This design comes from an exercise in tuning for small area on the open sky130 flow, not from production work. Function was checked by simulation only, so behaviour that the tests miss may differ from the original. Some runs may be left out. An edit can pass the tests and still lose a function that they never use. Power and IR drop assume default switching activity.

### flow/design.v
module add4(
    input wire [31:0] pc_in,
    output wire [31:0] pc_out
);
        assign pc_out = pc_in + 4;
endmodule
module mux(
    input wire [31:0] i0,
    input wire [31:0] i1,
    input wire sel,
    output wire [31:0] y
);
    assign y = (sel == 1'b1) ? i1 : i0;
endmodule
module alu(
    input wire [31:0] operandA,
    input wire [31:0] operandB,
    input wire [3:0] aluControl,
    output reg [31:0] result
);
    always@(*)
        begin
            case(aluControl)
                4'b0000 : result = $signed(operandA) + $signed(operandB);  
                4'b0001 : result = $signed(operandA) - $signed(operandB);  
                4'b0010 : result = $signed(operandA) & $signed(operandB);  
                4'b0011 : result = $signed(operandA) | $signed(operandB);  
                4'b0100 : result = $signed(operandA) ^ $signed(operandB);  
                4'b0101 : result = operandA << operandB[4:0];  
                4'b0110 : result = operandA >> operandB[4:0];  
                4'b0111 : result = $signed(operandA) >>> operandB[4:0];  
                4'b1000 : result = operandA < operandB ? 1 : 0;  
                4'b1001 : result = $signed(operandA) < $signed(operandB) ? 1 : 0;  
                default : result = 0;
            endcase
        end
endmodule
module program_counter(
    input wire clk,
    input wire reset,
    input wire [31:0] pc_in,
    output wire [31:0] pc_out
);
    reg [31:0] pc_reg;
    assign pc_out = pc_reg;
    always @(posedge clk or posedge reset) begin
        if (reset == 1'b1) begin
            pc_reg <= 32'h0;
        end else begin
            pc_reg <= pc_in;
        end
    end
endmodule
module register_file(
    input wire clk,
    input wire reset,
    input wire read_enable,
    input wire [4:0] read_addr1,
    input wire [4:0] read_addr2,
    input wire write_enable,
    input wire [4:0] write_addr,
    input wire [31:0] write_data,
    output reg [31:0] data_out1,
    output reg [31:0] data_out2,
    output wire [31:0] x1,
    output wire [31:0] x2,
    output wire [31:0] x3,
    output wire [31:0] x4
);
    reg [31:0] data [0:31];
    assign x1 = data[1];
    assign x2 = data[2];
    assign x3 = data[3];
    assign x4 = data[4];
    integer i;
    always@(posedge clk or posedge reset) begin
        if(reset == 1'b1) begin
            for (i = 0; i < 32; i = i + 1) begin
                data[i] <= 32'b0;
            end
        end else begin
                if(write_enable == 1'b1 && write_addr != 5'd0) begin
                    data[write_addr] <= write_data;
                end
        end
    end
    always@(*) begin
        data_out1 = data[read_addr1];
        data_out2 = data[read_addr2];
    end
endmodule
module control(
    input wire [31:0] instruction,  
    input wire [31:0] address_from_pc,  
    output reg [31:0] address_to_pc_from_control,  
    output reg addr_sel_for_pc,  
    output reg write_enable_data_mem,  
    output reg read_enable_data_mem,  
    output reg [31:0] data_to_mem,  
    output reg [3:0] strobe_to_mem,  
    input wire [31:0] data_from_mem,  
    output reg [31:0] address_for_data_mem,  
    input wire [31:0] data_from_rs1,  
    input wire [31:0] data_from_rs2,  
    output reg write_enable_register_file,  
    output reg read_enable_register_file,  
    output reg [4:0] write_addr_register_file,  
    output reg [4:0] read_addr_rs1,  
    output reg [4:0] read_addr_rs2,  
    output reg [31:0] write_data_rd,  
    output reg [3:0] alu_op,
    output reg [31:0] data_for_alu,  
    output reg sel_for_alu,  
    input wire [31:0] data_from_alu  
);
    wire [6:0] opcode;  
    assign opcode = instruction[6:0];
    wire [2:0] funct3;
    assign funct3 = instruction[14:12];
    wire [6:0] funct7;
    assign funct7 = instruction[31:25];
    wire [4:0] rs1;
    assign rs1 = instruction[19:15];
    wire [4:0] rs2;
    assign rs2 = instruction[24:20];
    wire [4:0] rd;
    assign rd = instruction[11:7];
    reg [31:0] immediate;
    wire [31:0] mem_addr;
    assign mem_addr = data_from_rs1 + immediate;
    wire [7:0] load_byte;
    assign load_byte = data_from_mem >> {mem_addr[1:0], 3'b000};
    wire [15:0] load_half;
    assign load_half = mem_addr[1] ? data_from_mem[31:16] : data_from_mem[15:0];
    always@(*)
        begin
            case(opcode)
                7'b0010011: immediate <= {{20{instruction[31]}},instruction[31:20]};  
                7'b0010111: immediate <= {instruction[31:12],12'b0};  
                7'b1100011: immediate <= {{20{instruction[31]}},instruction[7],instruction[30:25],instruction[11:8],1'b0};  
                7'b1101111: immediate <= {{12{instruction[31]}}, instruction[19:12], instruction[20], instruction[30:21], 1'b0};  
                7'b1100111: immediate <= { {20{instruction[31]}},instruction[31:20]};  
                7'b0000011: immediate <= { {20{instruction[31]}},instruction[31:20]};  
                7'b0100011: immediate <= { {20{instruction[31]}}, instruction[31:25], instruction[11:7]};  
                7'b0110111: immediate <= {instruction[31:12], 12'b0};  
                default: immediate <= 32'b0;
            endcase
    end
     always@(*)
         begin
                      data_for_alu <= 32'b0;
                      read_addr_rs2 <= rs2;
                      read_addr_rs1 <= rs1;
                      write_addr_register_file <= rd;
                      write_enable_register_file <= 1'b0;
                      read_enable_register_file <= 1'b0;
                      write_data_rd <= 1'b0;
                      sel_for_alu <= 1'b0;  
                      alu_op <= 5'b0;  
                      address_to_pc_from_control <= 32'b0;
                      addr_sel_for_pc <= 1'b0;
                      write_enable_data_mem <= 1'b0;
                      read_enable_data_mem <= 1'b0;
                      address_for_data_mem <= 32'b0;
                      data_to_mem <= 32'b0;
                      strobe_to_mem <= 4'b0;
             case(opcode)
                 7'b0110011:  
                      begin
                      write_enable_register_file <= 1'b1;
                      read_enable_register_file <= 1'b1;
                      write_data_rd <= data_from_alu;
                      case(funct3)
                          3'b000: begin if(funct7 == 7'b0100000) alu_op <= 4'b0001; else alu_op <= 4'b0000; end  
                          3'b001: alu_op <= 4'b0101;  
                          3'b010: alu_op <= 4'b1001;  
                          3'b011: alu_op <= 4'b1000;  
                          3'b100: alu_op <= 4'b0100;  
                          3'b101: begin if(funct7 == 7'b0100000) alu_op <= 4'b0111; else alu_op <= 4'b0110; end  
                          3'b110: alu_op <= 4'b0011;  
                          3'b111: alu_op <= 4'b0010;  
                          default: alu_op <= 4'b0000;
                      endcase
                      end
                7'b0010011: begin  
                      write_enable_register_file <= 1'b1;
                      read_enable_register_file <= 1'b1;
                      write_data_rd <= data_from_alu;
                      addr_sel_for_pc <= 1'b0;
                      data_for_alu <= immediate;
                      sel_for_alu <= 1'b1;  
                    case(funct3)
                        3'b000: alu_op <= 4'b0000;  
                        3'b100: alu_op <= 4'b0100;  
                        3'b011: alu_op <= 4'b1000;  
                        3'b010: alu_op <= 4'b1001;  
                        3'b110: alu_op <= 4'b0011;  
                        3'b111: alu_op <= 4'b0010;  
                        3'b001: alu_op <= 4'b0101;  
                        3'b101: begin if(funct7 == 7'b0100000) alu_op <= 4'b0111; else alu_op <= 4'b0110; end  
                        default: alu_op <= 4'b0000;
                    endcase    
                end
                7'b0010111: begin  
                      write_enable_register_file <= 1'b1;
                      read_enable_register_file <= 1'b0;
                      write_data_rd <= immediate + address_from_pc;
                end
                7'b1100011: begin  
                      read_enable_register_file <= 1'b1;
                    case(funct3)
                        3'b000: begin 
                        if(data_from_rs1 == data_from_rs2) begin 
                        address_to_pc_from_control <= $signed(address_from_pc) + $signed(immediate);
                        addr_sel_for_pc <= 1'b1; 
                        end 
                        else begin 
                        address_to_pc_from_control <= 32'b0; 
                        addr_sel_for_pc <= 1'b0; 
                        end 
                        end  
                        3'b101: begin 
                        if($signed(data_from_rs1) >= $signed(data_from_rs2)) begin 
                        address_to_pc_from_control <= $signed(address_from_pc) + $signed(immediate);
                        addr_sel_for_pc <= 1'b1; 
                        end 
                        else begin 
                        address_to_pc_from_control <= 32'b0; 
                        addr_sel_for_pc <= 1'b0; 
                        end 
                        end  
                        3'b111: begin 
                        if(data_from_rs1 >= data_from_rs2) begin 
                        address_to_pc_from_control <= $signed(address_from_pc) + $signed(immediate);
                        addr_sel_for_pc <= 1'b1; 
                        end 
                        else begin 
                        address_to_pc_from_control <= 32'b0; 
                        addr_sel_for_pc <= 1'b0; 
                        end 
                        end  
                        3'b100: begin if($signed(data_from_rs1) < $signed(data_from_rs2)) begin 
                        address_to_pc_from_control <= $signed(address_from_pc) + $signed(immediate);
                        addr_sel_for_pc <= 1'b1; 
                        end 
                        else begin 
                        address_to_pc_from_control <= 32'b0; 
                        addr_sel_for_pc <= 1'b0; 
                        end 
                        end  
                        3'b110: begin if(data_from_rs1 < data_from_rs2) begin 
                        address_to_pc_from_control <= $signed(address_from_pc) + $signed(immediate);
                        addr_sel_for_pc <= 1'b1; 
                        end 
                        else begin 
                        address_to_pc_from_control <= 32'b0; 
                        addr_sel_for_pc <= 1'b0; 
                        end 
                        end  
                        3'b001: begin if(data_from_rs1 != data_from_rs2) begin 
                        address_to_pc_from_control <= $signed(address_from_pc) + $signed(immediate);
                        addr_sel_for_pc <= 1'b1; 
                        end 
                        else begin 
                        address_to_pc_from_control <= 32'b0; 
                        addr_sel_for_pc <= 1'b0; 
                        end 
                        end  
                        default: address_to_pc_from_control <= address_from_pc;
                    endcase
                end
                7'b1101111: begin  
                      write_enable_register_file <= 1'b1;
                      write_data_rd <= address_from_pc + 4;
                      address_to_pc_from_control <= $signed(address_from_pc) + $signed(immediate);
                      addr_sel_for_pc <= 1'b1;
                end
                7'b1100111: begin  
                      write_enable_register_file <= 1'b1;
                      read_enable_register_file <= 1'b1;
                      write_data_rd <= address_from_pc + 4;
                     address_to_pc_from_control <= (data_from_rs1 + immediate) & 32'hFFFFFFFE;
                      addr_sel_for_pc <= 1'b1;
                end
                7'b0000011: begin  
                      write_enable_register_file <= 1'b1;
                      read_enable_register_file <= 1'b1;
                      read_enable_data_mem <= 1'b1;
                      address_for_data_mem <= mem_addr;
                    case(funct3)
                    3'b000: begin
                    write_data_rd <= {{24{load_byte[7]}},load_byte};
                    end  
                    3'b100: begin
                        write_data_rd <= {24'b0,load_byte};  
                    end  
                    3'b001: begin
                        write_data_rd <= {{16{load_half[15]}},
                        load_half};  
                    end
                    3'b101: begin
                        write_data_rd <= {16'b0,load_half};  
                    end
                    3'b010: begin
                        write_data_rd <= data_from_mem;  
                    end
                    default:
                        write_data_rd <= 32'b0;
                    endcase
                end
                7'b0100011: begin  
                      read_enable_register_file <= 1'b1;
                      write_enable_data_mem <= 1'b1;
                      address_for_data_mem <= mem_addr;
                    case(funct3)
                        3'b000: begin
                            data_to_mem <= {4{data_from_rs2[7:0]}};  
                            strobe_to_mem <= 4'b0001 << mem_addr[1:0];
                        end
                        3'b001: begin
                            data_to_mem <= {2{data_from_rs2[15:0]}};  
                            strobe_to_mem <= mem_addr[1] ? 4'b1100 : 4'b0011;
                        end
                        3'b010: begin
                            data_to_mem <= data_from_rs2;  
                            strobe_to_mem <= 4'b1111;
                        end
                        default: begin
                            data_to_mem <= 32'b0;
                            write_enable_data_mem <= 1'b0;
                        end
                    endcase
                end
                7'b0110111: begin  
                      write_enable_register_file <= 1'b1;
                      write_data_rd <= immediate;
                end
                 default: begin
                      write_enable_register_file <= 1'b0;
                      read_enable_register_file <= 1'b0;
                      write_data_rd <= immediate + address_from_pc;
                      sel_for_alu <= 1'b0;  
                      alu_op <= 5'b0;  
                      address_to_pc_from_control <= 32'b0;
                      addr_sel_for_pc <= 1'b0;
                      write_enable_data_mem <= 1'b0;
                      read_enable_data_mem <= 1'b0;
                      address_for_data_mem <= 32'b0;
                      data_to_mem <= 32'b0;
                      strobe_to_mem <= 4'b0;
                 end
             endcase
        end
endmodule 
module processor(
    input wire clk,
    input wire reset,
    output [31:0] imem_addr,
    input wire [31:0] imem_data,
    output [31:0] dmem_addr,
    output [31:0] dmem_wdata,
    output [3:0] dmem_wstrb,
    output dmem_we,
    output dmem_re,
    input wire [31:0] dmem_rdata,
    output [31:0] x1,
    output [31:0] x2,
    output [31:0] x3,
    output [31:0] x4
);
    wire [31:0] address_to_pc_from_control;
    wire addr_sel_for_pc;
    wire [31:0] address_for_data_mem;
    wire [31:0] data_to_mem;
    wire [3:0] strobe_to_mem;
    wire [31:0] data_from_mem;
    wire read_enable_data_mem;
    wire write_enable_data_mem;
    wire [31:0] data_from_rs1;
    wire [31:0] data_from_rs2;
    wire [4:0] read_addr1;
    wire [4:0] read_addr2;
    wire [4:0] write_addr;
    wire read_enable_register_file;
    wire write_enable_register_file;
    wire [31:0] write_data;
    wire [31:0] pc_in;
    wire [31:0] pc_out_add;
    wire [31:0] operandB;
    wire [31:0] result;
    wire [3:0] alu_op;
    wire sel_for_alu;
    wire [31:0] data_for_alu;
    wire [31:0] address;
    wire [31:0] instruction;
    assign imem_addr = address;
    assign instruction = imem_data;
    assign dmem_addr = address_for_data_mem;
    assign dmem_wdata = data_to_mem;
    assign dmem_wstrb = strobe_to_mem;
    assign dmem_we = write_enable_data_mem;
    assign dmem_re = read_enable_data_mem;
    assign data_from_mem = dmem_rdata;
    add4 add4_0(
        .pc_in(address),
        .pc_out(pc_out_add)
    );
    mux mux0(
        .i0(pc_out_add),
        .i1(address_to_pc_from_control),
        .sel(addr_sel_for_pc),
        .y(pc_in)
    );
    mux mux1(
        .i0(data_from_rs2),
        .i1(data_for_alu),
        .sel(sel_for_alu),
        .y(operandB)
    );
    register_file register_file0(
        .clk(clk),
        .reset(reset),
        .read_enable(read_enable_register_file),
        .write_enable(write_enable_register_file),
        .read_addr1(read_addr1),
        .read_addr2(read_addr2),
        .write_addr(write_addr),
        .write_data(write_data),
        .data_out1(data_from_rs1),
        .data_out2(data_from_rs2),
        .x1(x1),
        .x2(x2),
        .x3(x3),
        .x4(x4)
    );
    program_counter program_counter0(
        .pc_in(pc_in),
        .pc_out(address),
        .clk(clk),
        .reset(reset)
    );
    alu alu0(
        .operandA(data_from_rs1),
        .operandB(operandB),
        .aluControl(alu_op),
        .result(result)
    );
    control control(
        .instruction(instruction),
        .address_from_pc(address),
        .address_to_pc_from_control(address_to_pc_from_control),
        .addr_sel_for_pc(addr_sel_for_pc),
        .write_enable_data_mem(write_enable_data_mem),
        .read_enable_data_mem(read_enable_data_mem),
        .data_to_mem(data_to_mem),
        .strobe_to_mem(strobe_to_mem),
        .data_from_mem(data_from_mem),
        .address_for_data_mem(address_for_data_mem),
        .data_from_rs1(data_from_rs1),
        .data_from_rs2(data_from_rs2),
        .write_enable_register_file(write_enable_register_file),
        .read_enable_register_file(read_enable_register_file),
        .write_addr_register_file(write_addr),
        .read_addr_rs1(read_addr1),
        .read_addr_rs2(read_addr2),
        .write_data_rd(write_data),
        .alu_op(alu_op),
        .data_for_alu(data_for_alu),
        .sel_for_alu(sel_for_alu),
        .data_from_alu(result)
    );
endmodule
### flow/run.sh
#!/bin/bash
# synth_recipe.tcl (not shown) runs the flow's synth.tcl, then flattens the netlist and writes it again
# the make line also repeats each setting of config.mk as NAME=value (left out here)
make -C /OpenROAD-flow-scripts/flow DESIGN_CONFIG=/design/flow/config.mk WORK_HOME=/design/flow/orfs CLKGATE_MAP_FILE= SYNTH_SCRIPT=/design/flow/synth_recipe.tcl finish
### flow/config.mk
export PLATFORM = sky130hd
export DESIGN_NAME = processor
export DESIGN_NICKNAME = processor
export VERILOG_FILES = /design/flow/design.v
export SDC_FILE = /design/flow/constraint.sdc
export NUM_CORES = 4
export LEC_CHECK = 0
export CAP_MARGIN = 20
export CORE_MARGIN = 2
export CORE_UTILIZATION = 40
export SLEW_MARGIN = 20
### flow/constraint.sdc
create_clock -name core_clock -period 12.0 [get_ports {clk}]
set_input_delay 2.4000 -clock core_clock [delete_from_list [all_inputs] [get_ports {clk}]]
set_output_delay 2.4000 -clock core_clock [all_outputs]
set_load 0.01 [all_outputs]
Figure 1. Routing congestion map (run 1).
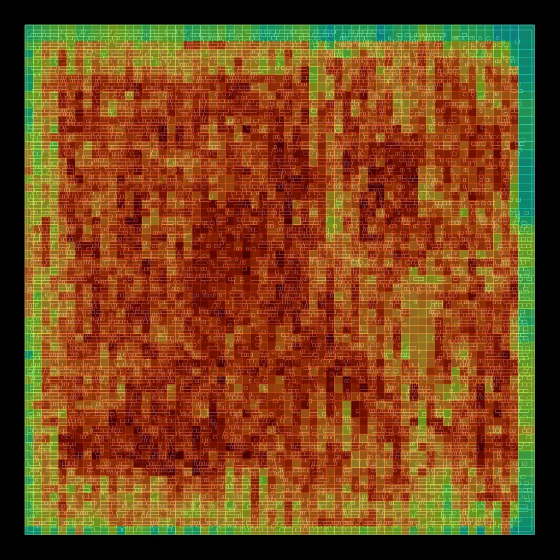
total track usage: 50.1%
global routing usage on met3: 16.3%
grt peak-use layer: met2
end-of-flow core utilization: 47.1%
met2 Track Usage GR: 71.0%

Figure 2. Layout detail (run 1).
Window x 190 to 230, y 274 to 314 µm. Cells in gray, sequential cells in the stronger gray; small squares are vias.
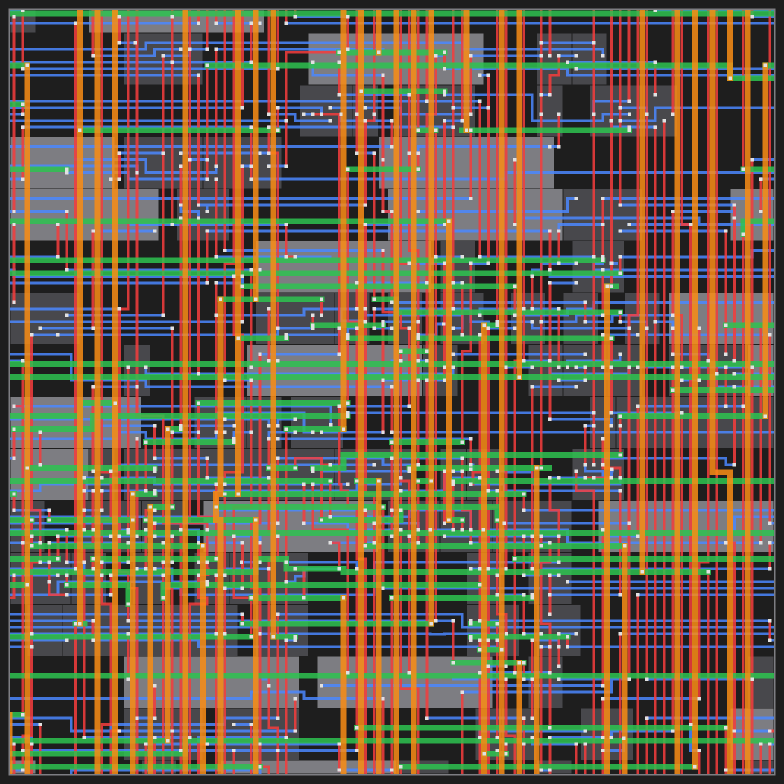
[M4] orange
[M1] blue
[M3] green
[M2] red
cells with their middle in the window: 76
netlist names of flops here include: `register_file0.data` (13)
sequential cells in the window: 13
most frequent: nand3_1 (16), mux2_2 (14), dfrtp_1 (13)

Figure 3. Nets reached from selected ports (run 1).
Scale: 1 px per µm.
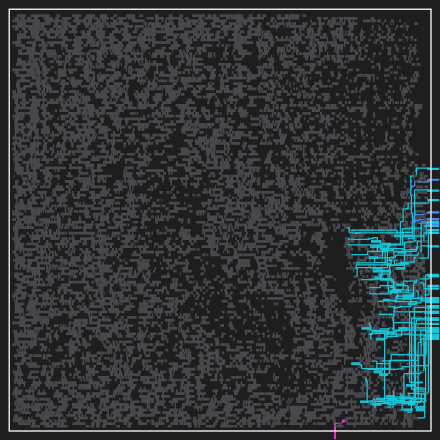
[`reset`] magenta | bits: 1 | direction: input | end cells: 1 | buffers: 1 | wire: 12.1 µm
[`dmem_wstrb`] blue | bits: 4 | direction: output | end cells: 4 | buffers: 4 | wire: 66.6 µm
[`imem_addr`] cyan | bits: 32 | direction: output | end cells: 32 | buffers: 32 | wire: 3,900 µm

==> run notes, run 1 <==
Of the cells placed in the final design, the portion with a size suffix greater than 1 is 14.4%. Registers take 0.0264 mm². Total power for the finished layout comes to 11.4 mW. Of the total power, registers draw 37.1%. At the placement stage, the worst setup path has a slack of 0.347 ns. After layout, the worst setup slack is 0.256 ns. By instance count, the leading cell after synthesis is nand2_1.

For the boundary pin count, the log shows 296. The register clock-pin slew on the reported worst setup and hold paths was 0.07 ns; the total net switching power was 4.26 mW. Setup repair after global routing left no endpoint under its margin.

The clock network accounts for 35.9% of the total power. For this design, the sink count on the clock tree is 1,056. Of all nets on the critical path, the largest fanout is 19. Per report_power, the Clock row totals 4.09 mW. In this run the critical register-to-register path is captured at register_file0.data[31][13]. For the overflow left after global routing, the log shows 0. Count of different cell masters after synthesis: 113. Signal routing reaches up to met5. The largest buffer count on any clock path came out at 3. Registers represent a cell area share of 32.7%.

The startpoint identified for the worst hold timing path is register_file0.data[0][4]. The height of the chip came out at 420 µm. After synthesis, the cell types taking the most area are dfrtp_1 (38%), nand2_1 (6.3%), a22oi_1 (5.5%), nand3_1 (5.2%), mux2_2 (4.7%). The count of cells resized by post-cts repair is 0, and the maximum clock frequency is 0.0852 GHz. After detailed routing, the number of remaining DRC violations is 0.

The flow ran to the end and the layout has no timing, DRC or antenna violations. The sink of the worst hold path is register_file0.data[0][4]. TritonCTS built the clock tree.

The clock reaches the later pin of the worst-skew pair after 0.83 ns. The leakage component of the power is 35.0 nW. The startpoint type of the worst setup path is an input port. Once placement finished, the instance area stood at 0.0765 mm². The pin slew with the least headroom to its limit works out to 1.27 ns. In this run the tool buffered the top-level ports with 295 buffer cells. In this run, placement finished with an instance count of 10,500.

The register with the most flip-flops in the layout has 1,024 of them. The tap cell count is 2,310, and the area share of the largest cell type after synthesis is 38.1%. The tightest min-delay check is of the flip-flop to flip-flop type. The total via count in the routed design was 77,200.

In the final timing run, aggregate negative setup slack is 0 ns. The worst hold path was traced through 0 stages.

In this run the number of H-tree levels came out at 3. By area, multi-input combinational cells come first. The setup-violating endpoint count in the final report came out at 0. In the final layout, clock buffers and inverters account for 5.31% of the cell area. The initialized floorplan defines 152 standard-cell rows. In the global route stage, met1 resource usage came out at 61.8%. For this run, the slowest stage of the critical path takes 0.68 ns. The count of nets left with antenna violations once routing finished came out at 0. The fraction of final cell area spent on non-clock buffers in this run is 8.11%.

The first detailed-routing pass took 7 iterations. Of the total power, the share spent switching nets is 37.3%. The logs give 0.177 mm² for the area of the die and 0.132 mV for the maximum ir drop on the vdd rail. The endpoint required time on the critical path is 9.60 ns.

The detailed router put a total of 165,000 µm of wire on met1. The worst pin sits at a relative slew slack of 15.0%. The reported sequential group power was 4.24 mW. The commonest cells after synthesis are nand2_1 (1,162), dfrtp_1 (1,056), nand3_1 (721), o21ai_0 (628), a22oi_1 (505).

The tools report the via count of the first global-routing pass as 70,900. The combinational share of power was 27.0%. Compared with the post-synthesis result, the final layout area differs by 16.7%. The congestion estimate from routability-driven global placement came to 1.06. The routed design uses 183,000 µm of met2 wire. The worst setup path is captured at an output pin. Internal power comes to 7.15 mW. The worst path in the final design needs a cycle of 11.74 ns, including I/O delays and setup.

In the finished design the tool counted flip-flops and latches totalling 1,056. The type of the setup path with the least slack is input port to output pin. The met3 wire length was 58,300 µm. The run gives 3.08 mW as the power consumed by combinational cells. The number of enable flip-flop cells after synthesis came out at 0. The layout inverter count without the clock tree is 153. Leaving out the clock tree, the finished layout contains a buffer count of 729. The number of hold buffers added after CTS was 0.

The tools report the number of design-rule violations left by the first detailed-router iteration as 13,100. The Yosys step of the flow raised 5 warnings. In the final routed layout, each cell accounts on average for 42.2 µm. The share of cell area taken by multi-input logic gates came out at 49.6%. Using the TritonRoute via totals, the vias-per-cell ratio works out to 7.18.

The post-CTS setup repair buffer count was 0. For the worst flop-to-flop path, the logic depth is 16. The slowest stage of the critical path belongs to the cell a2111oi_0. The reported max-cap violation count was 0. The tools report the initial antenna violation count as 28. The root cell of the clock tree was clkbuf_16.

For the total count of max-transition violations in the final report, the log shows 0. For the number of inserted diodes, the log shows 20. For the routed wire length, the log shows 454,000 µm. Setup slack of the most critical reg-to-reg path: 4.22 ns. In this run the critical register-to-register path is launched from register_file0.data[1][0].

After layout, the clock buffer instance count stands at 166.
run 1: kinds of logic after synthesis:
| family | share of synthesized area (%) |
|---|---|
| multiplexers | 7.32 |
| buffers and inverters | 5.70 |
| AND/OR/NAND/NOR | 21.1 |
| flip-flops | 38.1 |
| XOR/XNOR | 1.28 |
| AO/OA/AOI/OAI | 22.9 |
| adder cells (fa/ha/maj) | 3.60 |
run 1: layout by cell type, fill, tap and decap left out, types with 187 or more instances in the layout:
master	n
dfrtp_1	1056
nand3_1	708
buf_4	402
nor2_1	422
a22oi_1	505
nand4_1	187
ha_1	193
o21ai_0	625
a21oi_1	355
mux2_2	292
nand2_1	1144
clkdlybuf4s50_1	285
run 1: worst max-delay path by stage:
stage and to:
2_1_floorplan program_counter0.pc_reg[0], 3_3_place_gp dmem_addr[30], 3_5_place_dp dmem_addr[30], 4_1_cts dmem_addr[30], 5_1_grt dmem_addr[30], 6_report dmem_addr[30]
run 1: critical path, delay by kind of cell:
family                   cells  cell delay, ns
AND/OR/NAND/NOR              5            0.90
AO/OA/AOI/OAI               12            3.56
adder cells (fa/ha/maj)      2            0.77
buffers and inverters        5            1.59
XOR/XNOR                     1            0.09
## Run 2: files that changed since run 1, shown whole
==> flow/design.v <==
module add4(
    input wire [31:0] pc_in,
    output wire [31:0] pc_out
);
        assign pc_out = pc_in + 4;
endmodule
module mux(
    input wire [31:0] i0,
    input wire [31:0] i1,
    input wire sel,
    output wire [31:0] y
);
    assign y = (sel == 1'b1) ? i1 : i0;
endmodule
module alu(
    input wire [31:0] operandA,
    input wire [31:0] operandB,
    input wire sub,
    input wire arith,
    input wire [2:0] f3,
    output wire [31:0] sum,
    output wire eq,
    output wire ltu,
    output wire lt,
    output reg [31:0] result
);
    wire [32:0] s = {1'b0, operandA} + {1'b0, operandB ^ {32{sub}}} + {32'b0, sub};
    assign sum = s[31:0];
    assign eq = (s[31:0] == 32'b0);
    assign ltu = ~s[32];
    assign lt = (operandA[31] ^ operandB[31]) ? operandA[31] : ltu;
    wire left = (f3 == 3'b001);
    reg [31:0] ra, rr;
    integer i;
    always @(*) for (i = 0; i < 32; i = i + 1) ra[i] = operandA[31 - i];
    wire [31:0] shin = left ? ra : operandA;
    wire [31:0] shr = $signed({arith & ~left & operandA[31], shin}) >>> operandB[4:0];
    always @(*) for (i = 0; i < 32; i = i + 1) rr[i] = shr[31 - i];
    always @(*) begin
        case (f3)
            3'b000: result = sum;
            3'b001: result = rr;
            3'b010: result = {31'b0, lt};
            3'b011: result = {31'b0, ltu};
            3'b100: result = operandA ^ operandB;
            3'b101: result = shr;
            3'b110: result = operandA | operandB;
            default: result = operandA & operandB;
        endcase
    end
endmodule
module program_counter(
    input wire clk,
    input wire reset,
    input wire [31:1] pc_in,
    output wire [31:0] pc_out
);
    reg [31:1] pc_reg;
    assign pc_out = {pc_reg, 1'b0};
    always @(posedge clk or posedge reset) begin
        if (reset) pc_reg <= 31'h0;
        else pc_reg <= pc_in;
    end
endmodule
module register_file(
    input wire clk,
    input wire reset,
    input wire [4:0] read_addr1,
    input wire [4:0] read_addr2,
    input wire write_enable,
    input wire [4:0] write_addr,
    input wire [31:0] write_data,
    output wire [31:0] data_out1,
    output wire [31:0] data_out2,
    output wire [31:0] x1,
    output wire [31:0] x2,
    output wire [31:0] x3,
    output wire [31:0] x4
);
    reg [31:0] rlo [1:4];
    reg [31:0] rhi [5:31];
    reg [31:5] valid;
    assign x1 = rlo[1];
    assign x2 = rlo[2];
    assign x3 = rlo[3];
    assign x4 = rlo[4];
    integer i;
    always @(posedge clk or posedge reset) begin
        if (reset) begin
            for (i = 1; i <= 4; i = i + 1) rlo[i] <= 32'b0;
            valid <= 27'b0;
        end else if (write_enable) begin
            for (i = 1; i <= 4; i = i + 1)
                if (write_addr == i) rlo[i] <= write_data;
            for (i = 5; i <= 31; i = i + 1)
                if (write_addr == i) valid[i] <= 1'b1;
        end
    end
    always @(posedge clk) begin
        if (write_enable)
            for (i = 5; i <= 31; i = i + 1)
                if (write_addr == i) rhi[i] <= write_data;
    end
    reg [31:0] r1, r2;
    always @(*) begin
        r1 = 32'b0;
        r2 = 32'b0;
        for (i = 1; i <= 4; i = i + 1) begin
            r1 = r1 | (rlo[i] & {32{read_addr1 == i}});
            r2 = r2 | (rlo[i] & {32{read_addr2 == i}});
        end
        for (i = 5; i <= 31; i = i + 1) begin
            r1 = r1 | (rhi[i] & {32{read_addr1 == i && valid[i]}});
            r2 = r2 | (rhi[i] & {32{read_addr2 == i && valid[i]}});
        end
    end
    assign data_out1 = r1;
    assign data_out2 = r2;
endmodule
module control(
    input wire [31:0] instruction,
    input wire [31:0] address_from_pc,
    input wire [31:0] data_from_rs2,
    input wire [31:0] data_from_mem,
    input wire [1:0] mem_addr_lo,      
    input wire eq,
    input wire lt,
    input wire ltu,
    output wire [4:0] read_addr_rs1,   
    output wire [4:0] read_addr_rs2,
    output wire [4:0] write_addr_register_file,
    output wire write_enable_register_file,
    output wire sel_pc_a,              
    output wire [31:0] operand_b,      
    output wire alu_sub,
    output wire alu_arith,
    output wire [2:0] alu_f3,
    output wire jump,                  
    output wire branch_taken,
    output wire [31:0] branch_imm,
    output wire wb_link,               
    output wire wb_load,               
    output wire [31:0] load_data,
    output wire write_enable_data_mem,
    output wire read_enable_data_mem,
    output wire [31:0] data_to_mem,
    output wire [3:0] strobe_to_mem
);
    wire [31:0] ins = instruction;
    wire [2:0] f3 = ins[14:12];
    wire alt = (ins[31:25] == 7'b0100000);
    wire ok = (ins[1:0] == 2'b11);
    wire [4:0] op = ins[6:2];
    wire is_op    = ok && op == 5'b01100;
    wire is_opimm = ok && op == 5'b00100;
    wire is_lui   = ok && op == 5'b01101;
    wire is_auipc = ok && op == 5'b00101;
    wire is_jal   = ok && op == 5'b11011;
    wire is_jalr  = ok && op == 5'b11001;
    wire is_br    = ok && op == 5'b11000;
    wire is_load  = ok && op == 5'b00000;
    wire is_store = ok && op == 5'b01000;
    wire [31:0] immI = {{20{ins[31]}}, ins[31:20]};
    wire [31:0] immS = {{20{ins[31]}}, ins[31:25], ins[11:7]};
    wire [31:0] immB = {{20{ins[31]}}, ins[7], ins[30:25], ins[11:8], 1'b0};
    wire [31:0] immU = {ins[31:12], 12'b0};
    wire [31:0] immJ = {{12{ins[31]}}, ins[19:12], ins[20], ins[30:21], 1'b0};
    assign read_addr_rs1 = (is_lui | is_auipc | is_jal) ? 5'd0 : ins[19:15];
    assign read_addr_rs2 = ins[24:20];
    assign write_addr_register_file = ins[11:7];
    assign write_enable_register_file = is_op | is_opimm | is_lui | is_auipc | is_jal | is_jalr | is_load;
    assign sel_pc_a = is_auipc | is_jal;
    assign operand_b = (is_op | is_br) ? data_from_rs2 :
                       is_store ? immS :
                       (is_lui | is_auipc) ? immU :
                       is_jal ? immJ : immI;
    assign alu_sub = is_br | ((is_op | is_opimm) & (f3[2:1] == 2'b01)) | (is_op & f3 == 3'b000 & alt);
    assign alu_arith = alt;
    assign alu_f3 = (is_op | is_opimm) ? f3 : 3'b000;
    assign jump = is_jal | is_jalr;
    assign branch_taken = is_br & (f3[2] ? ((f3[1] ? ltu : lt) ^ f3[0]) : (~f3[1] & (eq ^ f3[0])));
    assign branch_imm = immB;
    assign wb_link = is_jal | is_jalr;
    assign wb_load = is_load;
    wire [7:0] lbyte = mem_addr_lo[1] ? (mem_addr_lo[0] ? data_from_mem[31:24] : data_from_mem[23:16])
                                      : (mem_addr_lo[0] ? data_from_mem[15:8] : data_from_mem[7:0]);
    wire [15:0] lhalf = mem_addr_lo[1] ? data_from_mem[31:16] : data_from_mem[15:0];
    reg [31:0] ld;
    always @(*) begin
        case (f3)
            3'b000: ld = {{24{lbyte[7]}}, lbyte};
            3'b100: ld = {24'b0, lbyte};
            3'b001: ld = {{16{lhalf[15]}}, lhalf};
            3'b101: ld = {16'b0, lhalf};
            3'b010: ld = data_from_mem;
            default: ld = 32'b0;
        endcase
    end
    assign load_data = ld;
    assign read_enable_data_mem = is_load;
    assign write_enable_data_mem = is_store & ~f3[2] & ~(f3[1] & f3[0]);
    assign strobe_to_mem = f3[1] ? 4'b1111 :
                           f3[0] ? (mem_addr_lo[1] ? 4'b1100 : 4'b0011) :
                           (4'b0001 << mem_addr_lo);
    assign data_to_mem[7:0]   = data_from_rs2[7:0];
    assign data_to_mem[15:8]  = (f3[1] | f3[0]) ? data_from_rs2[15:8] : data_from_rs2[7:0];
    assign data_to_mem[23:16] = f3[1] ? data_from_rs2[23:16] : data_from_rs2[7:0];
    assign data_to_mem[31:24] = f3[1] ? data_from_rs2[31:24] : f3[0] ? data_from_rs2[15:8] : data_from_rs2[7:0];
endmodule
module processor(
    input wire clk,
    input wire reset,
    output [31:0] imem_addr,
    input wire [31:0] imem_data,
    output [31:0] dmem_addr,
    output [31:0] dmem_wdata,
    output [3:0] dmem_wstrb,
    output dmem_we,
    output dmem_re,
    input wire [31:0] dmem_rdata,
    output [31:0] x1,
    output [31:0] x2,
    output [31:0] x3,
    output [31:0] x4
);
    wire [31:0] pc;
    wire [31:0] rs1_data, rs2_data;
    wire [4:0] ra1, ra2, wa;
    wire rf_we;
    wire [31:0] wb;
    wire sel_pc_a, alu_sub, alu_arith, jump, branch_taken, wb_link, wb_load;
    wire [2:0] alu_f3;
    wire [31:0] operand_a, operand_b, sum, result, branch_imm, load_data;
    wire eq, lt, ltu;
    assign imem_addr = pc;
    assign dmem_addr = sum;
    register_file register_file0(
        .clk(clk), .reset(reset),
        .read_addr1(ra1), .read_addr2(ra2),
        .write_enable(rf_we), .write_addr(wa), .write_data(wb),
        .data_out1(rs1_data), .data_out2(rs2_data),
        .x1(x1), .x2(x2), .x3(x3), .x4(x4)
    );
    control control0(
        .instruction(imem_data),
        .address_from_pc(pc),
        .data_from_rs2(rs2_data),
        .data_from_mem(dmem_rdata),
        .mem_addr_lo(sum[1:0]),
        .eq(eq), .lt(lt), .ltu(ltu),
        .read_addr_rs1(ra1), .read_addr_rs2(ra2),
        .write_addr_register_file(wa),
        .write_enable_register_file(rf_we),
        .sel_pc_a(sel_pc_a),
        .operand_b(operand_b),
        .alu_sub(alu_sub), .alu_arith(alu_arith), .alu_f3(alu_f3),
        .jump(jump), .branch_taken(branch_taken), .branch_imm(branch_imm),
        .wb_link(wb_link), .wb_load(wb_load), .load_data(load_data),
        .write_enable_data_mem(dmem_we),
        .read_enable_data_mem(dmem_re),
        .data_to_mem(dmem_wdata),
        .strobe_to_mem(dmem_wstrb)
    );
    assign operand_a = rs1_data | (pc & {32{sel_pc_a}});
    alu alu0(
        .operandA(operand_a), .operandB(operand_b),
        .sub(alu_sub), .arith(alu_arith), .f3(alu_f3),
        .sum(sum), .eq(eq), .ltu(ltu), .lt(lt),
        .result(result)
    );
    wire [31:1] pc_next_seq = pc[31:1] + (branch_taken ? branch_imm[31:1] : 31'd2);
    wire [31:1] pc_in = jump ? sum[31:1] : pc_next_seq;
    assign wb = wb_link ? {pc_next_seq, 1'b0} : wb_load ? load_data : result;
    program_counter program_counter0(
        .clk(clk), .reset(reset),
        .pc_in(pc_in), .pc_out(pc)
    );
endmodule
Figure 4. Layout detail (run 2).
Window x 169 to 209, y 244 to 284 µm. Cells in gray, sequential cells in the stronger gray; small squares are vias.
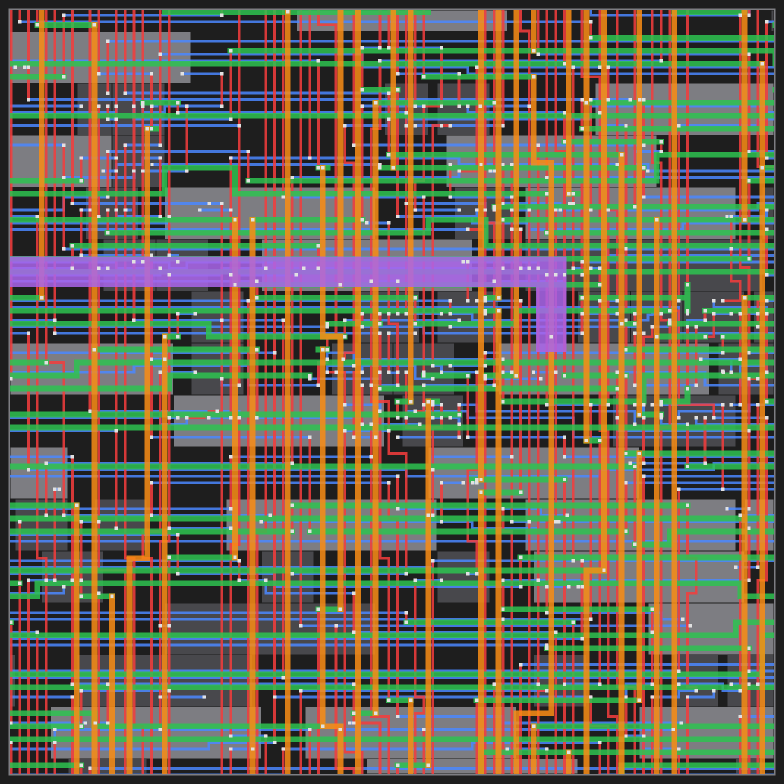
[M3] green
[M1] blue
[M4] orange
[M2] red
[M5] purple
most frequent: edfxtp_1 (17), buf_4 (10), a32oi_1 (5)
sequential cells in the window: 17
cells with their middle in the window: 51
netlist names of flops here include: `register_file0.rhi` (17)

Figure 5. Routing congestion map (run 2).
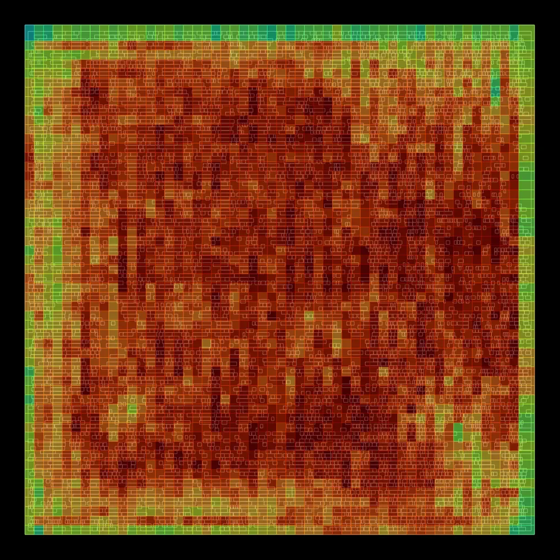
end-of-flow core utilization: 56.1%
met1 demand-to-capacity share in global routing: 62.9%
met2 Track Usage GR: 75.8%

==> run 2 against run 1 <==
The layout now fails its checks (setup timing). Combinational power fell by 24%. Synthesized cell count fell by 41%. First-iteration DRC count rose by 7.1%. Register-to-register slack got worse by 3.6 ns. Worst hold slack improved by 0.19 ns. Sequential power rose by 4%. Total power fell by 6.8%.
==> run notes, run 2 <==
Counting tap cells, the placed design contains a total of 7,742 instances. Following the worst setup path forward leads to its endpoint at register_file0.rhi[16][31]. Multi-input logic gates represent a cell area share of 32.9%. Peak-usage layer in the global routing report: met2. Maximum clock frequency: 0.0778 GHz.

By area, the combinational part of the netlist is dominated by compound AO/OA/AOI/OAI gates. The peak fanout along the critical path was 27; the final weighted congestion in routability-driven placement was 1.16. TritonCTS built the clock tree. After layout, the design draws a total of 10.6 mW. The startpoint type of the worst setup path is an input port. Measured against the total synthesized area, the mux share comes to 3.81%.

In the final layout, flip-flops and latches take up 39.6% of the cell area. The number of flip-flops in the largest register was 864. The critical path in this run is classified as input port to flip-flop.

After detailed routing, no signal wire sits above met5. The run finished, with violations left. Height of the chip: 377 µm. The commonest cells after synthesis are edfxtp_1 (864), a22oi_1 (457), nand2_1 (330), clkbuf_1 (319), nor2_1 (235). In the final routed layout, each cell accounts on average for 50.1 µm. For the routed wire length on met2, the log shows 159,000 µm. In the post-synthesis netlist, the biggest area contributors are edfxtp_1 (47%), dfrtp_1 (8.3%), a22oi_1 (6.2%), ha_1 (2.8%), a22o_1 (2.6%). The final layout contains a sequential cell count of 1,050. For this run, the total global-route usage over all layers was measured as 55.4%. The tools report the largest buffer count on any clock path as 3. The slack of the critical path was -0.862 ns; the sequential share of power was 41.4%.

After Yosys synthesis, and, or, nand and nor cells account for 11.4% of the synthesized area. The fraction of final cell area spent on non-clock buffers in this run is 18.4%. Total count of max-transition violations in the final report: 0. In this run the critical register-to-register path is captured at register_file0.rhi[16][31]. Combinational logic is responsible for 22.0% of the overall power. The largest stage delay on the critical path was 0.53 ns. The tools report the endpoint required time on the critical path as 12.53 ns. Setup repair after global routing could not meet its margin everywhere. Setup violations remaining at the end of the flow were counted as 529. The tools report the initial antenna violation count as 42. The tightest min-delay check is of the flip-flop to flip-flop type. For this design the static power due to leakage is 29.8 nW. For the hold buffer count at CTS, the log shows 0. The library cell used most frequently in the layout, excluding fill and tap cells, is buf_4. Dividing the detail-routed via count by the number of cells gives 7.61. The run gives 6 as the number of synthesis warnings. The count of port buffers added during placement is 294. The logs give 56,300 for the via count of the first global-routing pass and 12 for the iteration count of the initial detailed-routing pass. For this design, the slowest cell found on the critical path is a222oi_1. In this run, the clock network consumes 36.6% of the power. For the insertion delay of the later-clocked pin in the worst-skew pair, the log shows 0.80 ns. The kind of cell with the highest combined delay along the critical path is compound AO/OA/AOI/OAI gates.

The number of levels the H-tree was split into was 3. The register clock-pin slew on the reported worst setup and hold paths works out to 0.06 ns. The met3 wire length came out at 69,100 µm. For the pin with the worst max-slew slack, the measured transition is 1.35 ns.

The analysis attributes to net switching a power of 3.32 mW. Internal power comes to 7.32 mW. For the reported max-cap violation count, the log shows 0. The xor-xnor portion of the synthesized cell area works out to 1.27%.

The repair_antennas step left the layout with diodes totalling 47. Footprint of the flip-flops and latches: 0.0306 mm². The die covers 0.142 mm². The tools report the reg-to-reg critical path startpoint as register_file0.valid[15]. Among all cell types in the netlist, the one instantiated most often is edfxtp_1. Of the total power, the share spent switching nets is 31.2%. STA classifies the critical path endpoint as a flip-flop. The complex-gate fraction of the synthesized area was 22.3%. The initialized floorplan defines 136 standard-cell rows.

For flop-to-flop paths, the worst setup slack is 0.65 ns. The top cell types in the final layout, fill and taps aside, are buf_4 (1,086), edfxtp_1 (864), a22oi_1 (450). In this run the post-CTS setup repair buffer count came out at 34. During I/O placement, the number of pins put on the boundary was 296.

In the final layout, the share of cells above drive strength 1 is 30.8%. After layout, the minimum clock period comes to 12.86 ns. In this run the layout check failures are setup timing. The tree is rooted in a clkbuf_16. Summed over all failing endpoints, the final setup total negative slack is -181.92 ns. Number of clock sinks: 1,050.

The design received a total of 1,794 well taps at floorplan. The maximum ir drop on the vdd rail is 0.136 mV, and the length of routed wiring on met1 is 133,000 µm. Of the total synthesized cell area, the portion taken by full adders, half adders and majority gates is 2.88%. After detailed routing, the total wire length is 406,000 µm.
[run 2: power groups by stage]
stage | sequential, mW | clock (mW) | combinational [mW]
6_report | 4.41 | 3.89 | 2.34
3_3_place_gp | 4.45 | 0 | 2.06
4_1_cts | 4.37 | 3.87 | 2.13
2_1_floorplan | 4.32 | 0 | 0.717
3_5_place_dp | 4.44 | 0 | 2.07
5_1_grt | 4.39 | 4.00 | 2.39
[run 2: worst reg2reg max path: cells and delay by family (launching register included)]
family	cells	cell delay, ns
compound gates	18	4.00
xor+xnor	1	0.12
fa+ha+maj	3	0.76
buf+inv	10	2.05
flops	1	0.67
mux	1	0.22
simple gates	16	3.30
[run 2: how the worst min path moves through the flow]
stage | depth (start not counted) | slack, ns | from | endpoint
floorplan | 1 | 0.48 | register_file0.valid[29] | register_file0.valid[29]
global placement | 1 | 0.55 | register_file0.valid[29] | register_file0.valid[29]
detailed placement | 1 | 0.55 | register_file0.valid[29] | register_file0.valid[29]
CTS | 1 | 0.56 | register_file0.valid[29] | register_file0.valid[29]
global route | 1 | 0.59 | register_file0.valid[29] | register_file0.valid[29]
finish | 2 | 0.59 | register_file0.rlo[4][20] | register_file0.rlo[4][20]
## Run 3: files that changed since run 2, shown whole
==> flow/design.v <==
module add4(
    input wire [31:0] pc_in,
    output wire [31:0] pc_out
);
        assign pc_out = pc_in + 4;
endmodule
module mux(
    input wire [31:0] i0,
    input wire [31:0] i1,
    input wire sel,
    output wire [31:0] y
);
    assign y = (sel == 1'b1) ? i1 : i0;
endmodule
module alu_adder(
    input wire [31:0] a,
    input wire [31:0] b,
    input wire sub,
    output wire [31:0] s,
    output wire cout,
    output wire eq,
    output wire [31:0] p0,
    output wire [31:0] g0
);
    wire [31:0] bb = b ^ {32{sub}};
    assign p0 = a ^ bb;
    assign g0 = a & bb;
    reg [31:0] g, p;
    integer i, l;
    always @(*) begin
        g = g0; p = p0;
        g[0] = g0[0] | (p0[0] & sub);
        for (l = 1; l < 32; l = l * 2)
            for (i = 2*l-1; i < 32; i = i + 2*l) begin
                g[i] = g[i] | (p[i] & g[i-l]);
                p[i] = p[i] & p[i-l];
            end
        for (l = 8; l >= 1; l = l / 2)
            for (i = 3*l-1; i < 32; i = i + 2*l) begin
                g[i] = g[i] | (p[i] & g[i-l]);
                p[i] = p[i] & p[i-l];
            end
    end
    assign s = p0 ^ {g[30:0], sub};
    assign cout = g[31];
    assign eq = &p0;
endmodule
module alu(
    input wire [31:0] operandA,
    input wire [31:0] operandB,
    input wire sub,
    input wire s_sum,       
    input wire s_sll,
    input wire s_sr,        
    input wire s_sra,
    input wire s_and,       
    input wire s_xor,       
    input wire s_lt,
    input wire s_ltu,
    output wire [31:0] sum,
    output wire eq,
    output wire ltu,
    output wire lt,
    output wire [31:0] result
);
    wire cout;
    wire [31:0] p0, g0;
    alu_adder adder(.a(operandA), .b(operandB), .sub(sub), .s(sum), .cout(cout), .eq(eq), .p0(p0), .g0(g0));
    assign ltu = ~cout;
    assign lt = (operandA[31] ^ operandB[31]) ? operandA[31] : ltu;
    reg [31:0] ra, rr;
    integer i;
    always @(*) for (i = 0; i < 32; i = i + 1) ra[i] = operandA[31 - i];
    wire [31:0] shin = (operandA & {32{s_sr}}) | (ra & {32{s_sll}});
    wire [31:0] shr = $signed({s_sra & operandA[31], shin}) >>> operandB[4:0];
    always @(*) for (i = 0; i < 32; i = i + 1) rr[i] = shr[31 - i];
    assign result = (sum & {32{s_sum}}) | (rr & {32{s_sll}}) | (shr & {32{s_sr}}) |
                    (g0 & {32{s_and}}) | (p0 & {32{s_xor}}) |
                    {31'b0, (lt & s_lt) | (ltu & s_ltu)};
endmodule
module program_counter(
    input wire [31:1] pc,
    input wire [12:1] branch_imm,      
    input wire branch_taken,
    input wire jump,
    input wire [31:1] jump_target,
    output wire [31:1] pc_plus4,
    output wire [31:1] pc_next
);
    genvar i;
    wire [13:2] ci;
    wire [13:1] c;
    wire [12:1] bt_lo;
    assign ci[2] = 1'b1;
    assign c[1] = 1'b0;
    assign pc_plus4[1] = pc[1];
    generate
        for (i = 2; i <= 12; i = i + 1) begin : inc
            assign pc_plus4[i] = pc[i] ^ ci[i];
            assign ci[i+1] = ci[i] & pc[i];
        end
        for (i = 1; i <= 12; i = i + 1) begin : lo
            assign bt_lo[i] = pc[i] ^ branch_imm[i] ^ c[i];
            assign c[i+1] = (pc[i] & branch_imm[i]) | (c[i] & (pc[i] ^ branch_imm[i]));
        end
    endgenerate
    wire s = branch_imm[12];
    wire [32:13] all1, any1;
    wire [31:13] bt_hi;
    assign all1[13] = 1'b1;
    assign any1[13] = 1'b0;
    generate
        for (i = 13; i <= 31; i = i + 1) begin : hi
            assign all1[i+1] = all1[i] & pc[i];
            assign any1[i+1] = any1[i] | pc[i];
            assign pc_plus4[i] = pc[i] ^ (ci[13] & all1[i]);
            assign bt_hi[i] = pc[i] ^ (s ? (~c[13] & ~any1[i]) : (c[13] & all1[i]));
        end
    endgenerate
    assign pc_next = jump ? jump_target : branch_taken ? {bt_hi, bt_lo} : pc_plus4;
endmodule
module rf_aoi222(
    input wire a1, a2, b1, b2, c1, c2,
    output wire y
);
    assign y = ~((a1 & a2) | (b1 & b2) | (c1 & c2));
endmodule
module rf_read_bit #(parameter N = 31) (
    input wire [N-1:0] d,
    input wire [N-1:0] sel,
    output wire y
);
    localparam G = N / 3;
    wire [G:0] t;
    genvar k;
    generate
        for (k = 0; k < G; k = k + 1) begin : grp
            rf_aoi222 u(.a1(d[3*k]), .a2(sel[3*k]), .b1(d[3*k+1]), .b2(sel[3*k+1]),
                        .c1(d[3*k+2]), .c2(sel[3*k+2]), .y(t[k]));
        end
        if (N % 3 == 2) begin : rest2
            assign t[G] = ~((d[N-2] & sel[N-2]) | (d[N-1] & sel[N-1]));
        end else if (N % 3 == 1) begin : rest1
            assign t[G] = ~(d[N-1] & sel[N-1]);
        end else begin : rest0
            assign t[G] = 1'b1;
        end
    endgenerate
    assign y = ~&t;
endmodule
module rf_read #(parameter N = 32) (
    input wire [N*32-1:0] data,
    input wire [N-1:0] sel,
    output wire [31:0] y
);
    genvar b, e;
    generate
        for (b = 0; b < 32; b = b + 1) begin : bit_
            wire [N-1:0] col;
            for (e = 0; e < N; e = e + 1) begin : ent
                assign col[e] = data[32*e + b];
            end
            rf_read_bit #(.N(N)) u(.d(col), .sel(sel), .y(y[b]));
        end
    endgenerate
endmodule
module rf_wmux(
    input wire [31:0] q,
    input wire [31:0] wd,
    input wire we,
    input wire we_n,
    output wire [31:0] d
);
    assign d = (wd & {32{we}}) | (q & {32{we_n}});
endmodule
module rf_decode(
    input wire [4:0] wa,
    input wire wen,
    input wire [4:0] ra1,
    input wire kill1,                  
    input wire [4:0] ra2,
    input wire [31:5] valid,
    output reg [31:1] we,
    output reg [31:1] we_n,
    output reg [31:1] sel1,
    output reg [31:1] sel2
);
    integer i;
    always @(*) begin
        for (i = 1; i < 32; i = i + 1) begin
            we[i] = wen && wa == i;
            we_n[i] = !(wen && wa == i);
            sel1[i] = ra1 == i && !kill1;
            sel2[i] = ra2 == i;
            if (i >= 5) begin
                sel1[i] = sel1[i] && valid[i];
                sel2[i] = sel2[i] && valid[i];
            end
        end
    end
endmodule
module control(
    input wire [31:0] instruction,
    input wire [31:0] address_from_pc,
    input wire [31:0] data_from_rs2,
    input wire [31:0] data_from_mem,
    input wire [1:0] mem_addr_lo,      
    input wire eq,
    input wire lt,
    input wire ltu,
    output wire [4:0] read_addr_rs1,
    output wire kill_rs1,              
    output wire [4:0] read_addr_rs2,
    output wire [4:0] write_addr_register_file,
    output wire write_enable_register_file,
    output wire sel_pc_a,              
    output wire [31:0] operand_b,      
    output wire alu_sub,
    output wire s_sum,
    output wire s_sll,
    output wire s_sr,
    output wire s_sra,
    output wire s_and,
    output wire s_xor,
    output wire s_lt,
    output wire s_ltu,
    output wire jump,                  
    output wire branch_taken,
    output wire [31:0] branch_imm,
    output wire wb_link,               
    output wire wb_load,               
    output wire [31:0] load_data,
    output wire write_enable_data_mem,
    output wire read_enable_data_mem,
    output wire [31:0] data_to_mem,
    output wire [3:0] strobe_to_mem
);
    wire [31:0] ins = instruction;
    wire [2:0] f3 = ins[14:12];
    wire alt = (ins[31:25] == 7'b0100000);
    wire ok = (ins[1:0] == 2'b11);
    wire [4:0] op = ins[6:2];
    wire is_op    = ok && op == 5'b01100;
    wire is_opimm = ok && op == 5'b00100;
    wire is_lui   = ok && op == 5'b01101;
    wire is_auipc = ok && op == 5'b00101;
    wire is_jal   = ok && op == 5'b11011;
    wire is_jalr  = ok && op == 5'b11001;
    wire is_br    = ok && op == 5'b11000;
    wire is_load  = ok && op == 5'b00000;
    wire is_store = ok && op == 5'b01000;
    wire [31:0] immI = {{20{ins[31]}}, ins[31:20]};
    wire [31:0] immS = {{20{ins[31]}}, ins[31:25], ins[11:7]};
    wire [31:0] immB = {{20{ins[31]}}, ins[7], ins[30:25], ins[11:8], 1'b0};
    wire [31:0] immU = {ins[31:12], 12'b0};
    wire [31:0] immJ = {{12{ins[31]}}, ins[19:12], ins[20], ins[30:21], 1'b0};
    assign read_addr_rs1 = ins[19:15];
    assign kill_rs1 = is_lui | is_auipc | is_jal;
    assign read_addr_rs2 = ins[24:20];
    assign write_addr_register_file = ins[11:7];
    assign write_enable_register_file = is_op | is_opimm | is_lui | is_auipc | is_jal | is_jalr | is_load;
    assign sel_pc_a = is_auipc | is_jal;
    assign operand_b = (is_op | is_br) ? data_from_rs2 :
                       is_store ? immS :
                       (is_lui | is_auipc) ? immU :
                       is_jal ? immJ : immI;
    assign alu_sub = is_br | ((is_op | is_opimm) & (f3[2:1] == 2'b01)) | (is_op & f3 == 3'b000 & alt);
    wire is_alu = is_op | is_opimm;
    assign s_sum = ~is_alu | (f3 == 3'b000);
    assign s_sll = is_alu & (f3 == 3'b001);
    assign s_sr  = is_alu & (f3 == 3'b101);
    assign s_sra = is_alu & (f3 == 3'b101) & alt;
    assign s_and = is_alu & (f3[2:1] == 2'b11);
    assign s_xor = is_alu & (f3 == 3'b100 || f3 == 3'b110);
    assign s_lt  = is_alu & (f3 == 3'b010);
    assign s_ltu = is_alu & (f3 == 3'b011);
    assign jump = is_jal | is_jalr;
    assign branch_taken = is_br & (f3[2] ? ((f3[1] ? ltu : lt) ^ f3[0]) : (~f3[1] & (eq ^ f3[0])));
    assign branch_imm = immB;
    assign wb_link = is_jal | is_jalr;
    assign wb_load = is_load;
    wire [7:0] lbyte = mem_addr_lo[1] ? (mem_addr_lo[0] ? data_from_mem[31:24] : data_from_mem[23:16])
                                      : (mem_addr_lo[0] ? data_from_mem[15:8] : data_from_mem[7:0]);
    wire [15:0] lhalf = mem_addr_lo[1] ? data_from_mem[31:16] : data_from_mem[15:0];
    reg [31:0] ld;
    always @(*) begin
        case (f3)
            3'b000: ld = {{24{lbyte[7]}}, lbyte};
            3'b100: ld = {24'b0, lbyte};
            3'b001: ld = {{16{lhalf[15]}}, lhalf};
            3'b101: ld = {16'b0, lhalf};
            3'b010: ld = data_from_mem;
            default: ld = 32'b0;
        endcase
    end
    assign load_data = ld;
    assign read_enable_data_mem = is_load;
    assign write_enable_data_mem = is_store & ~f3[2] & ~(f3[1] & f3[0]);
    assign strobe_to_mem = f3[1] ? 4'b1111 :
                           f3[0] ? (mem_addr_lo[1] ? 4'b1100 : 4'b0011) :
                           (4'b0001 << mem_addr_lo);
    assign data_to_mem[7:0]   = data_from_rs2[7:0];
    assign data_to_mem[15:8]  = (f3[1] | f3[0]) ? data_from_rs2[15:8] : data_from_rs2[7:0];
    assign data_to_mem[23:16] = f3[1] ? data_from_rs2[23:16] : data_from_rs2[7:0];
    assign data_to_mem[31:24] = f3[1] ? data_from_rs2[31:24] : f3[0] ? data_from_rs2[15:8] : data_from_rs2[7:0];
endmodule
module processor(
    input wire clk,
    input wire reset,
    output [31:0] imem_addr,
    input wire [31:0] imem_data,
    output [31:0] dmem_addr,
    output [31:0] dmem_wdata,
    output [3:0] dmem_wstrb,
    output dmem_we,
    output dmem_re,
    input wire [31:0] dmem_rdata,
    output [31:0] x1,
    output [31:0] x2,
    output [31:0] x3,
    output [31:0] x4
);
    reg [31:1] pc;
    reg [31:0] regs [1:31];
    reg [31:5] valid;
    wire [31:1] pc_next;
    wire [31:1] we, we_n, sel1, sel2;
    wire [32*31-1:0] d_next;
    wire [32*31-1:0] q_all;
    wire [31:0] wb;
    wire rf_we;
    wire kill1;
    integer i;
    always @(posedge clk or posedge reset) begin
        if (reset) begin
            pc <= 31'b0;
            for (i = 1; i <= 4; i = i + 1) regs[i] <= 32'b0;
            valid <= 27'b0;
        end else begin
            pc <= pc_next;
            for (i = 1; i <= 4; i = i + 1) regs[i] <= d_next[32*(i-1) +: 32];
            valid <= valid | we[31:5];
        end
    end
    always @(posedge clk) begin
        for (i = 5; i <= 31; i = i + 1) regs[i] <= d_next[32*(i-1) +: 32];
    end
    genvar k;
    generate
        for (k = 1; k <= 31; k = k + 1) begin : rf
            assign q_all[32*(k-1) +: 32] = regs[k];
            rf_wmux wmux(.q(regs[k]), .wd(wb), .we(we[k]), .we_n(we_n[k]), .d(d_next[32*(k-1) +: 32]));
        end
    endgenerate
    assign x1 = regs[1];
    assign x2 = regs[2];
    assign x3 = regs[3];
    assign x4 = regs[4];
    wire [31:0] pc32 = {pc, 1'b0};
    wire [31:0] rs1_data, rs2_data;
    wire [4:0] ra1, ra2, wa;
    wire sel_pc_a, alu_sub, s_sum, s_sll, s_sr, s_sra, s_and, s_xor, s_lt, s_ltu, jump, branch_taken, wb_link, wb_load;
    wire [31:0] operand_b, sum, result, branch_imm, load_data;
    wire [31:1] pc_plus4;
    wire eq, lt, ltu;
    assign imem_addr = pc32;
    assign dmem_addr = sum;
    rf_decode dec(
        .wa(wa), .wen(rf_we), .ra1(ra1), .kill1(kill1), .ra2(ra2), .valid(valid),
        .we(we), .we_n(we_n), .sel1(sel1), .sel2(sel2)
    );
    rf_read #(.N(32)) read1(.data({pc32, q_all}), .sel({sel_pc_a, sel1}), .y(rs1_data));
    rf_read #(.N(31)) read2(.data(q_all), .sel(sel2), .y(rs2_data));
    control control0(
        .instruction(imem_data),
        .address_from_pc(pc32),
        .data_from_rs2(rs2_data),
        .data_from_mem(dmem_rdata),
        .mem_addr_lo(sum[1:0]),
        .eq(eq), .lt(lt), .ltu(ltu),
        .read_addr_rs1(ra1), .kill_rs1(kill1), .read_addr_rs2(ra2),
        .write_addr_register_file(wa),
        .write_enable_register_file(rf_we),
        .sel_pc_a(sel_pc_a),
        .operand_b(operand_b),
        .alu_sub(alu_sub), .s_sum(s_sum), .s_sll(s_sll), .s_sr(s_sr), .s_sra(s_sra),
        .s_and(s_and), .s_xor(s_xor), .s_lt(s_lt), .s_ltu(s_ltu),
        .jump(jump), .branch_taken(branch_taken), .branch_imm(branch_imm),
        .wb_link(wb_link), .wb_load(wb_load), .load_data(load_data),
        .write_enable_data_mem(dmem_we),
        .read_enable_data_mem(dmem_re),
        .data_to_mem(dmem_wdata),
        .strobe_to_mem(dmem_wstrb)
    );
    alu alu0(
        .operandA(rs1_data), .operandB(operand_b),
        .sub(alu_sub), .s_sum(s_sum), .s_sll(s_sll), .s_sr(s_sr), .s_sra(s_sra),
        .s_and(s_and), .s_xor(s_xor), .s_lt(s_lt), .s_ltu(s_ltu),
        .sum(sum), .eq(eq), .ltu(ltu), .lt(lt),
        .result(result)
    );
    program_counter pcu(
        .pc(pc), .branch_imm(branch_imm[12:1]), .branch_taken(branch_taken),
        .jump(jump), .jump_target(sum[31:1]),
        .pc_plus4(pc_plus4), .pc_next(pc_next)
    );
    assign wb = wb_link ? {pc_plus4, 1'b0} : wb_load ? load_data : result;
endmodule
==> flow/config.mk <==
export PLATFORM = sky130hd
export DESIGN_NAME = processor
export DESIGN_NICKNAME = processor
export VERILOG_FILES = /design/flow/design.v
export SDC_FILE = /design/flow/constraint.sdc
export NUM_CORES = 4
export LEC_CHECK = 0
export CAP_MARGIN = 20
export CORE_MARGIN = 2
export CORE_UTILIZATION = 40
export SLEW_MARGIN = 20
export SYNTH_HIERARCHICAL = 1
Figure 6. Layout detail (run 3).
Window x 165 to 205, y 239 to 279 µm. Cells in gray, sequential cells in the stronger gray; small squares are vias.
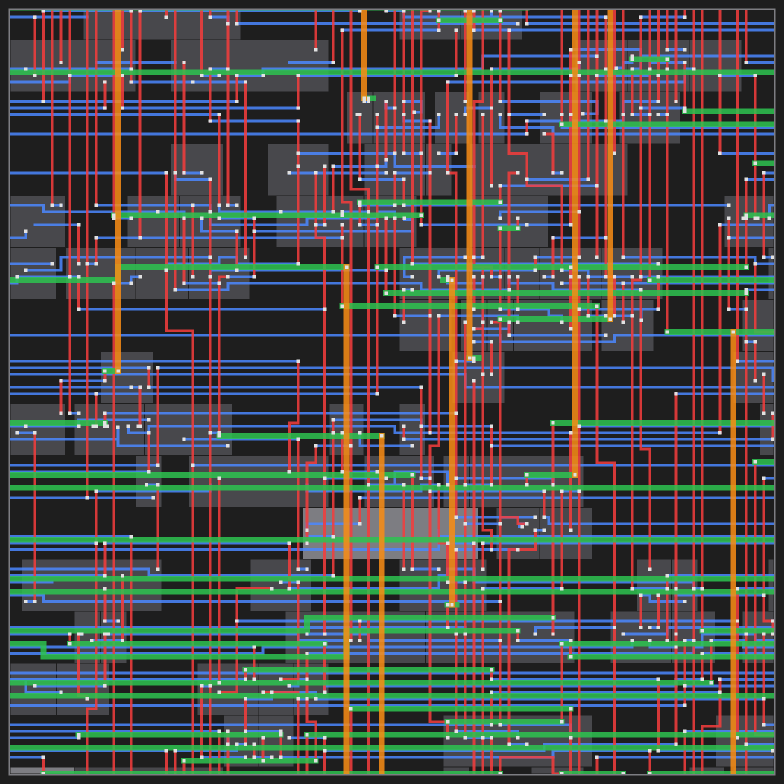
[M3] green
[M4] orange
[M2] red
[M1] blue
cells with their middle in the window: 76
netlist names of flops here include: `pc` (1)
most frequent: buf_4 (9), a22o_1 (8), xor2_1 (7)
sequential cells in the window: 1

Figure 7. Metal layers overlaid (run 3).
Scale: 1 px per µm.
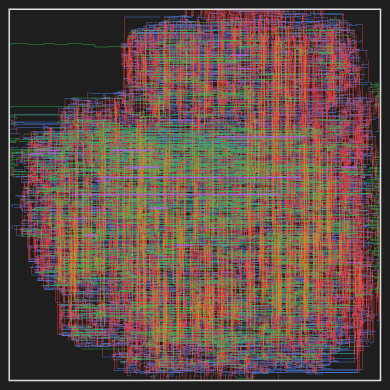
[M1] blue | wire length: 109 mm
[M2] red | wire length: 114 mm
[M5] purple | wire length: 731 µm
[M4] orange | wire length: 19,900 µm
[M3] green | wire length: 49.4 mm
detailed-route wire length: 293,000 µm
WL/cell: 40.8 µm

==> run 3 against run 2 <==
Still fails the layout checks on setup timing. Total power down 14%. Wire length down 28%. Global-route usage shrank 15 points. Worst setup slack better by 0.67 ns. Clock-buffer cell count increased by 4. First-iteration DRC count increased by 9.9%. Via count shrank 10%. Combinational power down 47%.
==> run notes, run 3 <==
Clock latency on the worst-skew pair, taken at its later pin, is 0.77 ns. Timing analysis after detailed placement gives a worst setup slack of -0.239 ns. Number of flip-flops in the largest register: 992. The total overflow left after global routing is 0. The ratio of total power to cell area came out at 144 mW/mm².

Routability-driven placement finished with a final weighted congestion of 1.07. The setup-violating endpoint count in the final report was 12.

The number of buffers and inverters on the critical path is 5. The height of the chip was 370 µm; the CTS buffer count was 110. The number of gates resized after CTS was 4. The total core area came out at 0.133 mm². The slack of the critical path was -0.194 ns. Startpoint type of the worst setup path: an input port.

In the detailed route, the total length drawn on met2 is 114,000 µm. The run gives 23 as the initial antenna violation count. The worst reg2reg path depth was 26. met2 is the most crowded layer. Pin slew with the least headroom to its limit: 1.34 ns. The endpoint required time on the critical path was 9.60 ns; the total chip power was 9.10 mW.

For this configuration, the core starts out at a cell density of 40.2%. The synthesis-to-finish area growth was 18.4%; the via count of the first global-routing pass was 49,300. For this run, global-route usage on met3 was measured as 17.7%. In the layout the commonest cells are a22o_1 (993), dfxtp_1 (864), a222oi_1 (673). The worst hold margin is 0.480 ns, and the count of mapped cells out of synthesis is 4,919. Across the VDD grid, the largest voltage drop is 0.124 mV. The overall track demand over capacity in global routing was 40.8%; the shortest period the worst path allows was 12.19 ns. The die covers 0.137 mm².

For the number of clock sinks, the log shows 1,050. The tools report the root cell of the clock tree as clkbuf_16. The library cell used most frequently in the layout, excluding fill and tap cells, is a22o_1.

The number of placed instances, taps included, is 6,969. The peak fanout along the critical path is 32, and the sum of negative setup slack is -0.797 ns. The type of the setup path with the least slack was input port to output pin.

The tools report the number of design-rule violations left by the first detailed-router iteration as 15,400. The pre-antenna-repair detailed-routing pass consisted of 17 iterations. Setup repair after global routing left no endpoint under its margin. TritonCTS built the clock tree. The global-route wire length before repair is 402,000 µm, and the hold buffer count at CTS is 0.

Timing would allow up to 0.0820 GHz. After detailed routing, the number of remaining DRC violations is 0. The final cell area excluding filler cells came out at 0.0634 mm². Once detail routing completed, the nets flagged for antenna violations numbered 0. For this run, the number of Yosys warnings is 13.

The family of cells with the greatest summed delay on the critical path was simple AND/OR/NAND/NOR gates. Filler cell count in the final layout: 12,200. For the reported max-cap violation count, the log shows 0.

The tools report the total count of max-transition violations in the final report as 0. The master of the slowest instance on the critical path is a222oi_1. For this run, the slowest stage of the critical path takes 1.17 ns. For met1 alone, demand over resource in global routing was 54.0%.

Counting buffers and inverters, the worst setup path is 18 cells deep. Total via count in the routed design: 55,300. The number of standard-cell rows in the floorplan came out at 134. Detailed routing placed a total of 49,400 µm of wire on met3. For this design the static power due to leakage is 25.1 nW. The instance count along the most critical hold path came out at 1. For the worst setup path, the data arrival time is 9.79 ns.

In this run the deepest clock path goes through 3 buffers. The placement-stage cell area was 0.0592 mm²; the met2 track demand over resource was 55.4%. Cells fill 47.6% of the core in the end. Dividing the detail-routed via count by the number of cells gives 7.69.

The length of routed wiring on met1 was 109,000 µm; the post-CTS setup repair buffer count was 0. The highest metal layer used by the detailed router is met5. The worst pin sits at a relative slew slack of 10.7%. Of the cells placed in the final design, the portion with a size suffix greater than 1 is 17.9%.

The worst hold path belongs to the class flip-flop to flip-flop. The run finished, with violations left. The worst setup path is captured at an output pin. Entering global routing, the biggest net connects 67 pins.

Clock-pin slew was measured on the worst setup and hold paths at 0.07 ns. After layout, the worst path uses 102% of the clock period. The tools report the post-synth design cell area as 0.0535 mm². The layout checks failed on setup timing. From left edge to right edge, the die measures 370 µm. The number of levels the H-tree was split into was 3.

The count of port buffers added during placement is 294. The count of final hold-check violations is 0. Pin placement for this block handled 296 I/O pins.
[run 3: changes by cell type in the layout (fill, tap and decap cells not counted), moves of 67 or more]
cell	previous run	this run
dfxtp_1	0	864
a222oi_1	102	673
ha_1	111	44
edfxtp_1	864	0
a22oi_1	450	31
a221oi_1	126	13
nand3_1	144	35
a22o_1	164	993
buf_4	1086	444
a21oi_1	191	63
nor2_1	192	95
buf_12	106	27
[run 3: report_power, final]
group	leakage, nW	internal, mW	switching, mW
logic	13.6	0.502	0.731
registers	9.52	3.71	0.354
clock network	1.97	2.22	1.58
[run 3: final cells by class]
cell class	count	area, µm²	share of cell area (%)
clock buffers	156	3240	5.11
well taps	1768	2210	3.49
inverters	64	248	0.391
diodes	6	15.0	0.0237
flip-flops and latches	1050	22000	34.6
repair buffers	770	6930	10.9
clock inverters	52	788	1.24
multi-input cells	3323	28000	44.2
[run 3: final timing paths]
kind / startpoint / end / slack, ns
min reg2reg: valid[9] / valid[9] / 0.48
max: imem_data[19] / dmem_addr[29] / -0.19
min: valid[9] / valid[9] / 0.48
max in group asynchronous: reset / pc[7] / 8.52
max reg2reg: valid[9] / regs[29][31] / 3.76
min in group asynchronous: reset / regs[1][20] / 2.10

[what the ideal ports hide]
How much do the figures lean on ideal ports? The routed layouts below were timed once more, with nothing changed but the port constraints. Step 1 sets driving cells, clkbuf_16 on the clock port and buf_2 on the other inputs (assumed; they add their load-dependent delay and slew). Step 2 moves the port delays by t, midway between the first and last clock arrival at a register: inputs arrive t later, outputs are due t later. That takes back most of the time a late clock gives input paths. Three values: ideal, step 1, step 2; two values: the first two.
run	t (ns)	setup WS [ns]	clock arrival spread, ns	cell pins on the clock port's net
run 1	0.887	0.256 / 0.218 / 0.218	0.072 / 0.073	1
run 2	0.851	-0.862 / -0.795 / -1.646	0.090 / 0.090	1
run 3	0.787	-0.194 / -0.223 / -0.223	0.117 / 0.117	1
The setup slack of run 2, which loses most, moves by +0.067 ns with the drivers and by -0.784 ns with both steps.
